Source: an optimization exercise on an open RTL-to-GDS flow (aim: small area, a short achievable clock period and few clock cycles per item). Production flows keep margins and buffers that such runs may drop.
At most, simulation tests tie the RTL to the original design; equivalence was not proved.
Some runs may be left out. An edit can pass the tests and still lose a function that they never use.
Only the layout flow was run in runs 5 and 9 to 13; the RTL was not checked for function there.
Power and IR drop assume default switching activity.

==> design/flow/design.v <==
module dffhr (d, r, clk, q);
  parameter WIDTH = 1;
  input 			r;
  input 			clk;
  input 	[WIDTH-1:0] 	d;
  output 	[WIDTH-1:0] 	q;
  reg 		[WIDTH-1:0] 	q;
  always @ (posedge clk) 
    if ( r ) 
      q <= {WIDTH{1'b0}};
    else
      q <= d;
endmodule  
module sha1_round (cv_in, w, round, cv_out);
   input [159:0] cv_in;
   input [31:0]  w;
   input [6:0]   round;
   output [159:0] cv_out;
   reg [31:0]     k;
   reg [31:0]     f;
   wire [31:0]    a_shift;
   wire [31:0]    b_shift;
   wire [31:0]    add_result;
   wire [31:0]    a = cv_in[159:128];
   wire [31:0]    b = cv_in[127:96];
   wire [31:0]    c = cv_in[95:64];
   wire [31:0]    d = cv_in[63:32];
   wire [31:0]    e = cv_in[31:0];
   always @(round)
     begin
        k = 32'd0;
        if ((round >= 7'd0) && (round <= 7'd19))
          k = 32'h5A827999;
        if ((round >= 7'd20) && (round <= 7'd39))
          k = 32'h6ED9EBA1;
        if ((round >= 7'd40) && (round <= 7'd59))
          k = 32'h8F1BBCDC;
        if ((round >= 7'd60) && (round <= 7'd79))
          k = 32'hCA62C1D6;
     end  
   always @(round or b or c or d)
     begin
        f = 32'd0;
        if ((round >= 7'd0) && (round <= 7'd19))
          f = ((b & c) | (~b & d));
        if ((round >= 7'd20) && (round <= 7'd39))
          f = (b ^ c ^ d);
        if ((round >= 7'd40) && (round <= 7'd59))
          f = ((b & c) | (b & d) | (c & d));
        if ((round >= 7'd60) && (round <= 7'd79))
          f = (b ^ c ^ d);
     end  
   assign a_shift = {a[26:0], a[31:27]};
   assign b_shift = {b[1:0], b[31:2]};
   assign add_result = (a_shift + ((f + k) + (e + w)));
   assign cv_out = {add_result, a, b_shift, c, d};
endmodule  
module sha1_exec(clk, reset, start, data_in, load_in, cv, 
  use_prev_cv, busy, out_valid, cv_next);
   input clk, reset;     
   input start;
   input [31:0] data_in;
   input load_in;
   input [159:0] cv;
   input use_prev_cv;
   output        busy;
   output        out_valid;
   output [159:0] cv_next;  
   reg            busy;         
   reg            out_valid;    
   reg [6:0]      rnd_cnt_d;    
   wire [6:0]     rnd_cnt_q;    
   wire [159:0]   rnd_d;        
   wire [159:0]   rnd_q;
   wire [159:0]   sha1_round_wire;   
   wire [159:0]   cv_d;         
   wire [159:0]   cv_q;         
   wire [159:0]   cv_next_d;    
   wire [159:0]   cv_next_q;
   parameter      IDLE = 2'b00;
   parameter      CALC = 2'b01;
   parameter      VALID_OUT = 2'b10;
   parameter      VALID_OUT2 = 2'b11;
   wire [1:0]     state; 
   reg [1:0]      next_state;
   wire [511:0]   w_d;
   wire [511:0]   w_q;
   wire [511:0]   w_temp;
   wire [31:0]    w;    
   wire [31:0]    w_gen_temp = w_temp[511:480] ^ w_temp[447:416] ^ 
                  w_temp[255:224] ^ w_temp[95:64];  
   wire [31:0]    w_gen = {w_gen_temp[30:0], w_gen_temp[31]};
   assign         w_d = ((load_in == 1'b1) ? w_temp :
                  ((rnd_cnt_q < 7'd15) ? w_temp : 
                  {w_gen, w_temp[479:0]}));
   assign w_temp = (state == CALC) ? {w_q[479:0], w_q[511:480]} : 
     ((load_in == 1'b1) ? {w_q[479:0], data_in} : w_q);
   assign w = w_q[511:480];
   sha1_round sha1_round(.cv_in(rnd_q), .w(w), .round(rnd_cnt_q),
                           .cv_out(sha1_round_wire));
   assign         rnd_d = ((state == CALC) ? sha1_round_wire : 
     (use_prev_cv == 1'b1) ? cv_next_q : cv);
   assign         cv_d = ((state == CALC) ? cv_q : 
     (use_prev_cv == 1'b1) ? cv_next_q : cv);
   assign         cv_next_d = (state == VALID_OUT) ? 
                                ({cv_q[159:128] + rnd_q[159:128],
                                  cv_q[127:96] + rnd_q[127:96],
                                  cv_q[95:64] + rnd_q[95:64],
                                  cv_q[63:32] + rnd_q[63:32],
                                  cv_q[31:0] + rnd_q[31:0]}) :
                                  (cv_next_q);
   assign         cv_next = cv_next_q;
   always @(state or start or rnd_cnt_q)
     begin
        out_valid = 1'b0;       
        busy = 1'b0;
        rnd_cnt_d = 7'b0000000;
        case (state)
          IDLE : begin
             out_valid = 1'b0;
             rnd_cnt_d = 7'b0000000;
             if (start) begin
                busy = 1'b1;
                next_state = CALC;
             end
             else begin
                busy = 1'b1;
                next_state = IDLE;
             end
          end  
          CALC : begin
             busy = 1'b1;
             out_valid = 1'b0;
             if (start) begin
                next_state = IDLE;
                rnd_cnt_d = 7'd0000000;
             end
             else if (rnd_cnt_q == 7'd79) begin
                next_state = VALID_OUT;
                rnd_cnt_d = 7'd0000000;
             end
             else begin
                next_state = CALC;
                rnd_cnt_d = rnd_cnt_q + 7'd0000001;
             end
          end  
          VALID_OUT : begin
             busy = 1'b1;
             out_valid = 1'b0;       
             if (start) begin
                next_state = IDLE;
                rnd_cnt_d = 7'd0000000;
             end else begin
                next_state = VALID_OUT2;
             end
          end     
          VALID_OUT2 : begin
             busy = 1'b0;
             out_valid = 1'b1;
             if (start) begin
                next_state = CALC;
             end
             else begin
                next_state = IDLE;
             end
          end
          default : begin
             next_state = IDLE;
          end
        endcase
     end          
   dffhr #(7) rnd_cnt_reg (.d(rnd_cnt_d), .q(rnd_cnt_q),
                           .clk(clk), .r(reset));
   dffhr #(2) state_reg (.d(next_state), .q(state), 
                         .clk(clk), .r(reset)); 
   dffhr #(512) w_reg (.d(w_d), .q(w_q), .clk(clk), .r(reset));
   dffhr #(160) cv_reg (.d(cv_d), .q(cv_q), .clk(clk), .r(reset));
   dffhr #(160) rnd_reg (.d(rnd_d), .q(rnd_q), .clk(clk), .r(reset));
   dffhr #(160) cv_next_reg (.d(cv_next_d), .q(cv_next_q),
                             .clk(clk), .r(reset));   
endmodule  
module sequencer (
	input clk_i,
	input rst_i,
	input [511:0] data_i,
	input start_i,
	input out_valid_i,
	output reg start_o,
	output reg load_o,
    output reg out_valid_o,
	output reg busy_o,
	output [31:0] data_o
);
	parameter      IDLE = 3'b000;
	parameter      TX = 3'b001;
	parameter      START = 3'b010;
	parameter      WAIT = 3'b011;
    parameter      DONE = 3'b100;
	reg [2:0]     state; 
	reg [2:0]      next_state;
	reg cnt_ce;
	reg cnt_tc;
	always @(posedge clk_i, negedge rst_i)
	begin
		if (rst_i == 1'b0) begin
			state <= IDLE;
		end else begin
			state <= next_state;
		end
	end
	always @(state, start_i, out_valid_i, cnt_tc) begin
		case (state)
				IDLE : begin
					if (start_i == 1'b1) begin
						next_state = TX;
					end else begin
						next_state = IDLE;
					end
				end  
				TX : begin
					if (cnt_tc == 1'b1) begin
						next_state = START;
					end else begin
						next_state = TX;
					end
				end  
				START : begin
					next_state = WAIT;
				end  
				WAIT : begin
					if (out_valid_i == 1'b1) begin
						next_state = DONE;
					end else begin
						next_state = WAIT;
					end
				end  
				DONE : begin
					if (start_i == 1'b0) begin
						next_state = IDLE;
					end else begin
						next_state = DONE;
					end
				end  
				default : begin
					next_state = IDLE;
				end
			endcase
	end
	always @(state)
	begin
		start_o = 1'b0;       
		load_o = 1'b0;
		cnt_ce = 1'b0;
        out_valid_o = 1'b0;
		busy_o = 1'b0;
		case (state)
				IDLE : begin
					start_o = 1'b0;       
					load_o = 1'b0;
					cnt_ce = 1'b0;
				end  
				TX : begin       
					load_o = 1'b1;
					cnt_ce = 1'b1;
					busy_o = 1'b1;
				end  
				START : begin
					start_o = 1'b1;  
					load_o = 1'b0;
					cnt_ce = 1'b0;
					busy_o = 1'b1;
				end  
				WAIT : begin
					start_o = 1'b0;  
					busy_o = 1'b1;
				end  
                DONE : begin
                    out_valid_o = 1'b1;  
				end  
				default : begin
					start_o = 1'b0;       
					load_o = 1'b0;
				end
			endcase
	end  
reg [3:0] cnt;
always @(posedge clk_i, negedge rst_i) begin
	if (rst_i == 0) begin
		cnt <= 4'hF;
		cnt_tc <= 1'b0;
	end else if (cnt_ce == 1'b1) begin
		cnt <= cnt - 1;
		if (cnt == 4'd1) begin
			cnt_tc <= 1'b1;
		end else begin
			cnt_tc <= 1'b0;
		end
	end
end
	assign data_o = data_i[cnt*32 +: 32];
endmodule
module top (
	input clk, 
	input rstn,
	input start,
	input use_prev_cv,
	input [511:0] data_i,
	input [159:0] cv,
	output busy,
	output out_valid,
	output [159:0] cv_next
	);
	wire load_int;
	wire start_int;
	wire out_valid_int;
	wire [31:0] data_int;
	sha1_exec sha1_exec (.clk(clk), .reset(~rstn), .start(start_int),
                        .data_in(data_int), .load_in(load_int),
                        .cv(cv), .use_prev_cv(use_prev_cv), .busy(), 
                        .out_valid(out_valid_int), .cv_next(cv_next));
	sequencer sequencer (.clk_i(clk), .rst_i(rstn), .data_i(data_i), .start_i(start),
						.out_valid_i(out_valid_int), .start_o(start_int), .load_o(load_int), .data_o(data_int), .out_valid_o(out_valid), .busy_o(busy));
endmodule
==> design/flow/run.sh <==
#!/bin/bash
# synth_recipe.tcl (not shown) runs the flow's synth.tcl, then flattens the netlist and writes it again
# the make line also repeats each setting of config.mk as NAME=value (left out here)
make -C /OpenROAD-flow-scripts/flow DESIGN_CONFIG=/design/flow/config.mk WORK_HOME=/design/flow/orfs CLKGATE_MAP_FILE= SYNTH_SCRIPT=/design/flow/synth_recipe.tcl finish
==> design/flow/config.mk <==
export PLATFORM = sky130hd
export DESIGN_NAME = top
export DESIGN_NICKNAME = top
export VERILOG_FILES = /design/flow/design.v
export SDC_FILE = /design/flow/constraint.sdc
export NUM_CORES = 4
export LEC_CHECK = 0
export CAP_MARGIN = 20
export CORE_MARGIN = 2
export CORE_UTILIZATION = 40
export SLEW_MARGIN = 20
==> design/flow/constraint.sdc <==
create_clock -name core_clock -period 6.0 [get_ports {clk}]
set_input_delay 1.2000 -clock core_clock [delete_from_list [all_inputs] [get_ports {clk}]]
set_output_delay 1.2000 -clock core_clock [all_outputs]
set_load 0.01 [all_outputs]
==> metrics.cfg, run 1 <==
[pwr]
power_clock_w = 0.00729
comb_power_share_pct = 33.8
switching_share_pct = 36.5
power.density_nw_per_um2 = 334
power_frac_clock_pct = 32.0
leakage_nw = 26.0
internal_power_w = 0.0144
pg_comb_w = 0.00769
peakVddDrop_mv = 0.421
p_seq_share_pct = 34.2
maxPowerGroup = registers

[worst_setup_path]
crit_fanout = 6
startpoint = sha1_exec.rnd_cnt_reg.q[0]
crit_type = register to register
path_delay_family = compound AO/OA/AOI/OAI gates
r2r_start = sha1_exec.rnd_cnt_reg.q[0]
ff2ff_path_depth = 21
path_cells = ha_1, o21bai_1, o21ai_0, and2_1, nor2_2, inv_1, nor2_1, fa_1, fa_1, inv_1, ha_1, a21oi_1, o21ai_0, a31oi_1, o21ai_1, o311a_1, o31ai_2, a21boi_0, xor2_1, a21oi_1, nor2_1
setup.worst_path.start_class = register
worst-path-buf-inv = 2
setup.worst_path.end_class = register
reg2reg_slack_ps = 490

[yosys]
seq_area_frac_synth_pct = 37.2
ys_warn_count = 7
synth-simple-area-share_pct = 13.7
synth_edf_count = 0
synth_fa_ha_area_share_pct = 9.13
netlist_instances = 6400
synthArstFlopShare_pct = 0.793
synthDistinctLibCells = 86
synth_area_leader_cell = dfxtp_1
avgSynthCellArea_um2 = 8.50
synth.mux.area_fraction_pct = 11.2
ys_ff_latch = 1009
synth_common_cells = nand2_1 (1216), dfxtp_1 (1001), a21oi_1 (974)
syn_nets = 7399
synthFlopType = dfxtp_1
syn_area_um2 = 54400
synth_compound_area_share_pct = 17.8
yosysMostFrequentCell = nand2_1

[layout]
largest_reg_flops = 512
insertedDiodeCount = 18
area_share_clock_buf_inv_pct = 5.76
multi_input_area_share_pct = 45.6
multi_input_gates = 4562
area_growth_pct = 25.5
final_common_cell = nand2_1
multi_input_area_um2 = 31100
drive_gt1_share_pct = 8.39
inverters = 436
clkbuf_count = 156
nNetsFinal = 8021
regMostFlops = sha1_exec.w_reg.q
mostFrequentLayoutCells = nand2_1 (1214), dfxtp_1 (1001), a21oi_1 (974)
nFillCells = 12800

[floorplan]
die_y_um = 373
start_util_pct = 40.2
tap_cells = 1781
die_x_um = 373
num_io_pins = 838

[clocking]
clkSinkCount = 1009
tritoncts = done
cts_buffer_depth = 3
cts_resized = 0
clkSlewWorstSetupHoldPaths_ps = 60
cts_root_buffer = clkbuf_16
clk-insertion-delay-late_ps = 730
cts_buffers = 111

[flow_run]
drv_cap = 0

[worst_hold_path]
min_from = sha1_exec.w_reg.q[159]
min_path_cells = 2

[placed_design]
gp_congestion = 0.950
dpl_worst_slack_ps = 259
io_buffers = 837
dpl.hpwl_um = 175000
dp_cells = 8690

[timing]
finalSetupViolCount = 0
hold_viol = 0
fin_skew_ps = 37.6
fmax_mhz = 181
slew_viol_final = 0
rsz0062_at_grt = false
relSlewSlack_pct = 31.2
period_share_pct = 91.8
worst_slew_pin_slew_ps = 1030
hold-worst-slack_ps = 430

[drt]
initialDrtViolationCount = 4361
drt_wl_total_um = 221000
drc_errors = 0
wl_met3_um = 11400
firstDrtPassIters = 8
wl_per_cell_um = 24.8
met1Wirelength_um = 99700
viasPerCell = 5.45
top_layer = met5
num_vias = 48600

[global_route]
use_met2_pct = 50.3
grt_usage_pct = 30.9
grt_max_degree = 195
grt.busiest_layer = met2
use_met1_pct = 42.4
grtUsageMet3_pct = 3.79
grt.overflow.total = 0
grt_pass1_wl_um = 319000
antenna_found_initial = 38

[outcome]
status = finished clean

Testbench counts for the RTL of run 1, summed over its fixed seeds: cycles 48,480, blocks 480.
Figure 1. Sequential cells coloured by netlist name (run 1).
Scale bar: 100 µm. Other sequential cells in the stronger grey, the rest of the logic in the fainter grey.
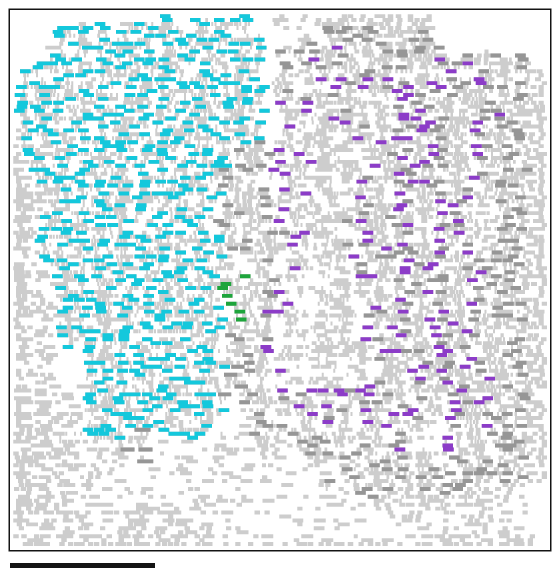
Key: sha1_exec.rnd_reg.q = purple [flops 160]; sha1_exec.w_reg.q = cyan [flops 512]; sha1_exec.rnd_cnt_reg.q = green [flops 7, where centre]
Final Util: 50.4%
seq pwr: 0.00778 W
register area: 20300 µm²
Seq area share: 29.7%

Figure 2. Placement by cell class (run 1).
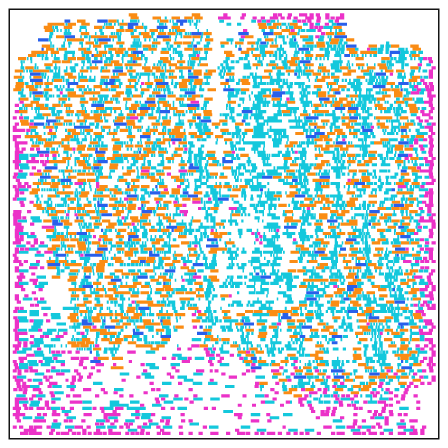
Key: other buffers and delay cells = magenta [cells 902, share of their area 14%]; clock drivers and dummy loads = blue [cells 209, share of their area 6.0%]; flops = orange [cells 1009, share of their area 31%]; combinational and other logic = cyan [cells 4998, share of their area 50%]
core area: 135000 µm²
design area: 68200 µm²
Rows: 135

Figure 3. Worst path highlighted (run 1).
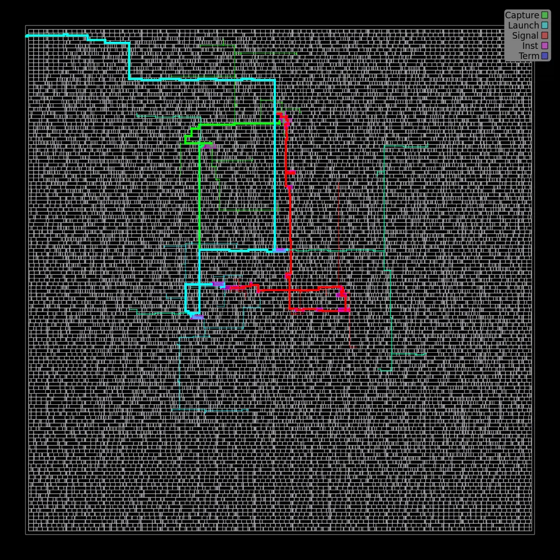
setup TNS: 0 ps
Tmin final: 5510 ps
Setup WS post-layout: 489 ps
final non-filler cell total: 8917

--- run 2 (changed files replaced; the others as in run 1) ---
==> design/flow/design.v <==
module sha1_round (
  input  [31:0] au,
  input  [31:0] av,
  input  [31:0] b,
  input  [31:0] c,
  input  [31:0] d,
  input  [31:0] zs,
  input  [31:0] zc,
  input         f_ch,      
  input         f_maj,     
  output [31:0] au_n,
  output [31:0] av_n
);
  wire [27:0] lo  = {1'b0, au[26:0]} + {1'b0, av[26:0]};
  wire [4:0]  th0 = au[31:27] + av[31:27];
  wire [4:0]  th1 = au[31:27] + av[31:27] + 5'd1;
  wire [4:0]  th  = lo[27] ? th1 : th0;
  wire [31:0] f = f_ch  ? ((b & c) | (~b & d)) :
                  f_maj ? ((b & c) | (b & d) | (c & d)) : (b ^ c ^ d);
  wire [31:0] u = {au[26:0], th};
  wire [31:0] v = {av[26:0], 5'b0};
  wire [31:0] s1 = zs ^ zc ^ v;
  wire [31:0] c1 = {(zs[30:0] & zc[30:0]) | (zs[30:0] & v[30:0]) | (zc[30:0] & v[30:0]), 1'b0};
  wire [31:0] s2 = s1 ^ c1 ^ f;
  wire [31:0] c2 = {(s1[30:0] & c1[30:0]) | (s1[30:0] & f[30:0]) | (c1[30:0] & f[30:0]), 1'b0};
  assign au_n = s2 ^ c2 ^ u;
  assign av_n = {(s2[30:0] & c2[30:0]) | (s2[30:0] & u[30:0]) | (c2[30:0] & u[30:0]), 1'b0};
endmodule
module top (
  input          clk,
  input          rstn,
  input          start,
  input          use_prev_cv,
  input  [511:0] data_i,
  input  [159:0] cv,
  output         busy,
  output         out_valid,
  output [159:0] cv_next
);
  reg         busy_r, valid_r;
  reg [6:0]   cnt;              
  reg         ph_ch, ph_maj;    
  reg [1:0]   phn;              
  reg         x_en;             
  reg         en4, en3, en2, last;
  reg [511:0] win;              
  reg [31:0]  au, av, b, c, d;  
  reg [31:0]  zs, zc;           
  reg [31:0]  ha, hb;           
  reg [159:0] res;              
  wire idle = ~busy_r & ~valid_r;
  assign busy = busy_r;
  assign out_valid = valid_r;
  assign cv_next = res;
  wire [159:0] hv = use_prev_cv ? res : cv;
  function [31:0] kconst(input [1:0] p);
    case (p)
      2'd0: kconst = 32'h5A827999;
      2'd1: kconst = 32'h6ED9EBA1;
      2'd2: kconst = 32'h8F1BBCDC;
      default: kconst = 32'hCA62C1D6;
    endcase
  endfunction
  wire [31:0] au_n, av_n;
  sha1_round u_rnd (.au(au), .av(av), .b(b), .c(c), .d(d), .zs(zs), .zc(zc),
                    .f_ch(ph_ch), .f_maj(ph_maj), .au_n(au_n), .av_n(av_n));
  wire [31:0] a_full = au + av;
  wire [31:0] wx = win[511-32*13 -: 32] ^ win[511-32*8 -: 32] ^
                   win[511-32*2 -: 32] ^ win[511 -: 32];
  wire [31:0] wn = {wx[30:0], wx[31]};
  wire [31:0] kn = kconst(phn);
  wire [31:0] xg = x_en ? hb : 32'd0;
  wire [31:0] w1 = win[511-32 -: 32];
  wire [31:0] p1 = d ^ w1 ^ xg;
  wire [31:0] q1 = {(d[30:0] & w1[30:0]) | (d[30:0] & xg[30:0]) | (w1[30:0] & xg[30:0]), 1'b0};
  wire [31:0] zs_n = p1 ^ q1 ^ kn;
  wire [31:0] zc_n = {(p1[30:0] & q1[30:0]) | (p1[30:0] & kn[30:0]) | (q1[30:0] & kn[30:0]), 1'b0};
  wire [31:0] e0 = hv[31:0];
  wire [31:0] w0 = data_i[511:480];
  wire [31:0] k0 = kconst(2'd0);
  wire [31:0] zs_0 = e0 ^ w0 ^ k0;
  wire [31:0] zc_0 = {(e0[30:0] & w0[30:0]) | (e0[30:0] & k0[30:0]) | (w0[30:0] & k0[30:0]), 1'b0};
  wire [31:0] fx = last ? b : {b[1:0], b[31:2]};
  wire [31:0] fy = fx + ha;
  wire [6:0] cnt_n = idle ? 7'd0 : cnt + 7'd1;
  reg  [31:0] ha_n;
  always @* begin
    case (cnt[1:0])
      2'd0: ha_n = hv[31:0];       
      2'd1: ha_n = hv[63:32];      
      2'd2: ha_n = hv[95:64];      
      default: ha_n = hv[127:96];  
    endcase
  end
  always @(posedge clk or negedge rstn)
    if (!rstn) begin
      busy_r  <= 1'b0;
      valid_r <= 1'b0;
    end else begin
      busy_r  <= (idle & start) | (busy_r & ~last);
      valid_r <= (busy_r & last) | (valid_r & start);
    end
  always @(posedge clk) begin
    cnt    <= cnt_n;
    ph_ch  <= cnt_n < 7'd20;
    ph_maj <= cnt_n >= 7'd40 && cnt_n < 7'd60;
    phn    <= cnt_n < 7'd19 ? 2'd0 : cnt_n < 7'd39 ? 2'd1 : cnt_n < 7'd59 ? 2'd2 : 2'd3;
    x_en   <= cnt_n == 7'd78;
    en4    <= cnt_n == 7'd77;
    en3    <= cnt_n == 7'd78;
    en2    <= cnt_n == 7'd79;
    last   <= cnt_n == 7'd80;
    ha     <= ha_n;
    hb     <= hv[159:128];
    if (idle) begin
      win <= data_i;
      au  <= hv[159:128];
      av  <= 32'd0;
      b   <= hv[127:96];
      c   <= hv[95:64];
      d   <= hv[63:32];
      zs  <= zs_0;
      zc  <= zc_0;
    end else begin
      win <= {win[479:0], wn};
      au  <= au_n;
      av  <= av_n;
      b   <= a_full;
      c   <= {b[1:0], b[31:2]};
      d   <= c;
      zs  <= zs_n;
      zc  <= zc_n;
    end
    if (busy_r) begin
      if (en4)  res[31:0]    <= fy;
      if (en3)  res[63:32]   <= fy;
      if (en2)  res[95:64]   <= fy;
      if (last) res[127:96]  <= fy;
      if (last) res[159:128] <= a_full;
    end
  end
endmodule
==> design/flow/config.mk <==
export PLATFORM = sky130hd
export DESIGN_NAME = top
export DESIGN_NICKNAME = top
export VERILOG_FILES = /design/flow/design.v
export SDC_FILE = /design/flow/constraint.sdc
export NUM_CORES = 4
export LEC_CHECK = 0
export CAP_MARGIN = 20
export CORE_MARGIN = 2
export CORE_UTILIZATION = 40
export SETUP_SLACK_MARGIN = 3
export SLEW_MARGIN = 20
Figure 4. Placement by cell class (run 2).
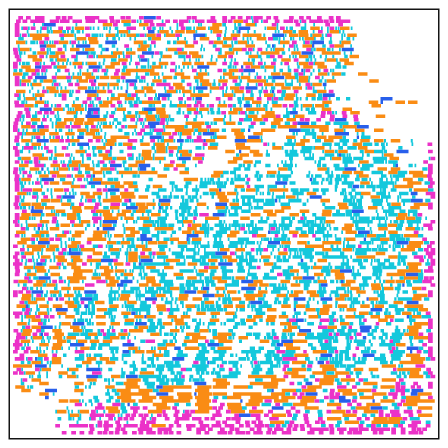
Key: clock drivers and dummy loads = blue [cells 204, share of their area 6.6%]; combinational and other logic = cyan [cells 3419, share of their area 39%]; other buffers and delay cells = magenta [cells 909, share of their area 16%]; flops = orange [cells 975, share of their area 38%]
Final Util: 54.1%
Rows: 119
Seq area share: 37.0%
design area: 57200 µm²

==> run 2 against run 1 <==
  * Clock skew increased by 15 ps
  * Largest cell class is now registers
  * Critical path type unchanged
  * Utilization grew 3.6 points
  * Synthesized cell count shrank 28%
==> metrics.cfg, run 2 <==
[timing]
worst_slew_pin_slew_ps = 1150  ; +122 ps
finalSetupViolCount = 0  ; unchanged
hold_viol = 0  ; unchanged
tns_ps = 0  ; unchanged
fmax_mhz = 311  ; +72%
period_share_pct = 53.6  ; -38 points
fin_skew_ps = 52.7  ; +15.1 ps
relSlewSlack_pct = 22.8  ; -8.4 points
hold-worst-slack_ps = 415  ; -15.7 ps

[drt]
wl_per_cell_um = 26.4  ; +6.3%
num_vias = 34700  ; -28%
wl_met3_um = 10600  ; -6.5%
top_layer = met5
initialDrtViolationCount = 2848  ; -35%
drc_errors = 0  ; unchanged
viasPerCell = 5.02  ; -7.8%
firstDrtPassIters = 7  ; -1
met1Wirelength_um = 71000  ; -29%

[clocking]
cts_buffers = 107  ; -3.6%
tritoncts = done
clk-insertion-delay-late_ps = 720  ; about the same
cts_resized = 96  ; +96
cts_buffer_depth = 3  ; unchanged
clkSinkCount = 975  ; -3.4%
cts_root_buffer = clkbuf_16

[yosys]
ys_ff_latch = 975  ; -3.4%
synth_compound_area_share_pct = 6.74  ; -11 points
syn_area_um2 = 42800  ; -21%
synth_fa_ha_area_share_pct = 11.7  ; +2.6 points
synth_area_leader_cell = dfxtp_1
synth_common_cells = nand2_1 (1755), dfxtp_1 (813), clkbuf_1 (201)
seq_area_frac_synth_pct = 49.4  ; +12 points
yosysMostFrequentCell = nand2_1
synthArstFlopShare_pct = 0.205  ; -0.59 points
synthFlopType = dfxtp_1
synth_edf_count = 160  ; +160
synth.mux.area_fraction_pct = 6.38  ; -4.8 points
synth-simple-area-share_pct = 18.7  ; +4.9 points
ys_warn_count = 1  ; -6
synthDistinctLibCells = 58  ; -33%

[placed_design]
dpl.hpwl_um = 146000  ; -17%

[layout]
regMostFlops = win
clkbuf_count = 161  ; +3.2%
area_share_clock_buf_inv_pct = 6.35  ; +0.59 points
multi_input_gates = 3243  ; -29%
nFillCells = 9861  ; -23%
drive_gt1_share_pct = 8.57  ; +0.18 points
largest_reg_flops = 512  ; unchanged
regArea_um2 = 21100  ; +4.4%
inverters = 176  ; -60%

[worst_setup_path]
path_cells = buf_8, mux2_4, ha_4, fa_2, a21o_1, a21oi_4, o21ai_4, a21boi_4, a211oi_4, or3_1, a21oi_2, xnor2_2
crit_fanout = 4  ; -2
startpoint = last
worst-path-buf-inv = 1  ; -1
reg2reg_slack_ps = 2790  ; +2300 ps
crit_type = register to register
setup.worst_path.end_class = register
r2r_start = last
setup.worst_path.start_class = register
path_delay_family = compound AO/OA/AOI/OAI gates

[floorplan]
start_util_pct = 40.5  ; +0.26 points
die_x_um = 331  ; -11%
coreArea_um2 = 106000  ; -22%
num_io_pins = 838  ; unchanged
tap_cells = 1391  ; -22%

[global_route]
antenna_found_initial = 36  ; -5.3%
grtUsageMet3_pct = 6.22  ; +2.4 points
grt_pass1_wl_um = 249000  ; -22%
grt.busiest_layer = met2
use_met1_pct = 38.9  ; -3.5 points

[pwr]
leakage_nw = 25.6  ; -1.6%
maxPowerGroup = combinational cells
power_clock_w = 0.00682  ; -6.4%
power_frac_clock_pct = 24.1  ; -7.9 points
switching_share_pct = 38.8  ; +2.3 points
power.density_nw_per_um2 = 494  ; +48%
p_seq_share_pct = 32.1  ; -2.1 points
peakVddDrop_mv = 0.274  ; -35%
pg_comb_w = 0.0124  ; +61%

[outcome]
status = finished clean

[worst_hold_path]
min_path_cells = 2  ; unchanged
min_from = win[415]

[flow_run]
drv_cap = 0  ; unchanged

Testbench counts for the RTL of run 2, summed over its fixed seeds: cycles 39,840, blocks 480.
Figure 5. Worst path highlighted (run 2).
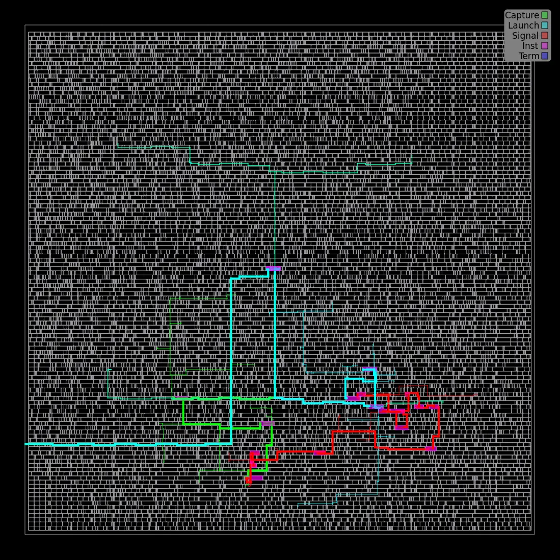
final non-filler cell total: 6917
Tmin final: 3210 ps
Setup WS post-layout: 2790 ps

==> run 3: changes to the inputs <==
--- a/design/flow/design.v
+++ b/design/flow/design.v
@@ -48,4 +48,6 @@
   reg [31:0]  zs, zc;           
   reg [31:0]  ha, hb;           
+  reg [31:0]  fx;               
+  reg         pre_last;         
   reg [159:0] res;              
   wire idle = ~busy_r & ~valid_r;
@@ -66,10 +68,19 @@
                     .f_ch(ph_ch), .f_maj(ph_maj), .au_n(au_n), .av_n(av_n));
   wire [31:0] a_full = au + av;
-  wire [31:0] wx = win[511-32*13 -: 32] ^ win[511-32*8 -: 32] ^
-                   win[511-32*2 -: 32] ^ win[511 -: 32];
-  wire [31:0] wn = {wx[30:0], wx[31]};
+  wire [31:0] wx = win[32*13 +: 32] ^ win[32*8 +: 32] ^ win[32*2 +: 32] ^
+                   win[31:0];
+  wire        use_gen = ~idle & (cnt >= 7'd14);
+  wire [3:0]  wsel = idle ? 4'd1 : cnt[3:0] + 4'd2;
+  reg  [31:0] wd;
+  integer n;
+  always @* begin
+    wd = 32'd0;
+    for (n = 1; n < 16; n = n + 1)
+      wd = wd | (data_i[511-32*n -: 32] & {32{~use_gen && wsel == n}});
+  end
+  wire [31:0] wn = wd | ({wx[30:0], wx[31]} & {32{use_gen}});
   wire [31:0] kn = kconst(phn);
   wire [31:0] xg = x_en ? hb : 32'd0;
-  wire [31:0] w1 = win[511-32 -: 32];
+  wire [31:0] w1 = win[511:480];
   wire [31:0] p1 = d ^ w1 ^ xg;
   wire [31:0] q1 = {(d[30:0] & w1[30:0]) | (d[30:0] & xg[30:0]) | (w1[30:0] & xg[30:0]), 1'b0};
@@ -81,5 +92,4 @@
   wire [31:0] zs_0 = e0 ^ w0 ^ k0;
   wire [31:0] zc_0 = {(e0[30:0] & w0[30:0]) | (e0[30:0] & k0[30:0]) | (w0[30:0] & k0[30:0]), 1'b0};
-  wire [31:0] fx = last ? b : {b[1:0], b[31:2]};
   wire [31:0] fy = fx + ha;
   wire [6:0] cnt_n = idle ? 7'd0 : cnt + 7'd1;
@@ -111,8 +121,10 @@
     en2    <= cnt_n == 7'd79;
     last   <= cnt_n == 7'd80;
+    pre_last <= cnt_n == 7'd79;
+    fx     <= pre_last ? a_full : {a_full[1:0], a_full[31:2]};
     ha     <= ha_n;
     hb     <= hv[159:128];
     if (idle) begin
-      win <= data_i;
+      win <= {wn, data_i[511:480], win[479:32]};
       au  <= hv[159:128];
       av  <= 32'd0;
@@ -123,5 +135,5 @@
       zc  <= zc_0;
     end else begin
-      win <= {win[479:0], wn};
+      win <= {wn, win[511:32]};
       au  <= au_n;
       av  <= av_n;
Figure 6. Sequential cells coloured by netlist name (run 3).
Scale bar: 100 µm. Other sequential cells in the stronger grey, the rest of the logic in the fainter grey.
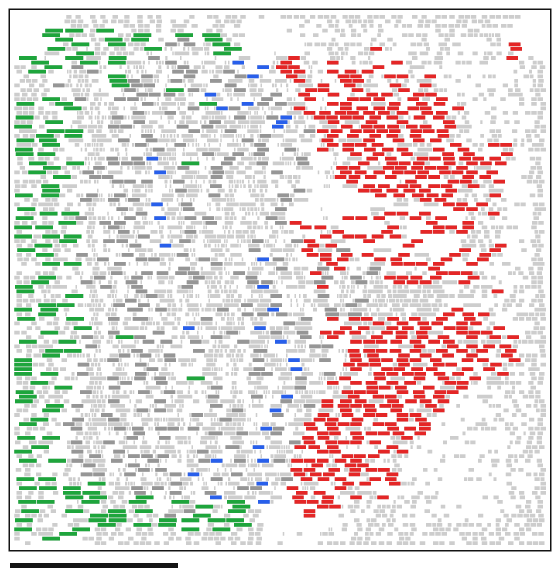
Key: win = red [flops 512]; hb = blue [flops 32, where a vertical strip down the middle]; res = green [flops 160]
Another 303 sequential cells are not coloured.
Seq area share: 39.4%
register area: 21800 µm²
Final Util: 55.4%
seq pwr: 0.0121 W

==> run 3 against run 2 <==
  * Critical path type unchanged
  * Synthesized area decreased by 6.1%
  * Clock power decreased by 2%
  * Still clean
  * Flip-flop and latch count increased by 32
==> metrics.cfg, run 3 <==
[outcome]
status = finished clean

[clocking]
cts_resized = 79  ; -18%
post_cts_buffers = 50
cts_buffers = 104  ; -2.8%
tritoncts = done
hold_buffers = 0
cts_root_buffer = clkbuf_16
clkSinkCount = 1007  ; +3.3%
htree_levels = 3
cts_buffer_depth = 3  ; unchanged
clk-insertion-delay-late_ps = 680  ; -40 ps

[placed_design]
gp_congestion = 0.945
io_buffers = 837
dpl.hpwl_um = 124000  ; -15%

[timing]
worst_slew_pin_slew_ps = 1140  ; -11.7 ps
fin_skew_ps = 28.5  ; -24.2 ps
relSlewSlack_pct = 23.7  ; +0.98 points
finalSetupViolCount = 0  ; unchanged
hold_viol = 0  ; unchanged
setup_slack_ps = 2800  ; +14.7 ps
tns_ps = 0  ; unchanged
fin_crit_ps = 3200  ; -14.7 ps
hold-worst-slack_ps = 307  ; -108 ps
fmax_mhz = 313  ; +0.46%
period_share_pct = 53.3  ; -0.24 points
rsz0062_at_grt = true

[pwr]
p_seq_share_pct = 34.6  ; +2.5 points
power.density_nw_per_um2 = 632  ; +28%
peakVddDrop_mv = 0.297  ; +8.4%
maxPowerGroup = combinational cells
switching_share_pct = 39.1  ; +0.22 points
leakage_nw = 22.8  ; -11%
power_clock_w = 0.00670  ; -2%
pg_comb_w = 0.0162  ; +31%
power_frac_clock_pct = 19.2  ; -4.9 points

[yosys]
synthDistinctLibCells = 67  ; +16%
synth-simple-area-share_pct = 8.69  ; -10 points
synth_edf_count = 160  ; unchanged
synth_area_leader_cell = dfxtp_1
ys_warn_count = 1  ; unchanged
synth_fa_ha_area_share_pct = 12.5  ; +0.79 points
syn_area_um2 = 40200  ; -6.1%
netlist_instances = 3512
synth.mux.area_fraction_pct = 6.48  ; +0.10 points
synthFlopType = dfxtp_1
synth_common_cells = dfxtp_1 (845), nand2_1 (402), inv_1 (187)
ys_ff_latch = 1007  ; +3.3%
synthArstFlopShare_pct = 0.199  ; -0.0065 points
synth_compound_area_share_pct = 11.2  ; +4.4 points
yosysMostFrequentCell = dfxtp_1
seq_area_frac_synth_pct = 54.2  ; +4.8 points

[floorplan]
core.rowCount = 116  ; -2.5%
num_io_pins = 838  ; unchanged
coreArea_um2 = 99900  ; -5.5%
die_y_um = 321
start_util_pct = 40.2  ; -0.23 points
die_x_um = 321  ; -3.1%
tap_cells = 1298  ; -6.7%

[layout]
inverters = 188  ; +6.8%
area_share_clock_buf_inv_pct = 6.44  ; +0.084 points
largest_reg_flops = 512  ; unchanged
multi_input_gates = 2165  ; -33%
clkbuf_count = 148  ; -8.1%
nFillCells = 8657  ; -12%
insertedDiodeCount = 18
drive_gt1_share_pct = 11.6  ; +3.0 points
multi_input_area_um2 = 18000
buf_share_pct = 17.3
regMostFlops = win
area_growth_pct = 37.7
design_area_um2 = 55300  ; -3.2%

[flow_run]
drv_cap = 0  ; unchanged

[global_route]
grt.busiest_layer = met2
grt_pass1_vias = 30800
grt_usage_pct = 30.5
antenna_found_initial = 27  ; -25%
grt.overflow.total = 0
grtUsageMet3_pct = 6.18  ; -0.040 points
grt_pass1_wl_um = 225000  ; -9.9%
use_met1_pct = 40.1  ; +1.2 points

[drt]
initialDrtViolationCount = 2962  ; +4.0%
antenna_left = 0
wl_per_cell_um = 27.9  ; +5.9%
met1Wirelength_um = 69200  ; -2.6%
drc_errors = 0  ; unchanged
num_vias = 30900  ; -11%
top_layer = met5
viasPerCell = 5.32  ; +5.8%
wl_met3_um = 11300  ; +6.9%
firstDrtPassIters = 8  ; +1

[worst_setup_path]
arrival_ps = 3770
setup.worst_path.end_class = register
path_cells = ha_4, inv_2, fa_2, nor2b_2, o31a_1, o31a_1, o2111ai_2, and3_4, nor3_4, buf_12, buf_4, xor2_2, ha_1, nand2_1, nand2_1
reg2reg_slack_ps = 2800  ; about the same
path_delay_family = adder cells
worst-path-buf-inv = 3  ; +2
crit_fanout = 6  ; +2
startpoint = au[1]
setup.worst_path.start_class = register
cp.depth = 15
r2r_start = au[1]
crit_type = register to register

[worst_hold_path]
min_path_cells = 0  ; -2
min_from = win[340]

Testbench counts for the RTL of run 3, summed over its fixed seeds: cycles 39,840, blocks 480.
Figure 7. Logic cells by family (run 3).
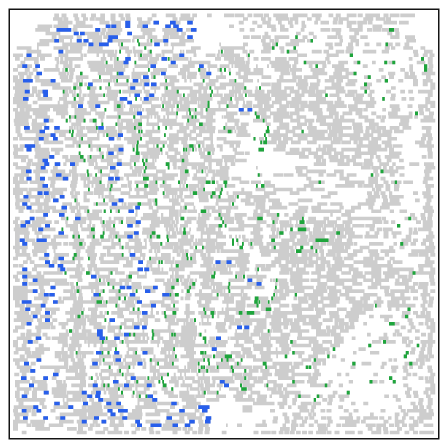
Key: NAND gates = green [cells 504, most used nand2_1]; multiplexers = blue [cells 249, most used mux2i_1]
commonest non-fill, non-tap cell in the layout: clkdlybuf4s50_1
multi-input combinational area share: 32.6%
final non-filler cell total: 5813

==> run 4: changes to the inputs <==
==> design/flow/flow/run.sh (new file) <==
#!/bin/bash
# The standard ORFS layout (standard.sh, unchanged synthesis), with one
# change: the I/O port buffers that placement inserts are buf_1 cells
# (buffer_ports -buffer_cell) rather than the default choice; repair_design
# still resizes them where a port drives a large load.
# Full make/tool output goes to standard.log; ORFS also keeps per-step logs
# under orfs/logs/.
set -uo pipefail
export BUFFER_PORTS_ARGS="-buffer_cell sky130_fd_sc_hd__buf_1"
bash standard.sh finish > standard.log 2>&1
status=$?
tail -n 20 standard.log
exit $status
==> design/flow/standard.sh (new file) <==
#!/bin/bash
# synth_recipe.tcl (not shown) runs the flow's synth.tcl, then flattens the netlist and writes it again
# the make line also repeats each setting of config.mk as NAME=value (left out here)
make -C /OpenROAD-flow-scripts/flow DESIGN_CONFIG=/design/flow/config.mk WORK_HOME=/design/flow/orfs CLKGATE_MAP_FILE= SYNTH_SCRIPT=/design/flow/synth_recipe.tcl "${@:-finish}"
removed: design/flow/run.sh
Figure 8. Worst path highlighted (run 4).
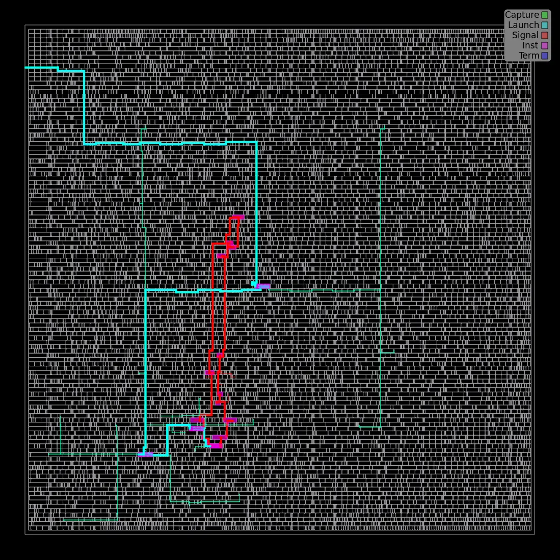
final non-filler cell total: 5809
Final Util: 50.0%
Tmin final: 3200 ps
Setup WS post-layout: 2800 ps

==> run 4 against run 3 <==
  * Largest power group unchanged
  * Sequential share of layout area up 4.2 points
  * Via count decreased by 0.26%
  * Design area decreased by 9.7%
  * Non-clock buffer count shrank 8
  * Synthesized area stayed put
  * Critical path depth is 1 lower
  * Wire length decreased by 2.6%
  * Sequential power hardly changed
  * Global-route usage shrank 0.65 points
  * Flip-flop and latch count is the same
  * Clock power is 3.0% lower
  * Critical path type unchanged
  * Largest cell class unchanged
==> metrics.cfg, run 4 <==
[timing]
period_share_pct = 53.4  ; +0.10 points
rsz0062_at_grt = true
hold-worst-slack_ps = 294  ; -12.2 ps
fin_skew_ps = 30.6  ; +2.02 ps
finalSetupViolCount = 0  ; unchanged
relSlewSlack_pct = 24.1  ; +0.37 points
worst_slew_pin_slew_ps = 1140  ; -5.48 ps
tns_ps = 0  ; unchanged
hold_viol = 0  ; unchanged
fmax_mhz = 312  ; -0.19%

[drt]
initialDrtViolationCount = 2851  ; -3.7%
antenna_left = 0  ; unchanged
firstDrtPassIters = 6  ; -2
top_layer = met5
drc_errors = 0  ; unchanged
wl_met3_um = 9890  ; -13%
wl_per_cell_um = 27.2  ; -2.5%
met1Wirelength_um = 68200  ; -1.4%
num_vias = 30800  ; -0.26%
viasPerCell = 5.31  ; -0.19%

[pwr]
maxPowerGroup = combinational cells
pg_comb_w = 0.0162  ; about the same
p_seq_share_pct = 34.7  ; about the same
leakage_nw = 20.5  ; -10%
p_seq_w = 0.0121  ; about the same
power_frac_clock_pct = 18.7  ; -0.5 points
power_clock_w = 0.00650  ; -3.0%
switching_share_pct = 40.2  ; +1.1 points
peakVddDrop_mv = 0.343  ; +15%
power.density_nw_per_um2 = 697  ; +10%

[worst_setup_path]
setup.worst_path.start_class = register
crit_type = register to register
path_cells = ha_4, inv_2, fa_2, nor2b_2, o31a_1, o31a_1, o2111ai_2, and3_4, nor3_4, buf_12, mux2_4, fa_2, nand2_1, nand2_1
r2r_start = au[1]
startpoint = au[1]
crit_fanout = 6  ; unchanged
arrival_ps = 3830  ; +60 ps
reg2reg_slack_ps = 2800  ; about the same
path_delay_family = adder cells
cp.depth = 14  ; -1
ff2ff_path_depth = 14
setup.worst_path.end_class = register
worst-path-buf-inv = 2  ; -1

[yosys]
synth_edf_count = 160  ; unchanged
synth_top_family_by_area = adder cells
synth_compound_area_share_pct = 11.2  ; unchanged
synth_common_cells = dfxtp_1 (845), nand2_1 (402), inv_1 (187)
netlist_instances = 3512  ; unchanged
synthArstFlopShare_pct = 0.199  ; unchanged
synth_fa_ha_area_share_pct = 12.5  ; unchanged
synthDistinctLibCells = 67  ; unchanged
syn_nets = 4485
synth.mux.area_fraction_pct = 6.48  ; unchanged
yosysMostFrequentCell = dfxtp_1
synthFlopType = dfxtp_1
syn_area_um2 = 40200  ; unchanged
synth_area_leader_cell = dfxtp_1
ys_warn_count = 1  ; unchanged
seq_area_frac_synth_pct = 54.2  ; unchanged
ys_ff_latch = 1007  ; unchanged
synth-simple-area-share_pct = 8.69  ; unchanged

[floorplan]
start_util_pct = 40.2  ; unchanged
coreArea_um2 = 99900  ; unchanged
tap_cells = 1298  ; unchanged
num_io_pins = 838  ; unchanged
core.rowCount = 116  ; unchanged

[global_route]
use_met1_pct = 39.5  ; -0.62 points
grt_pass1_vias = 30800  ; -0.029%
grt_pass1_wl_um = 219000  ; -2.4%
antenna_found_initial = 24  ; -11%
grt_usage_pct = 29.9  ; -0.65 points
grt.busiest_layer = met2
grtUsageMet3_pct = 4.95  ; -1.2 points
grt.overflow.total = 0  ; unchanged

[layout]
drive_gt1_share_pct = 11.8  ; +0.16 points
design_area_um2 = 49900  ; -9.7%
area_growth_pct = 24.3
multi_input_area_share_pct = 36.2  ; +3.6 points
regArea_um2 = 21800  ; about the same
clkbuf_count = 139  ; -6.1%
largest_reg_flops = 512  ; unchanged
multi_input_area_um2 = 18100  ; +0.32%
multi_input_gates = 2164  ; -0.046%
nFillCells = 9127  ; +5.4%
inverters = 188  ; unchanged
insertedDiodeCount = 17  ; -1
seq_area_share_pct = 43.7  ; +4.2 points
mostFrequentLayoutCells = buf_1 (836), dfxtp_1 (830), nand2_1 (399)
final_common_cell = buf_1
regMostFlops = win
buf_share_pct = 8.41  ; -8.8 points
area_share_clock_buf_inv_pct = 6.95  ; +0.52 points

[placed_design]
gp_congestion = 0.952  ; +0.76%
dpl.hpwl_um = 121000  ; -2.3%

[clocking]
cts_resized = 87  ; +10%
cts_buffers = 104  ; unchanged
tritoncts = done
hold_buffers = 0  ; unchanged
clkSinkCount = 1007  ; unchanged
post_cts_buffers = 50  ; unchanged
htree_levels = 3  ; unchanged
cts_root_buffer = clkbuf_16
clkSlewWorstSetupHoldPaths_ps = 60
clk-insertion-delay-late_ps = 700  ; +20 ps
cts_buffer_depth = 3  ; unchanged

[outcome]
status = finished clean

[worst_hold_path]
hold_class = primary input to async pin

[flow_run]
drv_cap = 0  ; unchanged

Figure 9. Pin map (run 4).
Pins as bars across the die edge, other pins in grey.
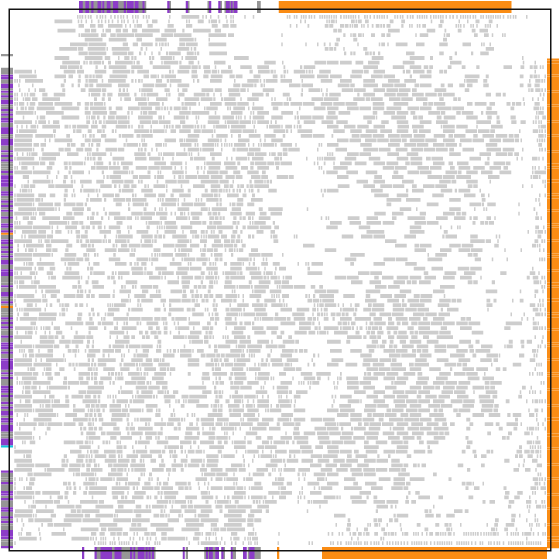
Key: cv_next = purple [pins 160, direction output, edge 95 left, 35 bottom, 30 top]; busy = cyan [pins 1, direction output, edge left]; data_i = orange [pins 512, direction input, edge 214 right, 150 top, 146 bottom, 2 left]
All pins by edge: 214 right, 212 bottom, 211 top, 201 left.
Die W: 321 µm
Die H: 321 µm
IO buf count: 837

==> run 5: changes to the inputs <==
--- a/design/flow/design.v
+++ b/design/flow/design.v
@@ -10,13 +10,14 @@
   input         f_maj,     
   output [31:0] au_n,
-  output [31:0] av_n
+  output [31:0] av_n,
+  output [4:0]  a_top      
 );
   wire [27:0] lo  = {1'b0, au[26:0]} + {1'b0, av[26:0]};
+  wire        cl  = lo[27];
   wire [4:0]  th0 = au[31:27] + av[31:27];
   wire [4:0]  th1 = au[31:27] + av[31:27] + 5'd1;
-  wire [4:0]  th  = lo[27] ? th1 : th0;
+  assign a_top = cl ? th1 : th0;
   wire [31:0] f = f_ch  ? ((b & c) | (~b & d)) :
                   f_maj ? ((b & c) | (b & d) | (c & d)) : (b ^ c ^ d);
-  wire [31:0] u = {au[26:0], th};
   wire [31:0] v = {av[26:0], 5'b0};
   wire [31:0] s1 = zs ^ zc ^ v;
@@ -24,6 +25,13 @@
   wire [31:0] s2 = s1 ^ c1 ^ f;
   wire [31:0] c2 = {(s1[30:0] & c1[30:0]) | (s1[30:0] & f[30:0]) | (c1[30:0] & f[30:0]), 1'b0};
-  assign au_n = s2 ^ c2 ^ u;
-  assign av_n = {(s2[30:0] & c2[30:0]) | (s2[30:0] & u[30:0]) | (c2[30:0] & u[30:0]), 1'b0};
+  wire [31:0] u  = {au[26:0], 5'b0};
+  wire [31:0] s3 = s2 ^ c2 ^ u;
+  wire [31:0] c3 = {(s2[30:0] & c2[30:0]) | (s2[30:0] & u[30:0]) | (c2[30:0] & u[30:0]), 1'b0};
+  wire [4:0]  x0 = s2[4:0] ^ c2[4:0] ^ th0;
+  wire [4:0]  x1 = s2[4:0] ^ c2[4:0] ^ th1;
+  wire [4:0]  y0 = (s2[4:0] & c2[4:0]) | (s2[4:0] & th0) | (c2[4:0] & th0);
+  wire [4:0]  y1 = (s2[4:0] & c2[4:0]) | (s2[4:0] & th1) | (c2[4:0] & th1);
+  assign au_n = {s3[31:5], cl ? x1 : x0};
+  assign av_n = {c3[31:6], cl ? y1 : y0, 1'b0};
 endmodule
 module top (
@@ -65,7 +73,10 @@
   endfunction
   wire [31:0] au_n, av_n;
+  wire [4:0]  a_top;
   sha1_round u_rnd (.au(au), .av(av), .b(b), .c(c), .d(d), .zs(zs), .zc(zc),
-                    .f_ch(ph_ch), .f_maj(ph_maj), .au_n(au_n), .av_n(av_n));
-  wire [31:0] a_full = au + av;
+                    .f_ch(ph_ch), .f_maj(ph_maj), .au_n(au_n), .av_n(av_n),
+                    .a_top(a_top));
+  wire [26:0] a_low = au[26:0] + av[26:0];
+  wire [31:0] a_full = {a_top, a_low};
   wire [31:0] wx = win[32*13 +: 32] ^ win[32*8 +: 32] ^ win[32*2 +: 32] ^
                    win[31:0];
Figure 10. Logic cells by family (run 5).
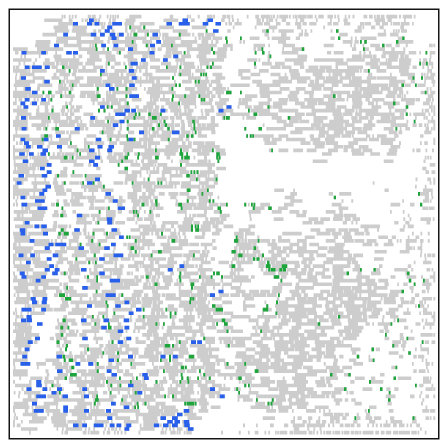
Key: NAND gates = green [cells 473, most used nand2_1, where widely spread]; multiplexers = blue [cells 253, most used mux2i_1]
final non-filler cell total: 5800
commonest non-fill, non-tap cell in the layout: buf_1
multi-input combinational area share: 36.1%

==> run 5 against run 4 <==
  * Highest routed layer unchanged
  * First-iteration DRC count shrank 8.2%
  * Non-clock buffer count shrank 27
  * Synthesized cell count grew 0.63%
==> metrics.cfg, run 5 <==
[outcome]
status = finished clean

[drt]
met1Wirelength_um = 68200  ; about the same
firstDrtPassIters = 6  ; unchanged
initialDrtViolationCount = 2616  ; -8.2%
viasPerCell = 5.31  ; +0.14%
wl_met3_um = 10900  ; +10%
top_layer = met5
wl_per_cell_um = 27.2  ; -0.16%
num_vias = 30800  ; -0.019%
antenna_left = 0  ; unchanged

[layout]
buf_share_pct = 7.89  ; -0.52 points
area_growth_pct = 22.8
drive_gt1_share_pct = 10.3  ; -1.5 points
insertedDiodeCount = 14  ; -3
multi_input_gates = 2173  ; +0.42%
clkbuf_count = 135  ; -2.9%
regArea_um2 = 21800  ; about the same
mostFrequentLayoutCells = buf_1 (836), dfxtp_1 (835), nand2_1 (389)
inverters = 198  ; +5.3%
area_share_clock_buf_inv_pct = 7.20  ; +0.25 points
nFillCells = 9220  ; +1.0%
largest_reg_flops = 512  ; unchanged
multi_input_area_um2 = 17900  ; -0.86%
regMostFlops = win

[global_route]
grt.overflow.total = 0  ; unchanged
use_met1_pct = 39.8  ; +0.32 points
grt_usage_pct = 29.7  ; -0.24 points
grt_pass1_vias = 30100  ; -2.4%
grt.busiest_layer = met2
grt_pass1_wl_um = 218000  ; -0.60%
grtUsageMet3_pct = 5.63  ; +0.68 points

[yosys]
netlist_instances = 3534  ; +0.63%
synthDistinctLibCells = 72  ; +7.5%
syn_area_um2 = 40400  ; +0.56%
synth_compound_area_share_pct = 11.7  ; +0.57 points
synthFlopType = dfxtp_1
synth.mux.area_fraction_pct = 6.57  ; +0.085 points
synth_common_cells = dfxtp_1 (845), nand2_1 (393), inv_1 (195)
synth_top_family_by_area = adder cells
yosysMostFrequentCell = dfxtp_1
seq_area_frac_synth_pct = 53.9  ; -0.30 points
synth_area_leader_cell = dfxtp_1
synthArstFlopShare_pct = 0.199  ; unchanged
synth-simple-area-share_pct = 8.36  ; -0.34 points
synth_edf_count = 160  ; unchanged
syn_nets = 4508  ; +0.51%

[worst_setup_path]
reg2reg_slack_ps = 2960  ; +170 ps
crit_fanout = 32  ; +26
path_cells = ha_2, xor2_4, nor2_1, nand2_2, nor2_4, buf_4, a222oi_1, nand2_1, a221oi_4, nand3_1
r2r_end = win[497]
arrival_ps = 3570  ; -260 ps
crit_type = register to register
ff2ff_path_depth = 10  ; -4
r2r_start = cnt[1]
slowest_delay_ps = 560
cp.depth = 10  ; -4
worst-path-buf-inv = 1  ; -1
setup.worst_path.end_class = register
startpoint = cnt[1]
setup.worst_path.start_class = register

[pwr]
switching_share_pct = 39.4  ; -0.83 points
peakVddDrop_mv = 0.398  ; +16%
maxPowerGroup = combinational cells
p_seq_w = 0.0122  ; about the same
leakage_nw = 20.4  ; -0.38%
power_frac_clock_pct = 19.3  ; +0.6 points
pg_comb_w = 0.0158  ; -2%
power_clock_w = 0.00668  ; +3%
p_seq_share_pct = 35.1  ; +0.4 points
power.density_nw_per_um2 = 697  ; about the same

[clocking]
cts_root_buffer = clkbuf_16
clkSinkCount = 1007  ; unchanged
cts_resized = 69  ; -21%
clkSlewWorstSetupHoldPaths_ps = 60  ; about the same
clk-insertion-delay-late_ps = 680  ; -20 ps
htree_levels = 3  ; unchanged
tritoncts = done
post_cts_buffers = 24  ; -52%
hold_buffers = 0  ; unchanged
cts_buffer_depth = 3  ; unchanged

[flow_run]
drv_cap = 0  ; unchanged

[floorplan]
start_util_pct = 40.3  ; +0.11 points
die_y_um = 322  ; +0.28%
coreArea_um2 = 100000  ; +0.29%
die_x_um = 322  ; +0.28%
dieArea_um2 = 104000
tap_cells = 1298  ; unchanged
num_io_pins = 838  ; unchanged

[timing]
tns_ps = 0  ; unchanged
finalSetupViolCount = 0  ; unchanged
worst_slew_pin_slew_ps = 1070  ; -71.5 ps
rsz0062_at_grt = true
hold_viol = 0  ; unchanged
period_share_pct = 50.6  ; -2.8 points
fin_skew_ps = 26.7  ; -3.86 ps
fin_crit_ps = 3040  ; -168 ps
fmax_mhz = 329  ; +5.5%
setup_slack_ps = 2960  ; +168 ps
relSlewSlack_pct = 29.0  ; +4.8 points

[placed_design]
io_buffers = 837  ; unchanged
gp_congestion = 0.970  ; +1.9%
dpl.hpwl_um = 124000  ; +2.6%

[worst_hold_path]
hold_class = primary input to async pin

Figure 11. Placement by cell class (run 5).
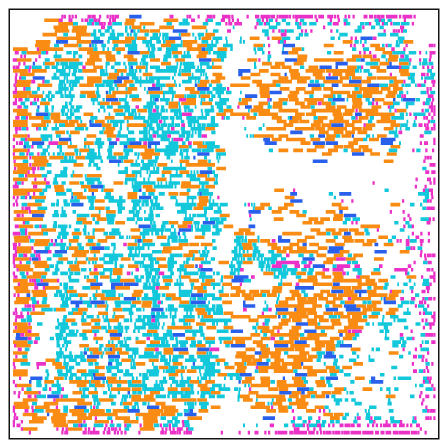
Key: flops = orange [cells 1007, share of their area 45%]; other buffers and delay cells = magenta [cells 912, share of their area 8.2%]; combinational and other logic = cyan [cells 2371, share of their area 39%]; clock drivers and dummy loads = blue [cells 198, share of their area 7.5%]
Rows: 116
Seq area share: 43.9%
Final Util: 49.5%
design area: 49600 µm²

==> run 6: changes to the inputs <==
--- a/design/flow/design.v
+++ b/design/flow/design.v
@@ -58,4 +58,6 @@
   reg [31:0]  fx;               
   reg         pre_last;         
+  reg [15:1]  tok;              
+  reg         use_gen;          
   reg [159:0] res;              
   wire idle = ~busy_r & ~valid_r;
@@ -81,6 +83,4 @@
   wire [31:0] wx = win[32*13 +: 32] ^ win[32*8 +: 32] ^ win[32*2 +: 32] ^
                    win[31:0];
-  wire        use_gen = ~idle & (cnt >= 7'd14);
-  wire [3:0]  wsel = idle ? 4'd1 : cnt[3:0] + 4'd2;
   reg  [31:0] wd;
   integer n;
@@ -88,5 +88,5 @@
     wd = 32'd0;
     for (n = 1; n < 16; n = n + 1)
-      wd = wd | (data_i[511-32*n -: 32] & {32{~use_gen && wsel == n}});
+      wd = wd | (data_i[511-32*n -: 32] & {32{tok[n]}});
   end
   wire [31:0] wn = wd | ({wx[30:0], wx[31]} & {32{use_gen}});
@@ -114,11 +114,18 @@
     endcase
   end
+  wire busy_n  = (idle & start) | (busy_r & ~last);
+  wire valid_n = (busy_r & last) | (valid_r & start);
+  wire idle_n  = ~busy_n & ~valid_n;
   always @(posedge clk or negedge rstn)
     if (!rstn) begin
       busy_r  <= 1'b0;
       valid_r <= 1'b0;
+      tok     <= 15'd1;
+      use_gen <= 1'b0;
     end else begin
-      busy_r  <= (idle & start) | (busy_r & ~last);
-      valid_r <= (busy_r & last) | (valid_r & start);
+      busy_r  <= busy_n;
+      valid_r <= valid_n;
+      tok     <= idle_n ? 15'd1 : {tok[14:1], 1'b0};
+      use_gen <= ~idle_n & (use_gen | tok[15]);
     end
   always @(posedge clk) begin
--- a/design/flow/config.mk
+++ b/design/flow/config.mk
@@ -9,4 +9,6 @@
 export CORE_MARGIN = 2
 export CORE_UTILIZATION = 40
+export CTS_CLUSTER_DIAMETER = 60
+export CTS_CLUSTER_SIZE = 30
 export SETUP_SLACK_MARGIN = 3
 export SLEW_MARGIN = 20
Figure 12. Worst path highlighted (run 6).
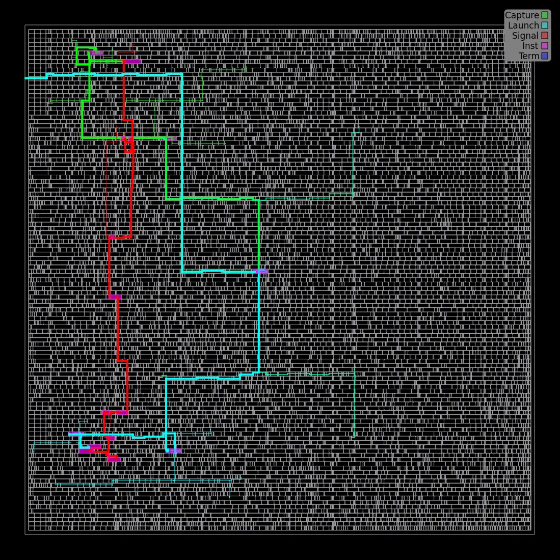
Final Util: 48.2%
Setup WS post-layout: 3030 ps

==> run 6 against run 5 <==
  * Critical path type unchanged
  * Die area grew 1.3%
  * Utilization shrank 1.3 points
  * Register-to-register slack gained 70 ps
  * Design area shrank 1.3%
  * Still clean
  * Synthesized cell count grew 0.85%
  * Synthesized area grew 1.3%
  * Global-route usage grew 1.4 points
  * Cell count grew 0.64%
  * Critical path depth grew 1
  * Clock-buffer cell count shrank 51
  * First-iteration DRC count grew 3.7%
==> metrics.cfg, run 6 <==
[yosys]
synth.mux.area_fraction_pct = 6.47  ; -0.098 points
synth_compound_area_share_pct = 11.9  ; +0.19 points
seq_area_frac_synth_pct = 54.2  ; +0.30 points
synthXorXnorAreaFrac_pct = 3.74
synth_common_cells = dfxtp_1 (845), nand2_1 (364), inv_1 (197)
synth_fa_ha_area_share_pct = 12.3
avgSynthCellArea_um2 = 11.5
syn_nets = 4537  ; +0.64%
synth_edf_count = 160  ; unchanged
synthDistinctLibCells = 83  ; +15%
synth.area.top_cells = dfxtp_1 (41%), edfxtp_1 (12%), fa_1 (8.4%)
synth_area_leader_cell = dfxtp_1
synth-simple-area-share_pct = 8.01  ; -0.35 points
synthFlopType = dfxtp_1
netlist.area_leader.share_pct = 41.3
yosysMostFrequentCell = dfxtp_1
ys_ff_latch = 1023
synth_top_family_by_area = adder cells
ys_warn_count = 1
synthArstFlopShare_pct = 1.76  ; +1.6 points
netlist_instances = 3564  ; +0.85%
syn_area_um2 = 40900  ; +1.3%

[floorplan]
tap_cells = 1368  ; +5.4%
core.rowCount = 117  ; +0.86%
die_y_um = 324  ; +0.63%
dieArea_um2 = 105000  ; +1.3%
num_io_pins = 838  ; unchanged
die_x_um = 324  ; +0.63%
start_util_pct = 40.3  ; -0.069 points

[clocking]
clkSlewWorstSetupHoldPaths_ps = 100  ; +40 ps
clk-insertion-delay-late_ps = 660  ; -20 ps
clkSinkCount = 1023  ; +1.6%
tritoncts = done
htree_levels = 3  ; unchanged
hold_buffers = 0  ; unchanged
post_cts_buffers = 19  ; -21%
cts_buffer_depth = 3  ; unchanged
cts_root_buffer = clkbuf_16
cts_resized = 25  ; -64%
cts_buffers = 75

[worst_setup_path]
cp.depth = 11  ; +1
r2r_start = fx[0]
crit_path_end = res[18]
crit_fanout = 4  ; -88%
crit_type = register to register
path_delay_family = compound AO/OA/AOI/OAI gates
path_cells = ha_4, inv_2, fa_2, nor2b_4, o211ai_2, a211oi_4, o41a_4, buf_4, nor3b_1, nor2_1, xnor2_1
r2r_end = res[18]
slowest_stage = xnor2_1
arrival_ps = 3360  ; -210 ps
cp.required_ps = 6390
startpoint = fx[0]
worst-path-buf-inv = 2  ; +1
ff2ff_path_depth = 11  ; +1
slowest_delay_ps = 420  ; -140 ps
reg2reg_slack_ps = 3030  ; +70 ps
setup.worst_path.start_class = register
setup.worst_path.end_class = register

[layout]
regMostFlops = win
mostFrequentLayoutCells = dfxtp_1 (836), buf_1 (836), nand2_1 (364)
clkbuf_count = 84  ; -38%
num-nonclk-buffers = 907
inverters = 198  ; unchanged
buf_share_pct = 7.60  ; -0.29 points
nNetsFinal = 5349
drive_gt1_share_pct = 9.04  ; -1.3 points
regArea_um2 = 22200  ; +1.9%
area_share_clock_buf_inv_pct = 5.63  ; -1.6 points
largest_reg_flops = 512  ; unchanged
fin_cells = 5837  ; +0.64%
top_area_cell_class = registers
insertedDiodeCount = 32  ; +18
multi_input_gates = 2171  ; -0.092%
nFillCells = 9617  ; +4.3%
multi_input_area_um2 = 17700  ; -1.0%
design.seq.count = 1023
reg_top3 = win (512), res (160)
area_growth_pct = 19.7
multi_input_area_share_pct = 36.2  ; +0.11 points

[timing]
rsz0062_at_grt = false
hold_viol = 0  ; unchanged
fmax_mhz = 337  ; +2.2%
finalSetupViolCount = 0  ; unchanged
hold-worst-slack_ps = 295
fin_skew_ps = 37.2  ; +10.5 ps
period_share_pct = 49.5  ; -1.1 points
slew_viol_final = 0
relSlewSlack_pct = 26.1  ; -2.9 points
fin_crit_ps = 2970  ; -65.8 ps
tns_ps = 0  ; unchanged
worst_slew_pin_slew_ps = 1100  ; +35.6 ps

[drt]
top_layer = met5
wl_per_cell_um = 28.8  ; +6.1%
wl_met2_um = 80800
drt_wl_total_um = 168000
antenna_left = 0  ; unchanged
num_vias = 30900  ; +0.44%
viasPerCell = 5.30  ; -0.19%
firstDrtPassIters = 6  ; unchanged
met1Wirelength_um = 68000  ; -0.24%
wl_met3_um = 10900  ; about the same
drc_errors = 0
initialDrtViolationCount = 2713  ; +3.7%

[global_route]
use_met2_pct = 51.5
grt_pass1_vias = 29800  ; -0.96%
grt.overflow.total = 0  ; unchanged
antenna_found_initial = 60
grt_pass1_wl_um = 225000  ; +3.2%
grt.busiest_layer = met2
grt_max_degree = 87
grt_usage_pct = 31.1  ; +1.4 points
grtUsageMet3_pct = 5.34  ; -0.29 points
use_met1_pct = 38.6  ; -1.2 points

[pwr]
switching_share_pct = 40.0  ; +0.61 points
comb_power_share_pct = 44.7
power_frac_clock_pct = 17.5  ; -1.8 points
power_clock_w = 0.00563  ; -16%
peakVddDrop_mv = 0.377  ; -5.2%
totalPowerFinal_w = 0.0322
p_seq_share_pct = 37.8  ; +2.7 points
leakage_nw = 20.2  ; -0.74%
pg_comb_w = 0.0144  ; -9%
p_sw_w = 0.0129
maxPowerGroup = combinational cells
p_seq_w = 0.0122  ; about the same
power.density_nw_per_um2 = 657  ; -5.8%
internal_power_w = 0.0193

[placed_design]
gp_congestion = 0.932  ; -3.9%
placed_area_um2 = 45500
dpl_worst_slack_ps = 2500
io_buffers = 837  ; unchanged
dpl.hpwl_um = 133000  ; +7.5%
dp_cells = 5633

[worst_hold_path]
min_path_cells = 0
min_from = win[116]
hold_class = register to register
min_to = win[84]

[flow_run]
drv_cap = 0  ; unchanged

[outcome]
status = finished clean

Testbench counts for the RTL of run 6, summed over its fixed seeds: cycles 39,840, blocks 480.
Figure 13. Placement by cell class (run 6).
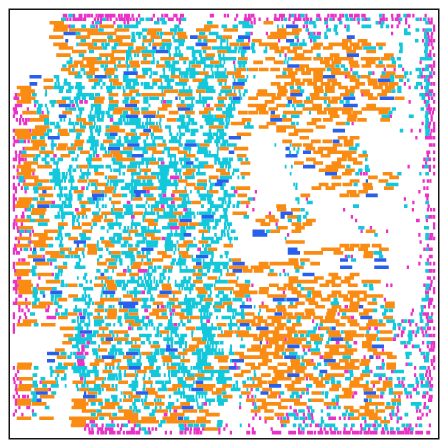
Key: clock drivers and dummy loads = blue [cells 138, share of their area 5.8%]; other buffers and delay cells = magenta [cells 907, share of their area 7.9%]; flops = orange [cells 1023, share of their area 47%]; combinational and other logic = cyan [cells 2369, share of their area 39%]
core area: 102000 µm²
Seq area share: 45.3%
design area: 49000 µm²

==> run 7: changes to the inputs <==
--- a/design/flow/config.mk
+++ b/design/flow/config.mk
@@ -9,6 +9,6 @@
 export CORE_MARGIN = 2
 export CORE_UTILIZATION = 40
-export CTS_CLUSTER_DIAMETER = 60
-export CTS_CLUSTER_SIZE = 30
+export CTS_CLUSTER_DIAMETER = 80
+export CTS_CLUSTER_SIZE = 24
 export SETUP_SLACK_MARGIN = 3
 export SLEW_MARGIN = 20
Figure 14. Sequential cells coloured by netlist name (run 7).
Scale bar: 100 µm. Other sequential cells in the stronger grey, the rest of the logic in the fainter grey.
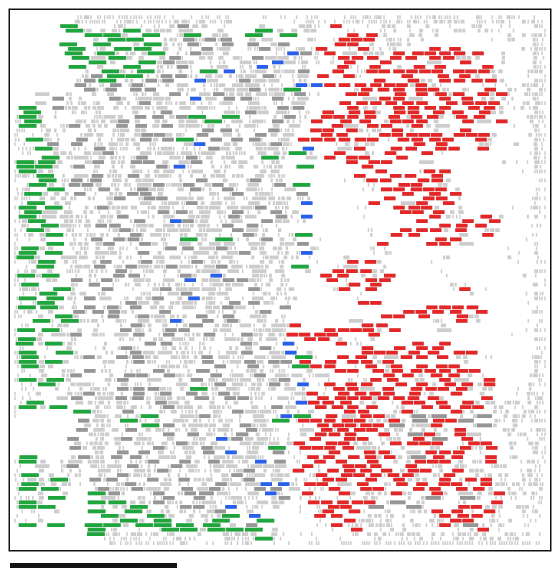
Key: win = red [flops 512]; hb = blue [flops 32, where a vertical strip down the middle]; res = green [flops 160]
Another 319 sequential cells are not coloured.
Seq area share: 46.5%
seq pwr: 0.0122 W

==> run 7 against run 6 <==
  * Setup slack worse by 10 ps
  * Worst hold slack improved by 27 ps
  * Synthesized area stayed put
  * First-iteration DRC count grew 0.85%
  * Clock skew grew 12 ps
==> metrics.cfg, run 7 <==
[pwr]
p_seq_share_pct = 39.8  ; +2.0 points
internal_power_w = 0.0183  ; -5.2%
power_frac_clock_pct = 13.6  ; -3.9 points
switching_share_pct = 40.1  ; +0.15 points
peakVddDrop_mv = 0.321  ; -15%
power_clock_w = 0.00415  ; -26%
p_sw_w = 0.0123  ; -4.6%
power.density_nw_per_um2 = 640  ; -2.6%
maxPowerGroup = combinational cells
leakage_nw = 19.7  ; -2.6%
totalPowerFinal_w = 0.0306  ; -4.9%
pg_comb_w = 0.0143  ; about the same

[worst_setup_path]
cp.depth = 11  ; unchanged
crit_fanout = 4  ; unchanged
reg2reg_slack_ps = 3020  ; about the same
r2r_start = fx[0]
crit_path_end = res[92]
arrival_ps = 3400  ; +40 ps
path_cells = ha_4, inv_2, fa_2, nor2b_4, o211ai_2, a211oi_4, o41a_4, a211oi_4, or2_4, a21o_4, a211o_1
setup.worst_path.end_class = register
r2r_end = res[92]
crit_type = register to register
setup.worst_path.start_class = register
slowest_delay_ps = 360  ; -60 ps
ff2ff_path_depth = 11  ; unchanged
slowest_stage = dfxtp_2
path_delay_family = compound AO/OA/AOI/OAI gates
cp.required_ps = 6420  ; +30 ps

[timing]
setup_slack_ps = 3020  ; -10.3 ps
fin_skew_ps = 49.0  ; +11.8 ps
slew_viol_final = 0  ; unchanged
hold-worst-slack_ps = 323  ; +27.5 ps
period_share_pct = 49.7  ; +0.17 points
hold_viol = 0  ; unchanged
fin_crit_ps = 2980  ; +10.3 ps
finalSetupViolCount = 0  ; unchanged
relSlewSlack_pct = 18.2  ; -7.9 points
rsz0062_at_grt = true
tns_ps = 0  ; unchanged
fmax_mhz = 335  ; -0.35%

[clocking]
tritoncts = done
clkSlewWorstSetupHoldPaths_ps = 100  ; about the same
hold_buffers = 0  ; unchanged
cts_resized = 30  ; +20%
htree_levels = 2  ; -1
cts_root_buffer = clkbuf_16
clk-insertion-delay-late_ps = 690  ; +30 ps
cts_buffer_depth = 3  ; unchanged
clkSinkCount = 1023  ; unchanged
post_cts_buffers = 22  ; +3

[layout]
design_area_um2 = 47800  ; -2.4%
final_core_utilization_pct = 47.0  ; -1.2 points
area_growth_pct = 16.8
clkbuf_count = 71  ; -15%
inverters = 198  ; unchanged
regMostFlops = win
multi_input_area_share_pct = 37.0  ; +0.79 points
num-nonclk-buffers = 904  ; -0.33%
mostFrequentLayoutCells = dfxtp_1 (839), buf_1 (836), nand2_1 (364)
insertedDiodeCount = 31  ; -3.1%
nFillCells = 9739  ; +1.3%
regArea_um2 = 22200  ; about the same
fin_cells = 5783  ; -0.93%
drive_gt1_share_pct = 7.53  ; -1.5 points
buf_share_pct = 7.74  ; +0.14 points
nNetsFinal = 5324  ; -0.47%

[yosys]
synthDistinctLibCells = 83  ; unchanged
synthArstFlopShare_pct = 1.76  ; unchanged
syn_nets = 4537  ; unchanged
synthXorXnorAreaFrac_pct = 3.74  ; unchanged
synth_common_cells = dfxtp_1 (845), nand2_1 (364), inv_1 (197)
netlist_instances = 3564  ; unchanged
avgSynthCellArea_um2 = 11.5  ; unchanged
synth_edf_count = 160  ; unchanged
synth_area_leader_cell = dfxtp_1
seq_area_frac_synth_pct = 54.2  ; unchanged
synth.mux.area_fraction_pct = 6.47  ; unchanged
synthFlopType = dfxtp_1
synth-simple-area-share_pct = 8.01  ; unchanged
yosysMostFrequentCell = dfxtp_1
synth_compound_area_share_pct = 11.9  ; unchanged
synth.area.top_cells = dfxtp_1 (41%), edfxtp_1 (12%), fa_1 (8.4%)
synth_fa_ha_area_share_pct = 12.3  ; unchanged
netlist.area_leader.share_pct = 41.3  ; unchanged
synth_top_family_by_area = adder cells

[global_route]
use_met1_pct = 38.6  ; about the same
grt_pass1_wl_um = 224000  ; -0.53%
grt_max_degree = 87  ; unchanged
grt.overflow.total = 0  ; unchanged
grt_usage_pct = 30.9  ; -0.21 points
grtUsageMet3_pct = 4.65  ; -0.69 points
grt.busiest_layer = met2
use_met2_pct = 50.5  ; -0.91 points
antenna_found_initial = 59  ; -1.7%
grt_pass1_vias = 29600  ; -0.59%

[outcome]
status = finished clean

[placed_design]
dpl_worst_slack_ps = 2500  ; unchanged
gp_congestion = 0.932  ; unchanged
io_buffers = 837  ; unchanged
placed_area_um2 = 45500  ; unchanged
dp_cells = 5633  ; unchanged

[drt]
antenna_left = 0  ; unchanged
firstDrtPassIters = 9  ; +3
num_vias = 30800  ; -0.56%
met1Wirelength_um = 67400  ; -0.90%
drc_errors = 0  ; unchanged
wl_per_cell_um = 29.0  ; +0.53%
drt_wl_total_um = 168000  ; -0.40%
wl_met3_um = 10900  ; -0.56%
wl_met2_um = 79900  ; -1.2%

[worst_hold_path]
hold_class = register to register
min_from = win[301]
min_to = win[269]

[floorplan]
tap_cells = 1368  ; unchanged
dieArea_um2 = 105000  ; unchanged
start_util_pct = 40.3  ; unchanged
core.rowCount = 117  ; unchanged
coreArea_um2 = 102000  ; unchanged

[flow_run]
drv_cap = 0  ; unchanged

Figure 15. Pin map (run 7).
Pins as bars across the die edge, other pins in grey.
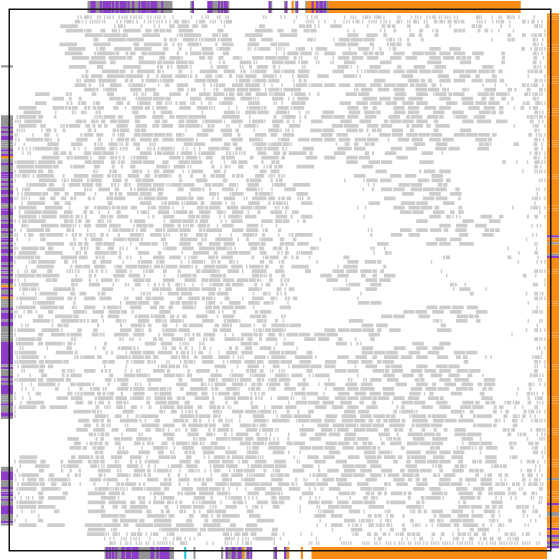
Key: data_i = orange [pins 512, direction input, edge 222 right, 156 bottom, 131 top, 3 left]; busy = cyan [pins 1, direction output, edge bottom]; cv_next = purple [pins 160, direction output, edge 78 left, 44 top, 31 bottom, 7 right]
Die H: 324 µm
Die W: 324 µm

==> run 8: changes to the inputs <==
--- a/design/flow/config.mk
+++ b/design/flow/config.mk
@@ -8,5 +8,5 @@
 export CAP_MARGIN = 20
 export CORE_MARGIN = 2
-export CORE_UTILIZATION = 40
+export CORE_UTILIZATION = 55
 export CTS_CLUSTER_DIAMETER = 80
 export CTS_CLUSTER_SIZE = 24
Figure 16. Placement by cell class (run 8).
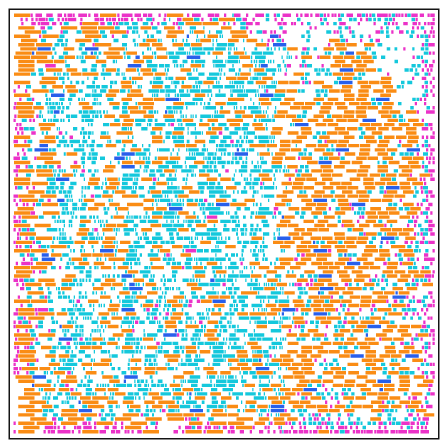
Key: clock drivers and dummy loads = blue [cells 88, share of their area 3.5%]; flops = orange [cells 1023, share of their area 48%]; other buffers and delay cells = magenta [cells 890, share of their area 7.8%]; combinational and other logic = cyan [cells 2369, share of their area 40%]
design area: 47200 µm²
Final Util: 63.7%

==> run 8 against run 7 <==
  * Still clean on timing, DRC and antenna
  * Synthesized cell count is the same
  * Combinational power hardly changed
  * Clock power down 2%
  * First-iteration DRC count grew 34%
  * Register-to-register slack gained 30 ps
  * Sequential power hardly changed
  * Utilization rose by 17 points
  * Wire length shrank 2.0%
  * Cell count shrank 6.7%
  * Total power decreased by 0.85%
  * Critical path type unchanged
==> metrics.cfg, run 8 <==
[global_route]
grt_pass1_wl_um = 224000  ; +0.12%
use_met1_pct = 54.0  ; +15 points
grt_max_degree = 150  ; +72%
antenna_found_initial = 80  ; +36%
grtUsageMet3_pct = 8.78  ; +4.1 points
grt_usage_pct = 41.7  ; +11 points
grt.overflow.total = 0  ; unchanged
grt.busiest_layer = met2

[worst_setup_path]
slowest_stage = dfxtp_1
slowest_delay_ps = 380  ; +20 ps
path_delay_family = compound AO/OA/AOI/OAI gates
crit_path_end = fx[31]
setup.worst_path.start_class = register
reg2reg_slack_ps = 3040  ; +30 ps
r2r_end = fx[31]
r2r_start = au[1]
ff2ff_path_depth = 11  ; unchanged
setup.worst_path.end_class = register
cp.required_ps = 6550  ; +130 ps
crit_type = register to register
path_cells = ha_2, inv_1, fa_2, nor2b_2, o31a_1, o211ai_2, a31oi_4, o211ai_1, xnor2_4, buf_4, mux2_2
arrival_ps = 3510  ; +110 ps

[pwr]
p_sw_w = 0.0122  ; -0.73%
power_clock_w = 0.00408  ; -2%
leakage_nw = 19.6  ; -0.49%
p_seq_w = 0.0122  ; about the same
totalPowerFinal_w = 0.0303  ; -0.85%
internal_power_w = 0.0181  ; -0.94%
power_frac_clock_pct = 13.5  ; about the same
power.density_nw_per_um2 = 642  ; +0.43%
p_seq_share_pct = 40.2  ; +0.4 points

[layout]
nNetsFinal = 5309  ; -0.28%
mostFrequentLayoutCells = dfxtp_1 (838), buf_1 (836), nand2_1 (364)
num-nonclk-buffers = 890  ; -1.5%
regMostFlops = win
area_growth_pct = 15.3
insertedDiodeCount = 55  ; +77%
inverters = 198  ; unchanged
nFillCells = 6335  ; -35%
clkbuf_count = 73  ; +2.8%
regArea_um2 = 22200  ; unchanged

[yosys]
netlist.area_leader.share_pct = 41.3  ; unchanged
synth_edf_count = 160  ; unchanged
synth_fa_ha_area_share_pct = 12.3  ; unchanged
synth_area_leader_cell = dfxtp_1
netlist_instances = 3564  ; unchanged
synth_top_family_by_area = adder cells
synth.mux.area_fraction_pct = 6.47  ; unchanged
synthFlopType = dfxtp_1
synthDistinctLibCells = 83  ; unchanged
synth_compound_area_share_pct = 11.9  ; unchanged
synth_common_cells = dfxtp_1 (845), nand2_1 (364), inv_1 (197)
syn_nets = 4537  ; unchanged
avgSynthCellArea_um2 = 11.5  ; unchanged
synth.area.top_cells = dfxtp_1 (41%), edfxtp_1 (12%), fa_1 (8.4%)
yosysMostFrequentCell = dfxtp_1

[worst_hold_path]
hold_class = register to register
min_from = win[333]
min_to = win[301]

[clocking]
hold_buffers = 0  ; unchanged
tritoncts = done
post_cts_buffers = 12  ; -45%
cts_resized = 29  ; -3.3%
clk-insertion-delay-late_ps = 670  ; -20 ps
htree_levels = 2  ; unchanged
cts_buffer_depth = 3  ; unchanged
clkSlewWorstSetupHoldPaths_ps = 100  ; about the same
cts_root_buffer = clkbuf_16

[timing]
hold-worst-slack_ps = 327  ; +4.04 ps
hold_viol = 0  ; unchanged
finalSetupViolCount = 0  ; unchanged
tns_ps = 0  ; unchanged
fmax_mhz = 338  ; +0.88%
period_share_pct = 49.3  ; -0.43 points
setup_slack_ps = 3040  ; +25.9 ps
fin_crit_ps = 2960  ; -25.9 ps
fin_skew_ps = 27.8  ; -21.2 ps

[drt]
met1Wirelength_um = 63700  ; -5.6%
drt_wl_total_um = 164000  ; -2.0%
antenna_left = 0  ; unchanged
firstDrtPassIters = 7  ; -2
wl_per_cell_um = 30.5  ; +5.1%
wl_met2_um = 73400  ; -8.2%
num_vias = 31700  ; +3.1%
wl_met3_um = 15500  ; +42%

[placed_design]
placed_area_um2 = 45000  ; -1.1%
dpl_worst_slack_ps = 2660  ; +159 ps
io_buffers = 837  ; unchanged

[floorplan]
die_y_um = 277  ; -15%
core.rowCount = 100  ; -15%
die_x_um = 277  ; -15%
start_util_pct = 55.2  ; +15 points
dieArea_um2 = 76600  ; -27%

[outcome]
status = finished clean

Figure 17. Logic cells by family (run 8).
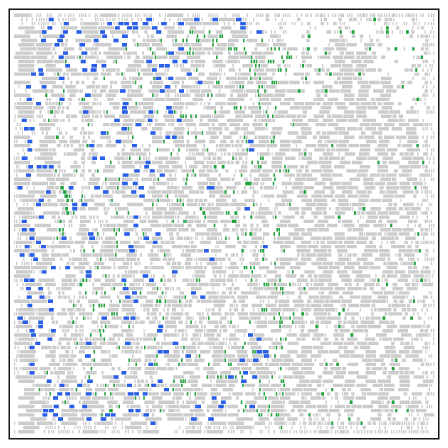
Key: multiplexers = blue [cells 253, most used mux2i_1]; NAND gates = green [cells 460, most used nand2_1]
commonest non-fill, non-tap cell in the layout: dfxtp_1
multi-input combinational area share: 37.5%
final non-filler cell total: 5394

==> run 9: changes to the inputs <==
--- a/design/flow/design.v
+++ b/design/flow/design.v
@@ -105,13 +105,15 @@
   wire [31:0] fy = fx + ha;
   wire [6:0] cnt_n = idle ? 7'd0 : cnt + 7'd1;
-  reg  [31:0] ha_n;
+  reg  [31:0] ha_c;
   always @* begin
     case (cnt[1:0])
-      2'd0: ha_n = hv[31:0];       
-      2'd1: ha_n = hv[63:32];      
-      2'd2: ha_n = hv[95:64];      
-      default: ha_n = hv[127:96];  
+      2'd0: ha_c = cv[31:0];       
+      2'd1: ha_c = cv[63:32];      
+      2'd2: ha_c = cv[95:64];      
+      default: ha_c = cv[127:96];  
     endcase
   end
+  wire [31:0] ha_r = (cnt[1:0] == 2'd0) ? res[31:0] : res[63:32];
+  wire [31:0] ha_n = use_prev_cv ? ha_r : ha_c;
   wire busy_n  = (idle & start) | (busy_r & ~last);
   wire valid_n = (busy_r & last) | (valid_r & start);
@@ -163,8 +165,5 @@
     end
     if (busy_r) begin
-      if (en4)  res[31:0]    <= fy;
-      if (en3)  res[63:32]   <= fy;
-      if (en2)  res[95:64]   <= fy;
-      if (last) res[127:96]  <= fy;
+      if (en4 | en3 | en2 | last) res[127:0] <= {fy, res[127:32]};
       if (last) res[159:128] <= a_full;
     end
--- a/design/flow/config.mk
+++ b/design/flow/config.mk
@@ -8,5 +8,5 @@
 export CAP_MARGIN = 20
 export CORE_MARGIN = 2
-export CORE_UTILIZATION = 55
+export CORE_UTILIZATION = 40
 export CTS_CLUSTER_DIAMETER = 80
 export CTS_CLUSTER_SIZE = 24
Figure 18. Placement by cell class (run 9).
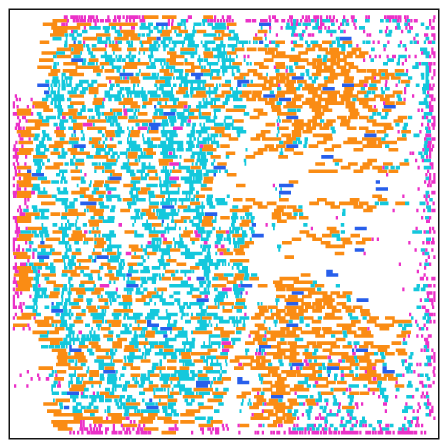
Key: clock drivers and dummy loads = blue [cells 93, share of their area 3.8%]; combinational and other logic = cyan [cells 2375, share of their area 40%]; flops = orange [cells 1023, share of their area 48%]; other buffers and delay cells = magenta [cells 887, share of their area 7.8%]
Rows: 117
design area: 48000 µm²
core area: 102000 µm²
Seq area share: 46.3%
Final Util: 47.0%

==> run 9 against run 8 <==
  * Largest power group unchanged
  * Critical endpoint is now res[140]
  * Global-route usage fell by 13 points
  * Critical path type unchanged
  * Synthesized cell count is 0.59% higher
  * Die area is 38% higher
  * Clock skew increased by 15 ps
==> metrics.cfg, run 9 <==
[worst_setup_path]
r2r_start = av[6]
setup.worst_path.start_class = register
crit_fanout = 5
crit_path_end = res[140]
r2r_end = res[140]
crit_type = register to register
slowest_delay_ps = 780  ; +400 ps
path_delay_family = XOR/XNOR gates
arrival_ps = 3370  ; -140 ps
slowest_stage = xnor2_1
cp.required_ps = 6330  ; -220 ps
worst-path-buf-inv = 1
cp.depth = 9
reg2reg_slack_ps = 2960  ; -90 ps
setup.worst_path.end_class = register
ff2ff_path_depth = 9  ; -2
path_cells = ha_1, nand4_1, nor2_1, a211oi_4, buf_4, o21ai_0, a21o_1, a21oi_1, xnor2_1

[layout]
clkbuf_count = 68  ; -6.8%
reg_top3 = win (512), res (160)
regMostFlops = win
area_growth_pct = 16.4
insertedDiodeCount = 14  ; -75%
multi_input_area_share_pct = 37.4  ; -0.091 points
area_share_clock_buf_inv_pct = 3.63
top_area_cell_class = registers
multi_input_gates = 2187
final_common_cell = buf_1
nNetsFinal = 5315  ; +0.11%
largest_reg_flops = 512
nFillCells = 9724  ; +53%
inverters = 188  ; -5.1%
regArea_um2 = 22200  ; about the same
mostFrequentLayoutCells = buf_1 (836), dfxtp_1 (831), nand2_1 (378)
num-nonclk-buffers = 887  ; -0.34%
fin_cells = 5760  ; +6.8%
multi_input_area_um2 = 17900
buf_share_pct = 7.56

[yosys]
ys_warn_count = 1
netlist.area_leader.share_pct = 41.0  ; -0.31 points
synth_fa_ha_area_share_pct = 12.2  ; -0.092 points
avgSynthCellArea_um2 = 11.5  ; +0.17%
syn_nets = 4558  ; +0.46%
synthXorXnorAreaFrac_pct = 3.80
synthArstFlopShare_pct = 1.76
synth_edf_count = 160  ; unchanged
synth.mux.area_fraction_pct = 6.78  ; +0.32 points
synth_area_leader_cell = dfxtp_1
synth_common_cells = dfxtp_1 (845), nand2_1 (379), a22oi_1 (189)
synth.area.top_cells = dfxtp_1 (41%), edfxtp_1 (12%), fa_1 (8.4%)
netlist_instances = 3585  ; +0.59%
seq_area_frac_synth_pct = 53.8
synth_compound_area_share_pct = 12.3  ; +0.37 points
synth-simple-area-share_pct = 7.74
ys_ff_latch = 1023
yosysMostFrequentCell = dfxtp_1
synthDistinctLibCells = 68  ; -18%
synthFlopType = dfxtp_1
synth_top_family_by_area = compound AO/OA/AOI/OAI gates

[pwr]
power_clock_w = 0.00429  ; +5.1%
p_seq_share_pct = 39.7  ; -0.5 points
totalPowerFinal_w = 0.0299  ; -1.4%
power_frac_clock_pct = 14.4  ; +0.9 points
leakage_nw = 19.9  ; +1.5%
comb_power_share_pct = 46.0
p_seq_w = 0.0119  ; about the same
power.density_nw_per_um2 = 623  ; -3.0%
switching_share_pct = 39.4
peakVddDrop_mv = 0.341
p_sw_w = 0.0118  ; -3.2%
internal_power_w = 0.0181  ; -0.15%

[clocking]
tritoncts = done
clkSinkCount = 1023
cts_buffers = 55
clkSlewWorstSetupHoldPaths_ps = 90  ; about the same
cts_root_buffer = clkbuf_16
post_cts_buffers = 9  ; -3
cts_resized = 30  ; +3.4%
hold_buffers = 0  ; unchanged
htree_levels = 2  ; unchanged
cts_buffer_depth = 3  ; unchanged
clk-insertion-delay-late_ps = 680  ; about the same

[timing]
setup_slack_ps = 2960  ; -86.1 ps
hold_viol = 0  ; unchanged
slew_viol_final = 0
fin_crit_ps = 3040  ; +86.1 ps
worst_slew_pin_slew_ps = 1150
fmax_mhz = 329  ; -2.8%
rsz0062_at_grt = true
finalSetupViolCount = 0  ; unchanged
relSlewSlack_pct = 22.7
tns_ps = 0  ; unchanged
hold-worst-slack_ps = 322  ; -4.92 ps
period_share_pct = 50.7  ; +1.4 points
fin_skew_ps = 43.2  ; +15.3 ps

[drt]
num_vias = 30700  ; -3.2%
firstDrtPassIters = 10  ; +3
wl_per_cell_um = 27.1  ; -11%
wl_met2_um = 72100  ; -1.7%
viasPerCell = 5.33
drt_wl_total_um = 156000  ; -5.1%
antenna_left = 0  ; unchanged
wl_met3_um = 10800  ; -30%
met1Wirelength_um = 66700  ; +4.8%

[global_route]
grt_pass1_vias = 30100
grtUsageMet3_pct = 4.48  ; -4.3 points
grt_max_degree = 134  ; -11%
use_met1_pct = 38.4  ; -16 points
use_met2_pct = 46.2
grt.overflow.total = 0  ; unchanged
grt_usage_pct = 28.5  ; -13 points
grt_pass1_wl_um = 217000  ; -3.0%
antenna_found_initial = 32  ; -60%
grt.busiest_layer = met2

[placed_design]
gp_congestion = 0.991
dp_cells = 5637
dpl_worst_slack_ps = 2510  ; -144 ps
io_buffers = 837  ; unchanged
dpl.hpwl_um = 122000
placed_area_um2 = 45700  ; +1.7%

[floorplan]
start_util_pct = 40.4  ; -15 points
dieArea_um2 = 106000  ; +38%
num_io_pins = 838
tap_cells = 1368

[worst_hold_path]
min_to = win[174]
min_from = win[206]
hold_class = register to register

[outcome]
status = finished clean

[flow_run]
drv_cap = 0

Figure 19. Pin map (run 9).
Pins as bars across the die edge, other pins in grey.
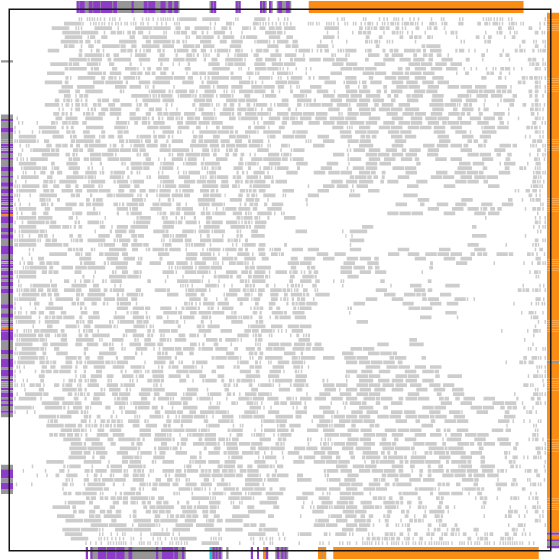
Key: busy = cyan [pins 1, direction output, edge bottom]; cv_next = purple [pins 160, direction output, edge 74 left, 44 top, 39 bottom, 3 right]; data_i = orange [pins 512, direction input, edge 231 right, 140 top, 139 bottom, 2 left]
All pins by edge: 237 right, 229 top, 224 bottom, 148 left.
Die H: 325 µm
Die W: 325 µm

==> run 10: changes to the inputs <==
--- a/design/flow/design.v
+++ b/design/flow/design.v
@@ -50,12 +50,11 @@
   reg         ph_ch, ph_maj;    
   reg [1:0]   phn;              
-  reg         x_en;             
-  reg         en4, en3, en2, last;
+  reg         en4, en3, en2, en1, last;
+  reg         fx_plain;         
   reg [511:0] win;              
   reg [31:0]  au, av, b, c, d;  
   reg [31:0]  zs, zc;           
-  reg [31:0]  ha, hb;           
+  reg [31:0]  ha;               
   reg [31:0]  fx;               
-  reg         pre_last;         
   reg [15:1]  tok;              
   reg         use_gen;          
@@ -92,28 +91,20 @@
   wire [31:0] wn = wd | ({wx[30:0], wx[31]} & {32{use_gen}});
   wire [31:0] kn = kconst(phn);
-  wire [31:0] xg = x_en ? hb : 32'd0;
-  wire [31:0] w1 = win[511:480];
-  wire [31:0] p1 = d ^ w1 ^ xg;
-  wire [31:0] q1 = {(d[30:0] & w1[30:0]) | (d[30:0] & xg[30:0]) | (w1[30:0] & xg[30:0]), 1'b0};
-  wire [31:0] zs_n = p1 ^ q1 ^ kn;
-  wire [31:0] zc_n = {(p1[30:0] & q1[30:0]) | (p1[30:0] & kn[30:0]) | (q1[30:0] & kn[30:0]), 1'b0};
-  wire [31:0] e0 = hv[31:0];
-  wire [31:0] w0 = data_i[511:480];
-  wire [31:0] k0 = kconst(2'd0);
-  wire [31:0] zs_0 = e0 ^ w0 ^ k0;
-  wire [31:0] zc_0 = {(e0[30:0] & w0[30:0]) | (e0[30:0] & k0[30:0]) | (w0[30:0] & k0[30:0]), 1'b0};
+  wire [31:0] ze = idle ? hv[31:0] : d;
+  wire [31:0] zw = idle ? data_i[511:480] : win[511:480];
+  wire [31:0] zs_n = ze ^ zw ^ kn;
+  wire [31:0] zc_n = {(ze[30:0] & zw[30:0]) | (ze[30:0] & kn[30:0]) | (zw[30:0] & kn[30:0]), 1'b0};
   wire [31:0] fy = fx + ha;
   wire [6:0] cnt_n = idle ? 7'd0 : cnt + 7'd1;
-  reg  [31:0] ha_c;
+  reg  [31:0] ha_n;
   always @* begin
-    case (cnt[1:0])
-      2'd0: ha_c = cv[31:0];       
-      2'd1: ha_c = cv[63:32];      
-      2'd2: ha_c = cv[95:64];      
-      default: ha_c = cv[127:96];  
+    case (cnt)
+      7'd76: ha_n = hv[31:0];
+      7'd77: ha_n = hv[63:32];
+      7'd78: ha_n = hv[95:64];
+      7'd79: ha_n = hv[127:96];
+      default: ha_n = hv[159:128];
     endcase
   end
-  wire [31:0] ha_r = (cnt[1:0] == 2'd0) ? res[31:0] : res[63:32];
-  wire [31:0] ha_n = use_prev_cv ? ha_r : ha_c;
   wire busy_n  = (idle & start) | (busy_r & ~last);
   wire valid_n = (busy_r & last) | (valid_r & start);
@@ -125,4 +116,5 @@
       tok     <= 15'd1;
       use_gen <= 1'b0;
+      phn     <= 2'd0;
     end else begin
       busy_r  <= busy_n;
@@ -130,4 +122,6 @@
       tok     <= idle_n ? 15'd1 : {tok[14:1], 1'b0};
       use_gen <= ~idle_n & (use_gen | tok[15]);
+      phn     <= idle_n ? 2'd0 :
+                 cnt_n < 7'd19 ? 2'd0 : cnt_n < 7'd39 ? 2'd1 : cnt_n < 7'd59 ? 2'd2 : 2'd3;
     end
   always @(posedge clk) begin
@@ -135,14 +129,14 @@
     ph_ch  <= cnt_n < 7'd20;
     ph_maj <= cnt_n >= 7'd40 && cnt_n < 7'd60;
-    phn    <= cnt_n < 7'd19 ? 2'd0 : cnt_n < 7'd39 ? 2'd1 : cnt_n < 7'd59 ? 2'd2 : 2'd3;
-    x_en   <= cnt_n == 7'd78;
     en4    <= cnt_n == 7'd77;
     en3    <= cnt_n == 7'd78;
     en2    <= cnt_n == 7'd79;
-    last   <= cnt_n == 7'd80;
-    pre_last <= cnt_n == 7'd79;
-    fx     <= pre_last ? a_full : {a_full[1:0], a_full[31:2]};
+    en1    <= cnt_n == 7'd80;
+    last   <= cnt_n == 7'd81;
+    fx_plain <= cnt_n == 7'd79 || cnt_n == 7'd80;
+    fx     <= fx_plain ? a_full : {a_full[1:0], a_full[31:2]};
     ha     <= ha_n;
-    hb     <= hv[159:128];
+    zs     <= zs_n;
+    zc     <= zc_n;
     if (idle) begin
       win <= {wn, data_i[511:480], win[479:32]};
@@ -152,6 +146,4 @@
       c   <= hv[95:64];
       d   <= hv[63:32];
-      zs  <= zs_0;
-      zc  <= zc_0;
     end else begin
       win <= {wn, win[511:32]};
@@ -161,10 +153,11 @@
       c   <= {b[1:0], b[31:2]};
       d   <= c;
-      zs  <= zs_n;
-      zc  <= zc_n;
     end
     if (busy_r) begin
-      if (en4 | en3 | en2 | last) res[127:0] <= {fy, res[127:32]};
-      if (last) res[159:128] <= a_full;
+      if (en4)  res[31:0]    <= fy;
+      if (en3)  res[63:32]   <= fy;
+      if (en2)  res[95:64]   <= fy;
+      if (en1)  res[127:96]  <= fy;
+      if (last) res[159:128] <= fy;
     end
   end
Figure 20. Sequential cells coloured by netlist name (run 10).
Scale bar: 100 µm. Other sequential cells in the stronger grey, the rest of the logic in the fainter grey.
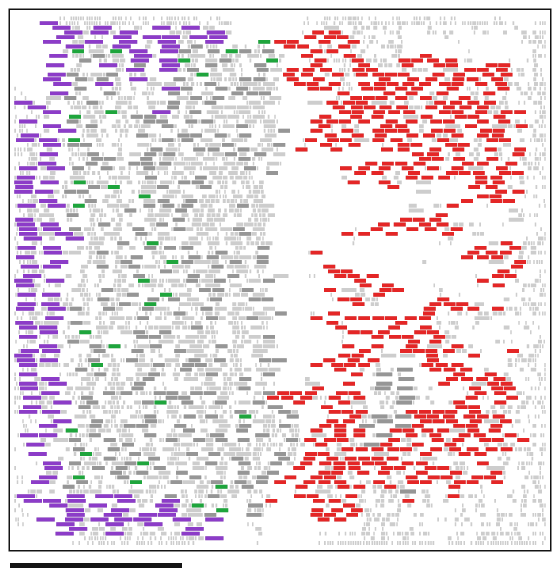
Key: d = green [flops 32]; res = purple [flops 160]; win = red [flops 512]
Another 289 sequential cells are not coloured.
Seq area share: 47.7%
seq pwr: 0.0116 W
register area: 21600 µm²

==> run 10 against run 9 <==
  * Still clean
  * Maximum frequency is 5.8% lower
  * Critical path depth increased by 5
  * Largest cell class unchanged
  * Cell count is 6.0% lower
  * Die area fell by 6.9%
  * Register-to-register slack got worse by 190 ps
  * Sequential share of layout area up 1.4 points
  * Via count fell by 3.8%
  * Setup slack worse by 190 ps
==> metrics.cfg, run 10 <==
[timing]
hold-worst-slack_ps = 324  ; +2.06 ps
fin_crit_ps = 3230  ; +188 ps
slew_viol_final = 0  ; unchanged
setup_slack_ps = 2770  ; -188 ps
fmax_mhz = 310  ; -5.8%
hold_viol = 0  ; unchanged
rsz0062_at_grt = true
period_share_pct = 53.8  ; +3.1 points
finalSetupViolCount = 0  ; unchanged
fin_skew_ps = 53.1  ; +9.93 ps
relSlewSlack_pct = 22.9  ; +0.23 points
worst_slew_pin_slew_ps = 1160  ; +4.87 ps

[yosys]
yosysMostFrequentCell = dfxtp_1
synth_compound_area_share_pct = 12.4  ; +0.14 points
synth_edf_count = 160  ; unchanged
synth.mux.area_fraction_pct = 6.66  ; -0.13 points
ys_ff_latch = 993  ; -2.9%
ys_warn_count = 1  ; unchanged
synth_top_family_by_area = compound AO/OA/AOI/OAI gates
avgSynthCellArea_um2 = 11.7  ; +1.4%
synthFlopType = dfxtp_1
seq_area_frac_synth_pct = 56.3  ; +2.5 points
synth-simple-area-share_pct = 6.57  ; -1.2 points
synth_area_leader_cell = dfxtp_1
synthXorXnorAreaFrac_pct = 4.17  ; +0.36 points
synth_fa_ha_area_share_pct = 10.4  ; -1.8 points
synthDistinctLibCells = 67  ; -1.5%
synthArstFlopShare_pct = 2.01  ; +0.25 points
syn_nets = 4197  ; -7.9%
synth.area.top_cells = dfxtp_1 (42%), edfxtp_1 (13%), fa_1 (7.4%)
netlist_instances = 3288  ; -8.3%
netlist.area_leader.share_pct = 42.5  ; +1.4 points

[drt]
met1Wirelength_um = 64400  ; -3.4%
firstDrtPassIters = 7  ; -3
viasPerCell = 5.46  ; +2.4%
wl_met2_um = 78100  ; +8.3%
wl_per_cell_um = 30.0  ; +11%
top_layer = met5
wl_met3_um = 11400  ; +5.7%
antenna_left = 0  ; unchanged
num_vias = 29500  ; -3.8%

[layout]
area_growth_pct = 18.3
design_area_um2 = 45300  ; -5.5%
clkbuf_count = 72  ; +5.9%
area_share_clock_buf_inv_pct = 3.79  ; +0.16 points
multi_input_gates = 1941  ; -11%
final_core_utilization_pct = 47.7  ; +0.71 points
num-nonclk-buffers = 904  ; +1.9%
reg_top3 = win (512), res (160)
insertedDiodeCount = 31  ; +17
nNetsFinal = 4993  ; -6.1%
buf_share_pct = 8.26  ; +0.70 points
mostFrequentLayoutCells = buf_1 (836), dfxtp_1 (806), nand2_1 (227)
top_area_cell_class = registers
fin_cells = 5413  ; -6.0%
final_common_cell = buf_1
multi_input_area_um2 = 15900  ; -11%
nFillCells = 8873  ; -8.8%
multi_input_area_share_pct = 35.0  ; -2.3 points
regMostFlops = win
largest_reg_flops = 512  ; unchanged

[flow_run]
drv_cap = 0  ; unchanged

[worst_setup_path]
crit_type = register to register
crit_fanout = 5  ; unchanged
cp.depth = 14  ; +5
r2r_end = au[4]
path_cells = ha_4, inv_2, fa_2, and2b_1, o31ai_2, a22oi_2, a31oi_2, o31a_1, o21a_2, o21ai_4, buf_12, and3_4, xor3_1, mux2i_1
ff2ff_path_depth = 14  ; +5
crit_path_end = au[4]
slowest_delay_ps = 370  ; -410 ps
arrival_ps = 3810  ; +440 ps
r2r_start = av[1]
setup.worst_path.end_class = register
cp.required_ps = 6580  ; +250 ps
slowest_stage = dfxtp_4
path_delay_family = compound AO/OA/AOI/OAI gates
reg2reg_slack_ps = 2770  ; -190 ps
worst-path-buf-inv = 2  ; +1

[clocking]
htree_levels = 2  ; unchanged
clk-insertion-delay-late_ps = 680  ; about the same
cts_root_buffer = clkbuf_16
clkSlewWorstSetupHoldPaths_ps = 90  ; about the same
clkSinkCount = 993  ; -2.9%
post_cts_buffers = 19  ; +10
tritoncts = done
cts_resized = 47  ; +57%
cts_buffers = 53  ; -3.6%
hold_buffers = 0  ; unchanged

[pwr]
internal_power_w = 0.0177  ; -2.1%
power.density_nw_per_um2 = 642  ; +3.0%
peakVddDrop_mv = 0.319  ; -6.5%
p_sw_w = 0.0114  ; -3.4%
power_clock_w = 0.00419  ; -2%
switching_share_pct = 39.1  ; -0.32 points
comb_power_share_pct = 45.7  ; -0.3 points
leakage_nw = 18.6  ; -6.4%
p_seq_share_pct = 39.9  ; +0.2 points
totalPowerFinal_w = 0.0291  ; -2.6%
power_frac_clock_pct = 14.4  ; about the same

[placed_design]
io_buffers = 837  ; unchanged
placed_area_um2 = 42800  ; -6.4%
dpl_worst_slack_ps = 2420  ; -95.5 ps
gp_congestion = 1.01  ; +1.9%
dp_cells = 5258  ; -6.7%
dpl.hpwl_um = 126000  ; +3.1%

[global_route]
use_met1_pct = 40.2  ; +1.8 points
antenna_found_initial = 60  ; +88%
grt_pass1_wl_um = 218000  ; +0.43%
use_met2_pct = 52.6  ; +6.4 points
grt.busiest_layer = met2
grt.overflow.total = 0  ; unchanged
grt_usage_pct = 31.7  ; +3.2 points
grtUsageMet3_pct = 4.69  ; +0.21 points

[outcome]
status = finished clean

[floorplan]
dieArea_um2 = 98300  ; -6.9%
num_io_pins = 838  ; unchanged
coreArea_um2 = 95000  ; -6.9%
tap_cells = 1265  ; -7.5%
core.rowCount = 113  ; -3.4%
start_util_pct = 40.4  ; -0.051 points

[worst_hold_path]
min_to = win[124]
hold_class = register to register

Figure 21. Pin map (run 10).
Pins as bars across the die edge, other pins in grey.
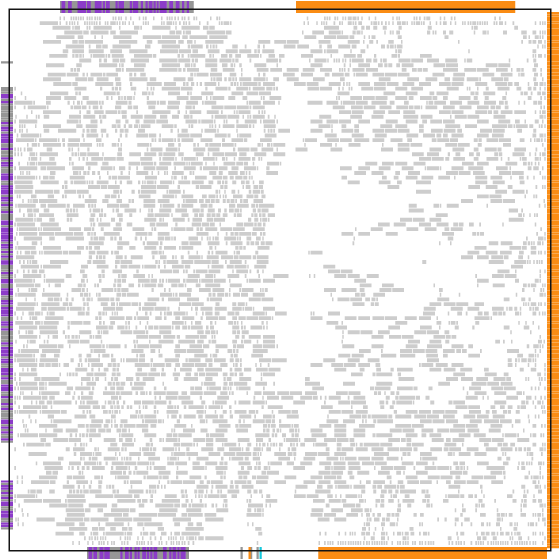
Key: cv_next = purple [pins 160, direction output, edge 88 left, 42 top, 30 bottom]; busy = cyan [pins 1, direction output, edge bottom]; data_i = orange [pins 512, direction input, edge 229 right, 145 bottom, 138 top]
Die W: 314 µm
Die H: 314 µm

==> run 11: changes to the inputs <==
--- a/design/flow/config.mk
+++ b/design/flow/config.mk
@@ -8,5 +8,5 @@
 export CAP_MARGIN = 20
 export CORE_MARGIN = 2
-export CORE_UTILIZATION = 40
+export CORE_UTILIZATION = 55
 export CTS_CLUSTER_DIAMETER = 80
 export CTS_CLUSTER_SIZE = 24
Figure 22. Placement by cell class (run 11).
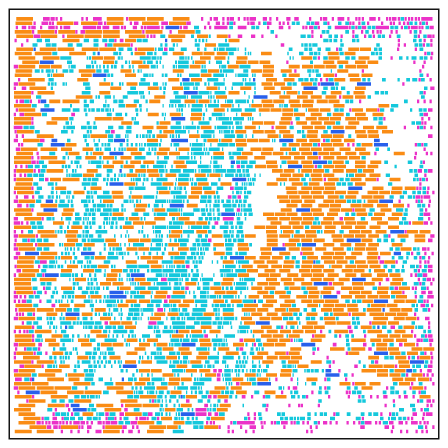
Key: combinational and other logic = cyan [cells 2129, share of their area 38%]; flops = orange [cells 993, share of their area 50%]; other buffers and delay cells = magenta [cells 898, share of their area 8.4%]; clock drivers and dummy loads = blue [cells 80, share of their area 3.6%]
Final Util: 64.8%
core area: 68800 µm²
design area: 44600 µm²
Seq area share: 48.5%

==> run 11 against run 10 <==
  * Still clean
  * Die area decreased by 27%
  * Clock-buffer cell count down 5
  * Combinational power about the same
  * Synthesized area unchanged
  * Wire length fell by 4.4%
  * Non-clock buffer count is 6 lower
  * Global-route usage is 10 points higher
  * Sequential share of layout area up 0.79 points
  * Utilization is 17 points higher
  * First-iteration DRC count rose by 36%
  * Cell count down 6.6%
  * Design area decreased by 1.7%
==> metrics.cfg, run 11 <==
[yosys]
syn_area_um2 = 38300
synthDistinctLibCells = 67  ; unchanged
synth-simple-area-share_pct = 6.57  ; unchanged
synth_area_leader_cell = dfxtp_1
avgSynthCellArea_um2 = 11.7  ; unchanged
yosysMostFrequentCell = dfxtp_1
synth_common_cells = dfxtp_1 (813), nand2_1 (230), mux2i_1 (201)
synth.area.top_cells = dfxtp_1 (42%), edfxtp_1 (13%), fa_1 (7.4%)
synth_fa_ha_area_share_pct = 10.4  ; unchanged
syn_nets = 4197  ; unchanged
synth_compound_area_share_pct = 12.4  ; unchanged
synthArstFlopShare_pct = 2.01  ; unchanged
synth.mux.area_fraction_pct = 6.66  ; unchanged
synthXorXnorAreaFrac_pct = 4.17  ; unchanged
synth_top_family_by_area = compound AO/OA/AOI/OAI gates
synthFlopType = dfxtp_1
ys_warn_count = 1  ; unchanged
synth_edf_count = 160  ; unchanged
seq_area_frac_synth_pct = 56.3  ; unchanged
netlist_instances = 3288  ; unchanged
netlist.area_leader.share_pct = 42.5  ; unchanged
ys_ff_latch = 993  ; unchanged

[clocking]
clkSinkCount = 993  ; unchanged
clkSlewWorstSetupHoldPaths_ps = 100  ; about the same
clk-insertion-delay-late_ps = 650  ; -30 ps
cts_root_buffer = clkbuf_16
cts_resized = 35  ; -26%
hold_buffers = 0  ; unchanged
cts_buffers = 50  ; -5.7%
htree_levels = 2  ; unchanged
post_cts_buffers = 9  ; -10
tritoncts = done

[placed_design]
placed_area_um2 = 42400  ; -0.91%
io_buffers = 837  ; unchanged
dpl.hpwl_um = 121000  ; -4.0%
dp_cells = 4931  ; -6.2%
gp_congestion = 1.06  ; +4.7%
dpl_worst_slack_ps = 2360  ; -55.6 ps

[layout]
clkbuf_count = 67  ; -6.9%
insertedDiodeCount = 24  ; -23%
final_common_cell = buf_1
mostFrequentLayoutCells = buf_1 (836), dfxtp_1 (806), nand2_1 (228)
multi_input_area_share_pct = 35.5  ; +0.49 points
buf_share_pct = 8.20  ; -0.059 points
fin_cells = 5055  ; -6.6%
area_growth_pct = 16.3
nNetsFinal = 4981  ; -0.24%
reg_top3 = win (512), res (160)
multi_input_gates = 1938  ; -0.15%
design.seq.count = 993
regMostFlops = win
num-nonclk-buffers = 898  ; -0.66%
multi_input_area_um2 = 15800  ; -0.31%
inverters = 191
top_area_cell_class = registers
largest_reg_flops = 512  ; unchanged
nFillCells = 5529  ; -38%
area_share_clock_buf_inv_pct = 3.47  ; -0.33 points

[worst_setup_path]
path_delay_family = compound AO/OA/AOI/OAI gates
path_cells = ha_4, inv_2, fa_2, and2b_1, o31ai_2, a22oi_2, a31oi_2, o31a_1, o21a_2, o21ai_4, buf_12, mux2i_4, xor2_1, mux2i_1
reg2reg_slack_ps = 2810  ; +40 ps
crit_type = register to register
slowest_stage = dfxtp_2
arrival_ps = 3690  ; -120 ps
cp.required_ps = 6500  ; -80 ps
worst-path-buf-inv = 2  ; unchanged
crit_fanout = 5  ; unchanged
setup.worst_path.end_class = register
r2r_end = au[1]
r2r_start = av[1]
cp.depth = 14  ; unchanged
slowest_delay_ps = 370  ; about the same
ff2ff_path_depth = 14  ; unchanged
crit_path_end = au[1]

[global_route]
grt_pass1_vias = 29400
use_met1_pct = 54.1  ; +14 points
grt.overflow.total = 0  ; unchanged
grt_pass1_wl_um = 211000  ; -3.5%
antenna_found_initial = 40  ; -33%
use_met2_pct = 66.1  ; +13 points
grt.busiest_layer = met2
grtUsageMet3_pct = 8.50  ; +3.8 points
grt_usage_pct = 41.8  ; +10 points

[pwr]
leakage_nw = 18.5  ; -0.68%
power.density_nw_per_um2 = 648  ; +0.90%
maxPowerGroup = combinational cells
totalPowerFinal_w = 0.0289  ; -0.79%
switching_share_pct = 39.7  ; +0.56 points
internal_power_w = 0.0174  ; -1.7%
p_seq_w = 0.0116  ; about the same
p_sw_w = 0.0115  ; +0.62%
comb_power_share_pct = 46.2  ; +0.5 points
peakVddDrop_mv = 0.348  ; +9.2%
power_clock_w = 0.00391  ; -6.7%
power_frac_clock_pct = 13.5  ; -0.9 points
p_seq_share_pct = 40.3  ; +0.4 points

[drt]
top_layer = met5
viasPerCell = 6.05  ; +11%
num_vias = 30600  ; +3.5%
met1Wirelength_um = 59300  ; -8.0%
antenna_left = 0  ; unchanged
firstDrtPassIters = 9  ; +2
wl_met3_um = 15300  ; +34%
wl_per_cell_um = 30.7  ; +2.4%
wl_met2_um = 71100  ; -8.9%

[floorplan]
tap_cells = 931  ; -26%
dieArea_um2 = 71800  ; -27%
die_y_um = 268  ; -15%
die_x_um = 268  ; -15%
core.rowCount = 96  ; -15%
start_util_pct = 55.7  ; +15 points
num_io_pins = 838  ; unchanged

[timing]
rsz0062_at_grt = true
finalSetupViolCount = 0  ; unchanged
fmax_mhz = 313  ; +1.1%
tns_ps = 0
setup_slack_ps = 2810  ; +36.3 ps
relSlewSlack_pct = 6.48  ; -16 points
worst_slew_pin_slew_ps = 1400  ; +246 ps
hold-worst-slack_ps = 325  ; +1.62 ps
period_share_pct = 53.2  ; -0.60 points
slew_viol_final = 0  ; unchanged
fin_skew_ps = 25.6  ; -27.5 ps
fin_crit_ps = 3190  ; -36.3 ps
hold_viol = 0  ; unchanged

[flow_run]
drv_cap = 0  ; unchanged

[worst_hold_path]
min_to = win[263]
min_path_cells = 0
min_from = win[295]
hold_class = register to register

[outcome]
status = finished clean

Figure 23. Sequential cells coloured by netlist name (run 11).
Scale bar: 100 µm. Other sequential cells in the stronger grey, the rest of the logic in the fainter grey.
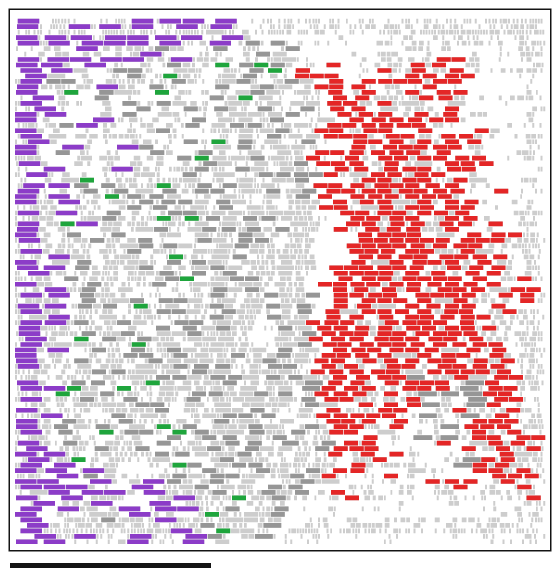
Key: d = green [flops 32]; win = red [flops 512]; res = purple [flops 160]
Another 289 sequential cells are not coloured.
register area: 21600 µm²

==> run 12: changes to the inputs <==
--- a/design/flow/design.v
+++ b/design/flow/design.v
@@ -57,5 +57,5 @@
   reg [31:0]  ha;               
   reg [31:0]  fx;               
-  reg [15:1]  tok;              
+  reg [15:0]  tok;              
   reg         use_gen;          
   reg [159:0] res;              
@@ -86,5 +86,5 @@
   always @* begin
     wd = 32'd0;
-    for (n = 1; n < 16; n = n + 1)
+    for (n = 0; n < 16; n = n + 1)
       wd = wd | (data_i[511-32*n -: 32] & {32{tok[n]}});
   end
@@ -92,7 +92,6 @@
   wire [31:0] kn = kconst(phn);
   wire [31:0] ze = idle ? hv[31:0] : d;
-  wire [31:0] zw = idle ? data_i[511:480] : win[511:480];
-  wire [31:0] zs_n = ze ^ zw ^ kn;
-  wire [31:0] zc_n = {(ze[30:0] & zw[30:0]) | (ze[30:0] & kn[30:0]) | (zw[30:0] & kn[30:0]), 1'b0};
+  wire [31:0] zs_n = ze ^ wn ^ kn;
+  wire [31:0] zc_n = {(ze[30:0] & wn[30:0]) | (ze[30:0] & kn[30:0]) | (wn[30:0] & kn[30:0]), 1'b0};
   wire [31:0] fy = fx + ha;
   wire [6:0] cnt_n = idle ? 7'd0 : cnt + 7'd1;
@@ -114,5 +113,5 @@
       busy_r  <= 1'b0;
       valid_r <= 1'b0;
-      tok     <= 15'd1;
+      tok     <= 16'd1;
       use_gen <= 1'b0;
       phn     <= 2'd0;
@@ -120,5 +119,5 @@
       busy_r  <= busy_n;
       valid_r <= valid_n;
-      tok     <= idle_n ? 15'd1 : {tok[14:1], 1'b0};
+      tok     <= idle_n ? 16'd1 : {tok[14:0], 1'b0};
       use_gen <= ~idle_n & (use_gen | tok[15]);
       phn     <= idle_n ? 2'd0 :
@@ -139,6 +138,6 @@
     zs     <= zs_n;
     zc     <= zc_n;
+    win    <= {wn, win[511:32]};
     if (idle) begin
-      win <= {wn, data_i[511:480], win[479:32]};
       au  <= hv[159:128];
       av  <= 32'd0;
@@ -147,5 +146,4 @@
       d   <= hv[63:32];
     end else begin
-      win <= {wn, win[511:32]};
       au  <= au_n;
       av  <= av_n;
--- a/design/flow/config.mk
+++ b/design/flow/config.mk
@@ -8,5 +8,5 @@
 export CAP_MARGIN = 20
 export CORE_MARGIN = 2
-export CORE_UTILIZATION = 55
+export CORE_UTILIZATION = 40
 export CTS_CLUSTER_DIAMETER = 80
 export CTS_CLUSTER_SIZE = 24
Figure 24. Logic cells by family (run 12).
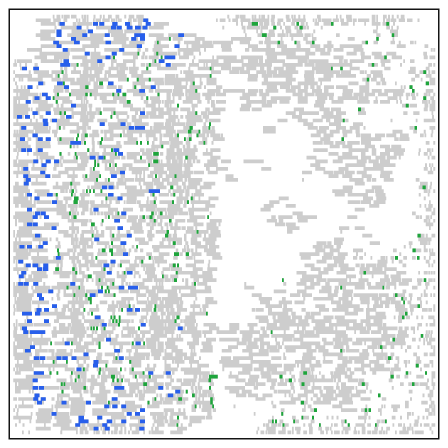
Key: multiplexers = blue [cells 226, most used mux2i_1]; NAND gates = green [cells 329, most used nand2_1, where widely spread]
multi-input combinational area share: 35.3%
final non-filler cell total: 5444
commonest non-fill, non-tap cell in the layout: buf_1

==> run 12 against run 11 <==
  * Still clean on timing, DRC and antenna
  * Total power is 3.4% higher
  * Sequential share of layout area decreased by 0.99 points
  * Via count fell by 4.1%
  * Combinational power is 8% higher
  * Clock power increased by 4%
  * Utilization is 17 points lower
  * Setup slack lost 140 ps
==> metrics.cfg, run 12 <==
[outcome]
status = finished clean

[layout]
largest_reg_flops = 512  ; unchanged
multi_input_area_um2 = 16100  ; +1.7%
clkbuf_count = 67  ; unchanged
design.seq.count = 994  ; +0.10%
inverters = 187  ; -2.1%
buf_share_pct = 8.50  ; +0.30 points
top_area_cell_class = registers
mostFrequentLayoutCells = buf_1 (836), dfxtp_1 (795), nand2_1 (239)
multi_input_gates = 1971  ; +1.7%

[placed_design]
gp_congestion = 0.989  ; -6.5%
io_buffers = 837  ; unchanged
dp_cells = 5292  ; +7.3%
placed_area_um2 = 42900  ; +1.2%

[worst_setup_path]
slowest_delay_ps = 370  ; about the same
arrival_ps = 3740  ; +50 ps
reg2reg_slack_ps = 2670  ; -140 ps
r2r_end = res[127]
crit_path_end = res[127]
r2r_start = fx[5]
crit_fanout = 5  ; unchanged
path_delay_family = compound AO/OA/AOI/OAI gates
ff2ff_path_depth = 12  ; -2
worst-path-buf-inv = 1  ; -1

[timing]
setup_slack_ps = 2670  ; -137 ps
fin_skew_ps = 45.7  ; +20.0 ps
tns_ps = 0  ; unchanged
fmax_mhz = 300  ; -4.1%
worst_slew_pin_slew_ps = 1130  ; -272 ps
period_share_pct = 55.5  ; +2.3 points
rsz0062_at_grt = true
relSlewSlack_pct = 24.6  ; +18 points
slew_viol_final = 0  ; unchanged
hold-worst-slack_ps = 321  ; -4.42 ps
fin_crit_ps = 3330  ; +137 ps
hold_viol = 0  ; unchanged

[yosys]
netlist.area_leader.share_pct = 42.5  ; about the same
netlist_instances = 3306  ; +0.55%
syn_area_um2 = 38300  ; about the same
synth_top_family_by_area = compound AO/OA/AOI/OAI gates
synth.area.top_cells = dfxtp_1 (42%), edfxtp_1 (13%), fa_1 (7.4%)
synthFlopType = dfxtp_1
synth_compound_area_share_pct = 13.0  ; +0.56 points
seq_area_frac_synth_pct = 56.4  ; +0.10 points
ys_ff_latch = 994  ; +0.10%
avgSynthCellArea_um2 = 11.6  ; -0.61%
synth-simple-area-share_pct = 7.11  ; +0.54 points
synth_area_leader_cell = dfxtp_1

[clocking]
clkSlewWorstSetupHoldPaths_ps = 110  ; about the same
cts_buffers = 52  ; +4.0%
htree_levels = 2  ; unchanged
cts_resized = 79  ; +130%
tritoncts = done
clk-insertion-delay-late_ps = 660  ; about the same
cts_root_buffer = clkbuf_16
hold_buffers = 0  ; unchanged

[floorplan]
start_util_pct = 40.3  ; -15 points
tap_cells = 1265  ; +36%

[drt]
antenna_left = 0  ; unchanged
top_layer = met5
num_vias = 29300  ; -4.1%
wl_per_cell_um = 27.4  ; -11%
viasPerCell = 5.38  ; -11%

[global_route]
grt_usage_pct = 29.2  ; -13 points
use_met2_pct = 47.6  ; -18 points
antenna_found_initial = 39  ; -2.5%
grt.busiest_layer = met2
grtUsageMet3_pct = 4.67  ; -3.8 points
grt.overflow.total = 0  ; unchanged

[pwr]
internal_power_w = 0.0179  ; +2.5%
power_clock_w = 0.00408  ; +4%
switching_share_pct = 40.2  ; +0.50 points
maxPowerGroup = combinational cells
peakVddDrop_mv = 0.346  ; -0.45%
leakage_nw = 18.5  ; +0.34%
comb_power_share_pct = 47.9  ; +1.7 points
power_frac_clock_pct = 13.7  ; +0.2 points

[flow_run]
drv_cap = 0  ; unchanged

[worst_hold_path]
min_from = win[477]
min_path_cells = 0  ; unchanged
min_to = win[445]

Figure 25. Placement by cell class (run 12).
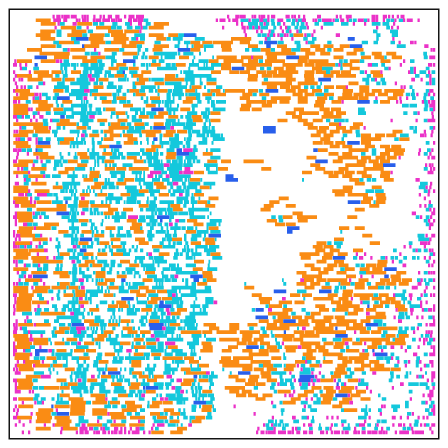
Key: other buffers and delay cells = magenta [cells 919, share of their area 8.8%]; combinational and other logic = cyan [cells 2158, share of their area 38%]; clock drivers and dummy loads = blue [cells 87, share of their area 3.7%]; flops = orange [cells 994, share of their area 49%]
Seq area share: 47.5%
core area: 95000 µm²
design area: 45600 µm²
Final Util: 48.0%
Rows: 113

==> run 13: changes to the inputs <==
--- a/design/flow/config.mk
+++ b/design/flow/config.mk
@@ -11,4 +11,4 @@
 export CTS_CLUSTER_DIAMETER = 80
 export CTS_CLUSTER_SIZE = 24
-export SETUP_SLACK_MARGIN = 3
+export SETUP_SLACK_MARGIN = 3.25
 export SLEW_MARGIN = 20
Figure 26. Placement by cell class (run 13).
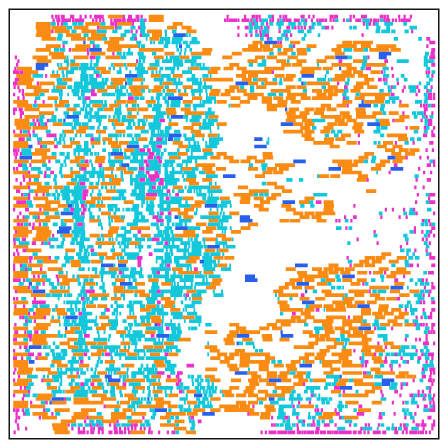
Key: other buffers and delay cells = magenta [cells 956, share of their area 9.4%]; combinational and other logic = cyan [cells 2156, share of their area 39%]; clock drivers and dummy loads = blue [cells 92, share of their area 3.9%]; flops = orange [cells 994, share of their area 48%]
Seq area share: 46.5%
Final Util: 49.1%

==> run 13 against run 12 <==
  * Via count rose by 1.3%
  * Still clean on timing, DRC and antenna
  * Design area rose by 2.3%
  * Setup slack worse by 58 ps
  * Highest routed layer unchanged
  * Clock skew shrank 2.3 ps
  * Worst hold slack worse by 5.7 ps
  * Synthesized cell count unchanged
  * Maximum frequency is 1.7% lower
==> metrics.cfg, run 13 <==
[timing]
period_share_pct = 56.5  ; +0.96 points
slew_viol_final = 0  ; unchanged
tns_ps = 0  ; unchanged
relSlewSlack_pct = 23.5  ; -1.2 points
rsz0062_at_grt = true
worst_slew_pin_slew_ps = 1140  ; +9.36 ps
hold-worst-slack_ps = 315  ; -5.65 ps
hold_viol = 0  ; unchanged
fin_skew_ps = 43.3  ; -2.30 ps
fmax_mhz = 295  ; -1.7%

[yosys]
synthFlopType = dfxtp_1
synth_fa_ha_area_share_pct = 10.3
avgSynthCellArea_um2 = 11.6  ; unchanged
netlist.area_leader.share_pct = 42.5  ; unchanged
ys_ff_latch = 994  ; unchanged
synthDistinctLibCells = 66
synth_compound_area_share_pct = 13.0  ; unchanged
synth.mux.area_fraction_pct = 6.05
synthArstFlopShare_pct = 2.11
synth-simple-area-share_pct = 7.11  ; unchanged
syn_nets = 4211
synth_area_leader_cell = dfxtp_1
seq_area_frac_synth_pct = 56.4  ; unchanged
synth.area.top_cells = dfxtp_1 (42%), edfxtp_1 (13%), fa_1 (7.4%)
syn_area_um2 = 38300  ; unchanged
netlist_instances = 3306  ; unchanged
synth_top_family_by_area = compound AO/OA/AOI/OAI gates

[worst_setup_path]
crit_path_end = res[31]
slowest_delay_ps = 380  ; about the same
r2r_end = res[31]
startpoint = fx[5]
slowest_stage = a221o_1
crit_fanout = 5  ; unchanged
setup.worst_path.end_class = register
cp.depth = 12
r2r_start = fx[5]
arrival_ps = 3820  ; +80 ps
path_delay_family = compound AO/OA/AOI/OAI gates
path_cells = ha_4, o21a_4, o211a_1, a211oi_2, o211ai_1, a211o_1, a31o_1, a221o_1, a41oi_2, o21bai_1, xnor2_2, buf_6
worst-path-buf-inv = 1  ; unchanged
setup.worst_path.start_class = register
reg2reg_slack_ps = 2610  ; -60 ps
ff2ff_path_depth = 12  ; unchanged

[pwr]
leakage_nw = 18.9  ; +1.9%
internal_power_w = 0.0185  ; +3.4%
power_frac_clock_pct = 13.8  ; about the same
totalPowerFinal_w = 0.0307
comb_power_share_pct = 48.6  ; +0.7 points
peakVddDrop_mv = 0.433  ; +25%
switching_share_pct = 39.8  ; -0.35 points
pg_comb_w = 0.0149
power.density_nw_per_um2 = 658
maxPowerGroup = combinational cells
power_clock_w = 0.00423  ; +4%
p_seq_w = 0.0115

[placed_design]
placed_area_um2 = 43000  ; +0.17%
io_buffers = 837  ; unchanged
gp_congestion = 0.968  ; -2.0%
dp_cells = 5296  ; +0.076%

[floorplan]
die_y_um = 313
tap_cells = 1265  ; unchanged
start_util_pct = 40.3  ; unchanged
core.rowCount = 113  ; unchanged
coreArea_um2 = 95000  ; unchanged
dieArea_um2 = 98300

[layout]
design.seq.count = 994  ; unchanged
regMostFlops = win
reg_top3 = win (512), res (160)
clkbuf_count = 70  ; +4.5%
multi_input_gates = 1969  ; -0.10%
design_area_um2 = 46700  ; +2.3%
largest_reg_flops = 512  ; unchanged
buf_share_pct = 9.06  ; +0.55 points
top_area_cell_class = registers
mostFrequentLayoutCells = buf_1 (836), dfxtp_1 (772), nand2_1 (233)
inverters = 187  ; unchanged
drive_gt1_share_pct = 11.3
multi_input_area_um2 = 16600  ; +3.3%
final_common_cell = buf_1
fin_cells = 5484  ; +0.73%
area_share_clock_buf_inv_pct = 3.76
multi_input_area_share_pct = 35.7  ; +0.36 points
nNetsFinal = 5067

[clocking]
hold_buffers = 0  ; unchanged
cts_buffer_depth = 3
cts_resized = 163  ; +110%
cts_root_buffer = clkbuf_16
tritoncts = done
htree_levels = 2  ; unchanged
clk-insertion-delay-late_ps = 680  ; +20 ps
clkSinkCount = 994
clkSlewWorstSetupHoldPaths_ps = 100  ; about the same
cts_buffers = 54  ; +3.8%

[drt]
num_vias = 29700  ; +1.3%
wl_per_cell_um = 28.1  ; +2.7%
drc_errors = 0
firstDrtPassIters = 9
top_layer = met5
viasPerCell = 5.41  ; +0.57%
antenna_left = 0  ; unchanged

[global_route]
grt_usage_pct = 30.3  ; +1.1 points
grtUsageMet3_pct = 5.23  ; +0.56 points
use_met2_pct = 49.7  ; +2.1 points
grt.busiest_layer = met2
grt.overflow.total = 0  ; unchanged
use_met1_pct = 38.5
antenna_found_initial = 43  ; +10%
grt_max_degree = 82

[worst_hold_path]
min_to = win[211]
min_from = win[243]
min_path_cells = 0  ; unchanged

[flow_run]
drv_cap = 0  ; unchanged

[outcome]
status = finished clean

Figure 27. Worst path highlighted (run 13).
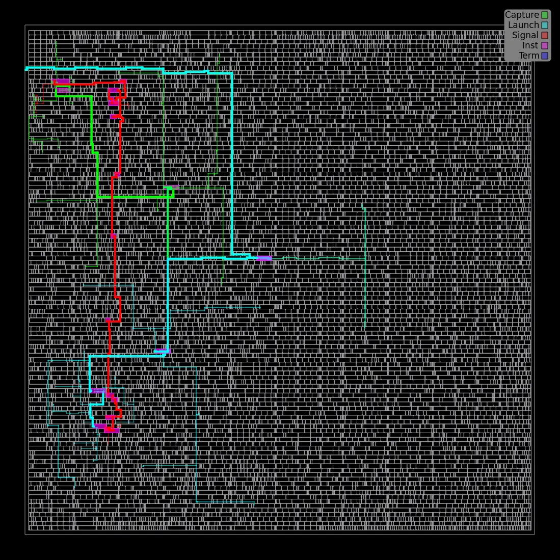
Tmin final: 3390 ps
Setup WS post-layout: 2610 ps

port drivers added, routing unchanged:
No port has a modelled driver above. Below, the same layouts with a new extraction and two added sets of constraints. Step 1, drivers: a clkbuf_16 drives clk and a buf_2 each remaining input, both assumed. Step 2 moves the port delays by t, midway between the first and last clock arrival at a register: inputs arrive t later, outputs are due t later. That takes back most of the time a late clock gives input paths. Slacks: ideal / step 1 / step 2; pairs: ideal / step 1.
| run | t (ns) | setup slack, ns | slew at the worst register clock pin (ns) | worst data-port slew with drivers (ns) |
|---|---|---|---|---|
| run 1 | 0.792 | 0.489 / 0.489 / 0.489 | 0.07 / 0.07 | 0.32 |
| run 2 | 0.764 | 2.787 / 2.787 / 2.413 | 0.07 / 0.07 | 0.20 |
| run 3 | 0.745 | 2.802 / 2.802 / 2.449 | 0.07 / 0.07 | 0.18 |
| run 4 | 0.750 | 2.795 / 2.795 / 2.398 | 0.07 / 0.07 | 0.30 |
| run 5 | 0.734 | 2.963 / 2.963 / 2.542 | 0.07 / 0.07 | 0.17 |
| run 6 | 0.718 | 3.029 / 3.029 / 2.519 | 0.11 / 0.11 | 0.27 |
| run 7 | 0.740 | 3.018 / 3.018 / 2.540 | 0.11 / 0.11 | 0.29 |
| run 8 | 0.724 | 3.044 / 3.044 / 2.568 | 0.11 / 0.11 | 0.31 |
| run 9 | 0.730 | 2.958 / 2.958 / 2.618 | 0.11 / 0.11 | 0.22 |
| run 10 | 0.722 | 2.770 / 2.770 / 2.425 | 0.10 / 0.10 | 0.29 |
| run 11 | 0.712 | 2.807 / 2.807 / 2.571 | 0.11 / 0.11 | 0.35 |
| run 12 | 0.706 | 2.670 / 2.670 / 2.435 | 0.11 / 0.11 | 0.27 |
| run 13 | 0.721 | 2.612 / 2.612 / 2.559 | 0.11 / 0.11 | 0.29 |
After both steps setup and hold are still met in every run listed. For run 6, which loses most, drivers alone change the setup slack by 0.000 ns; drivers and shift together by -0.510 ns.
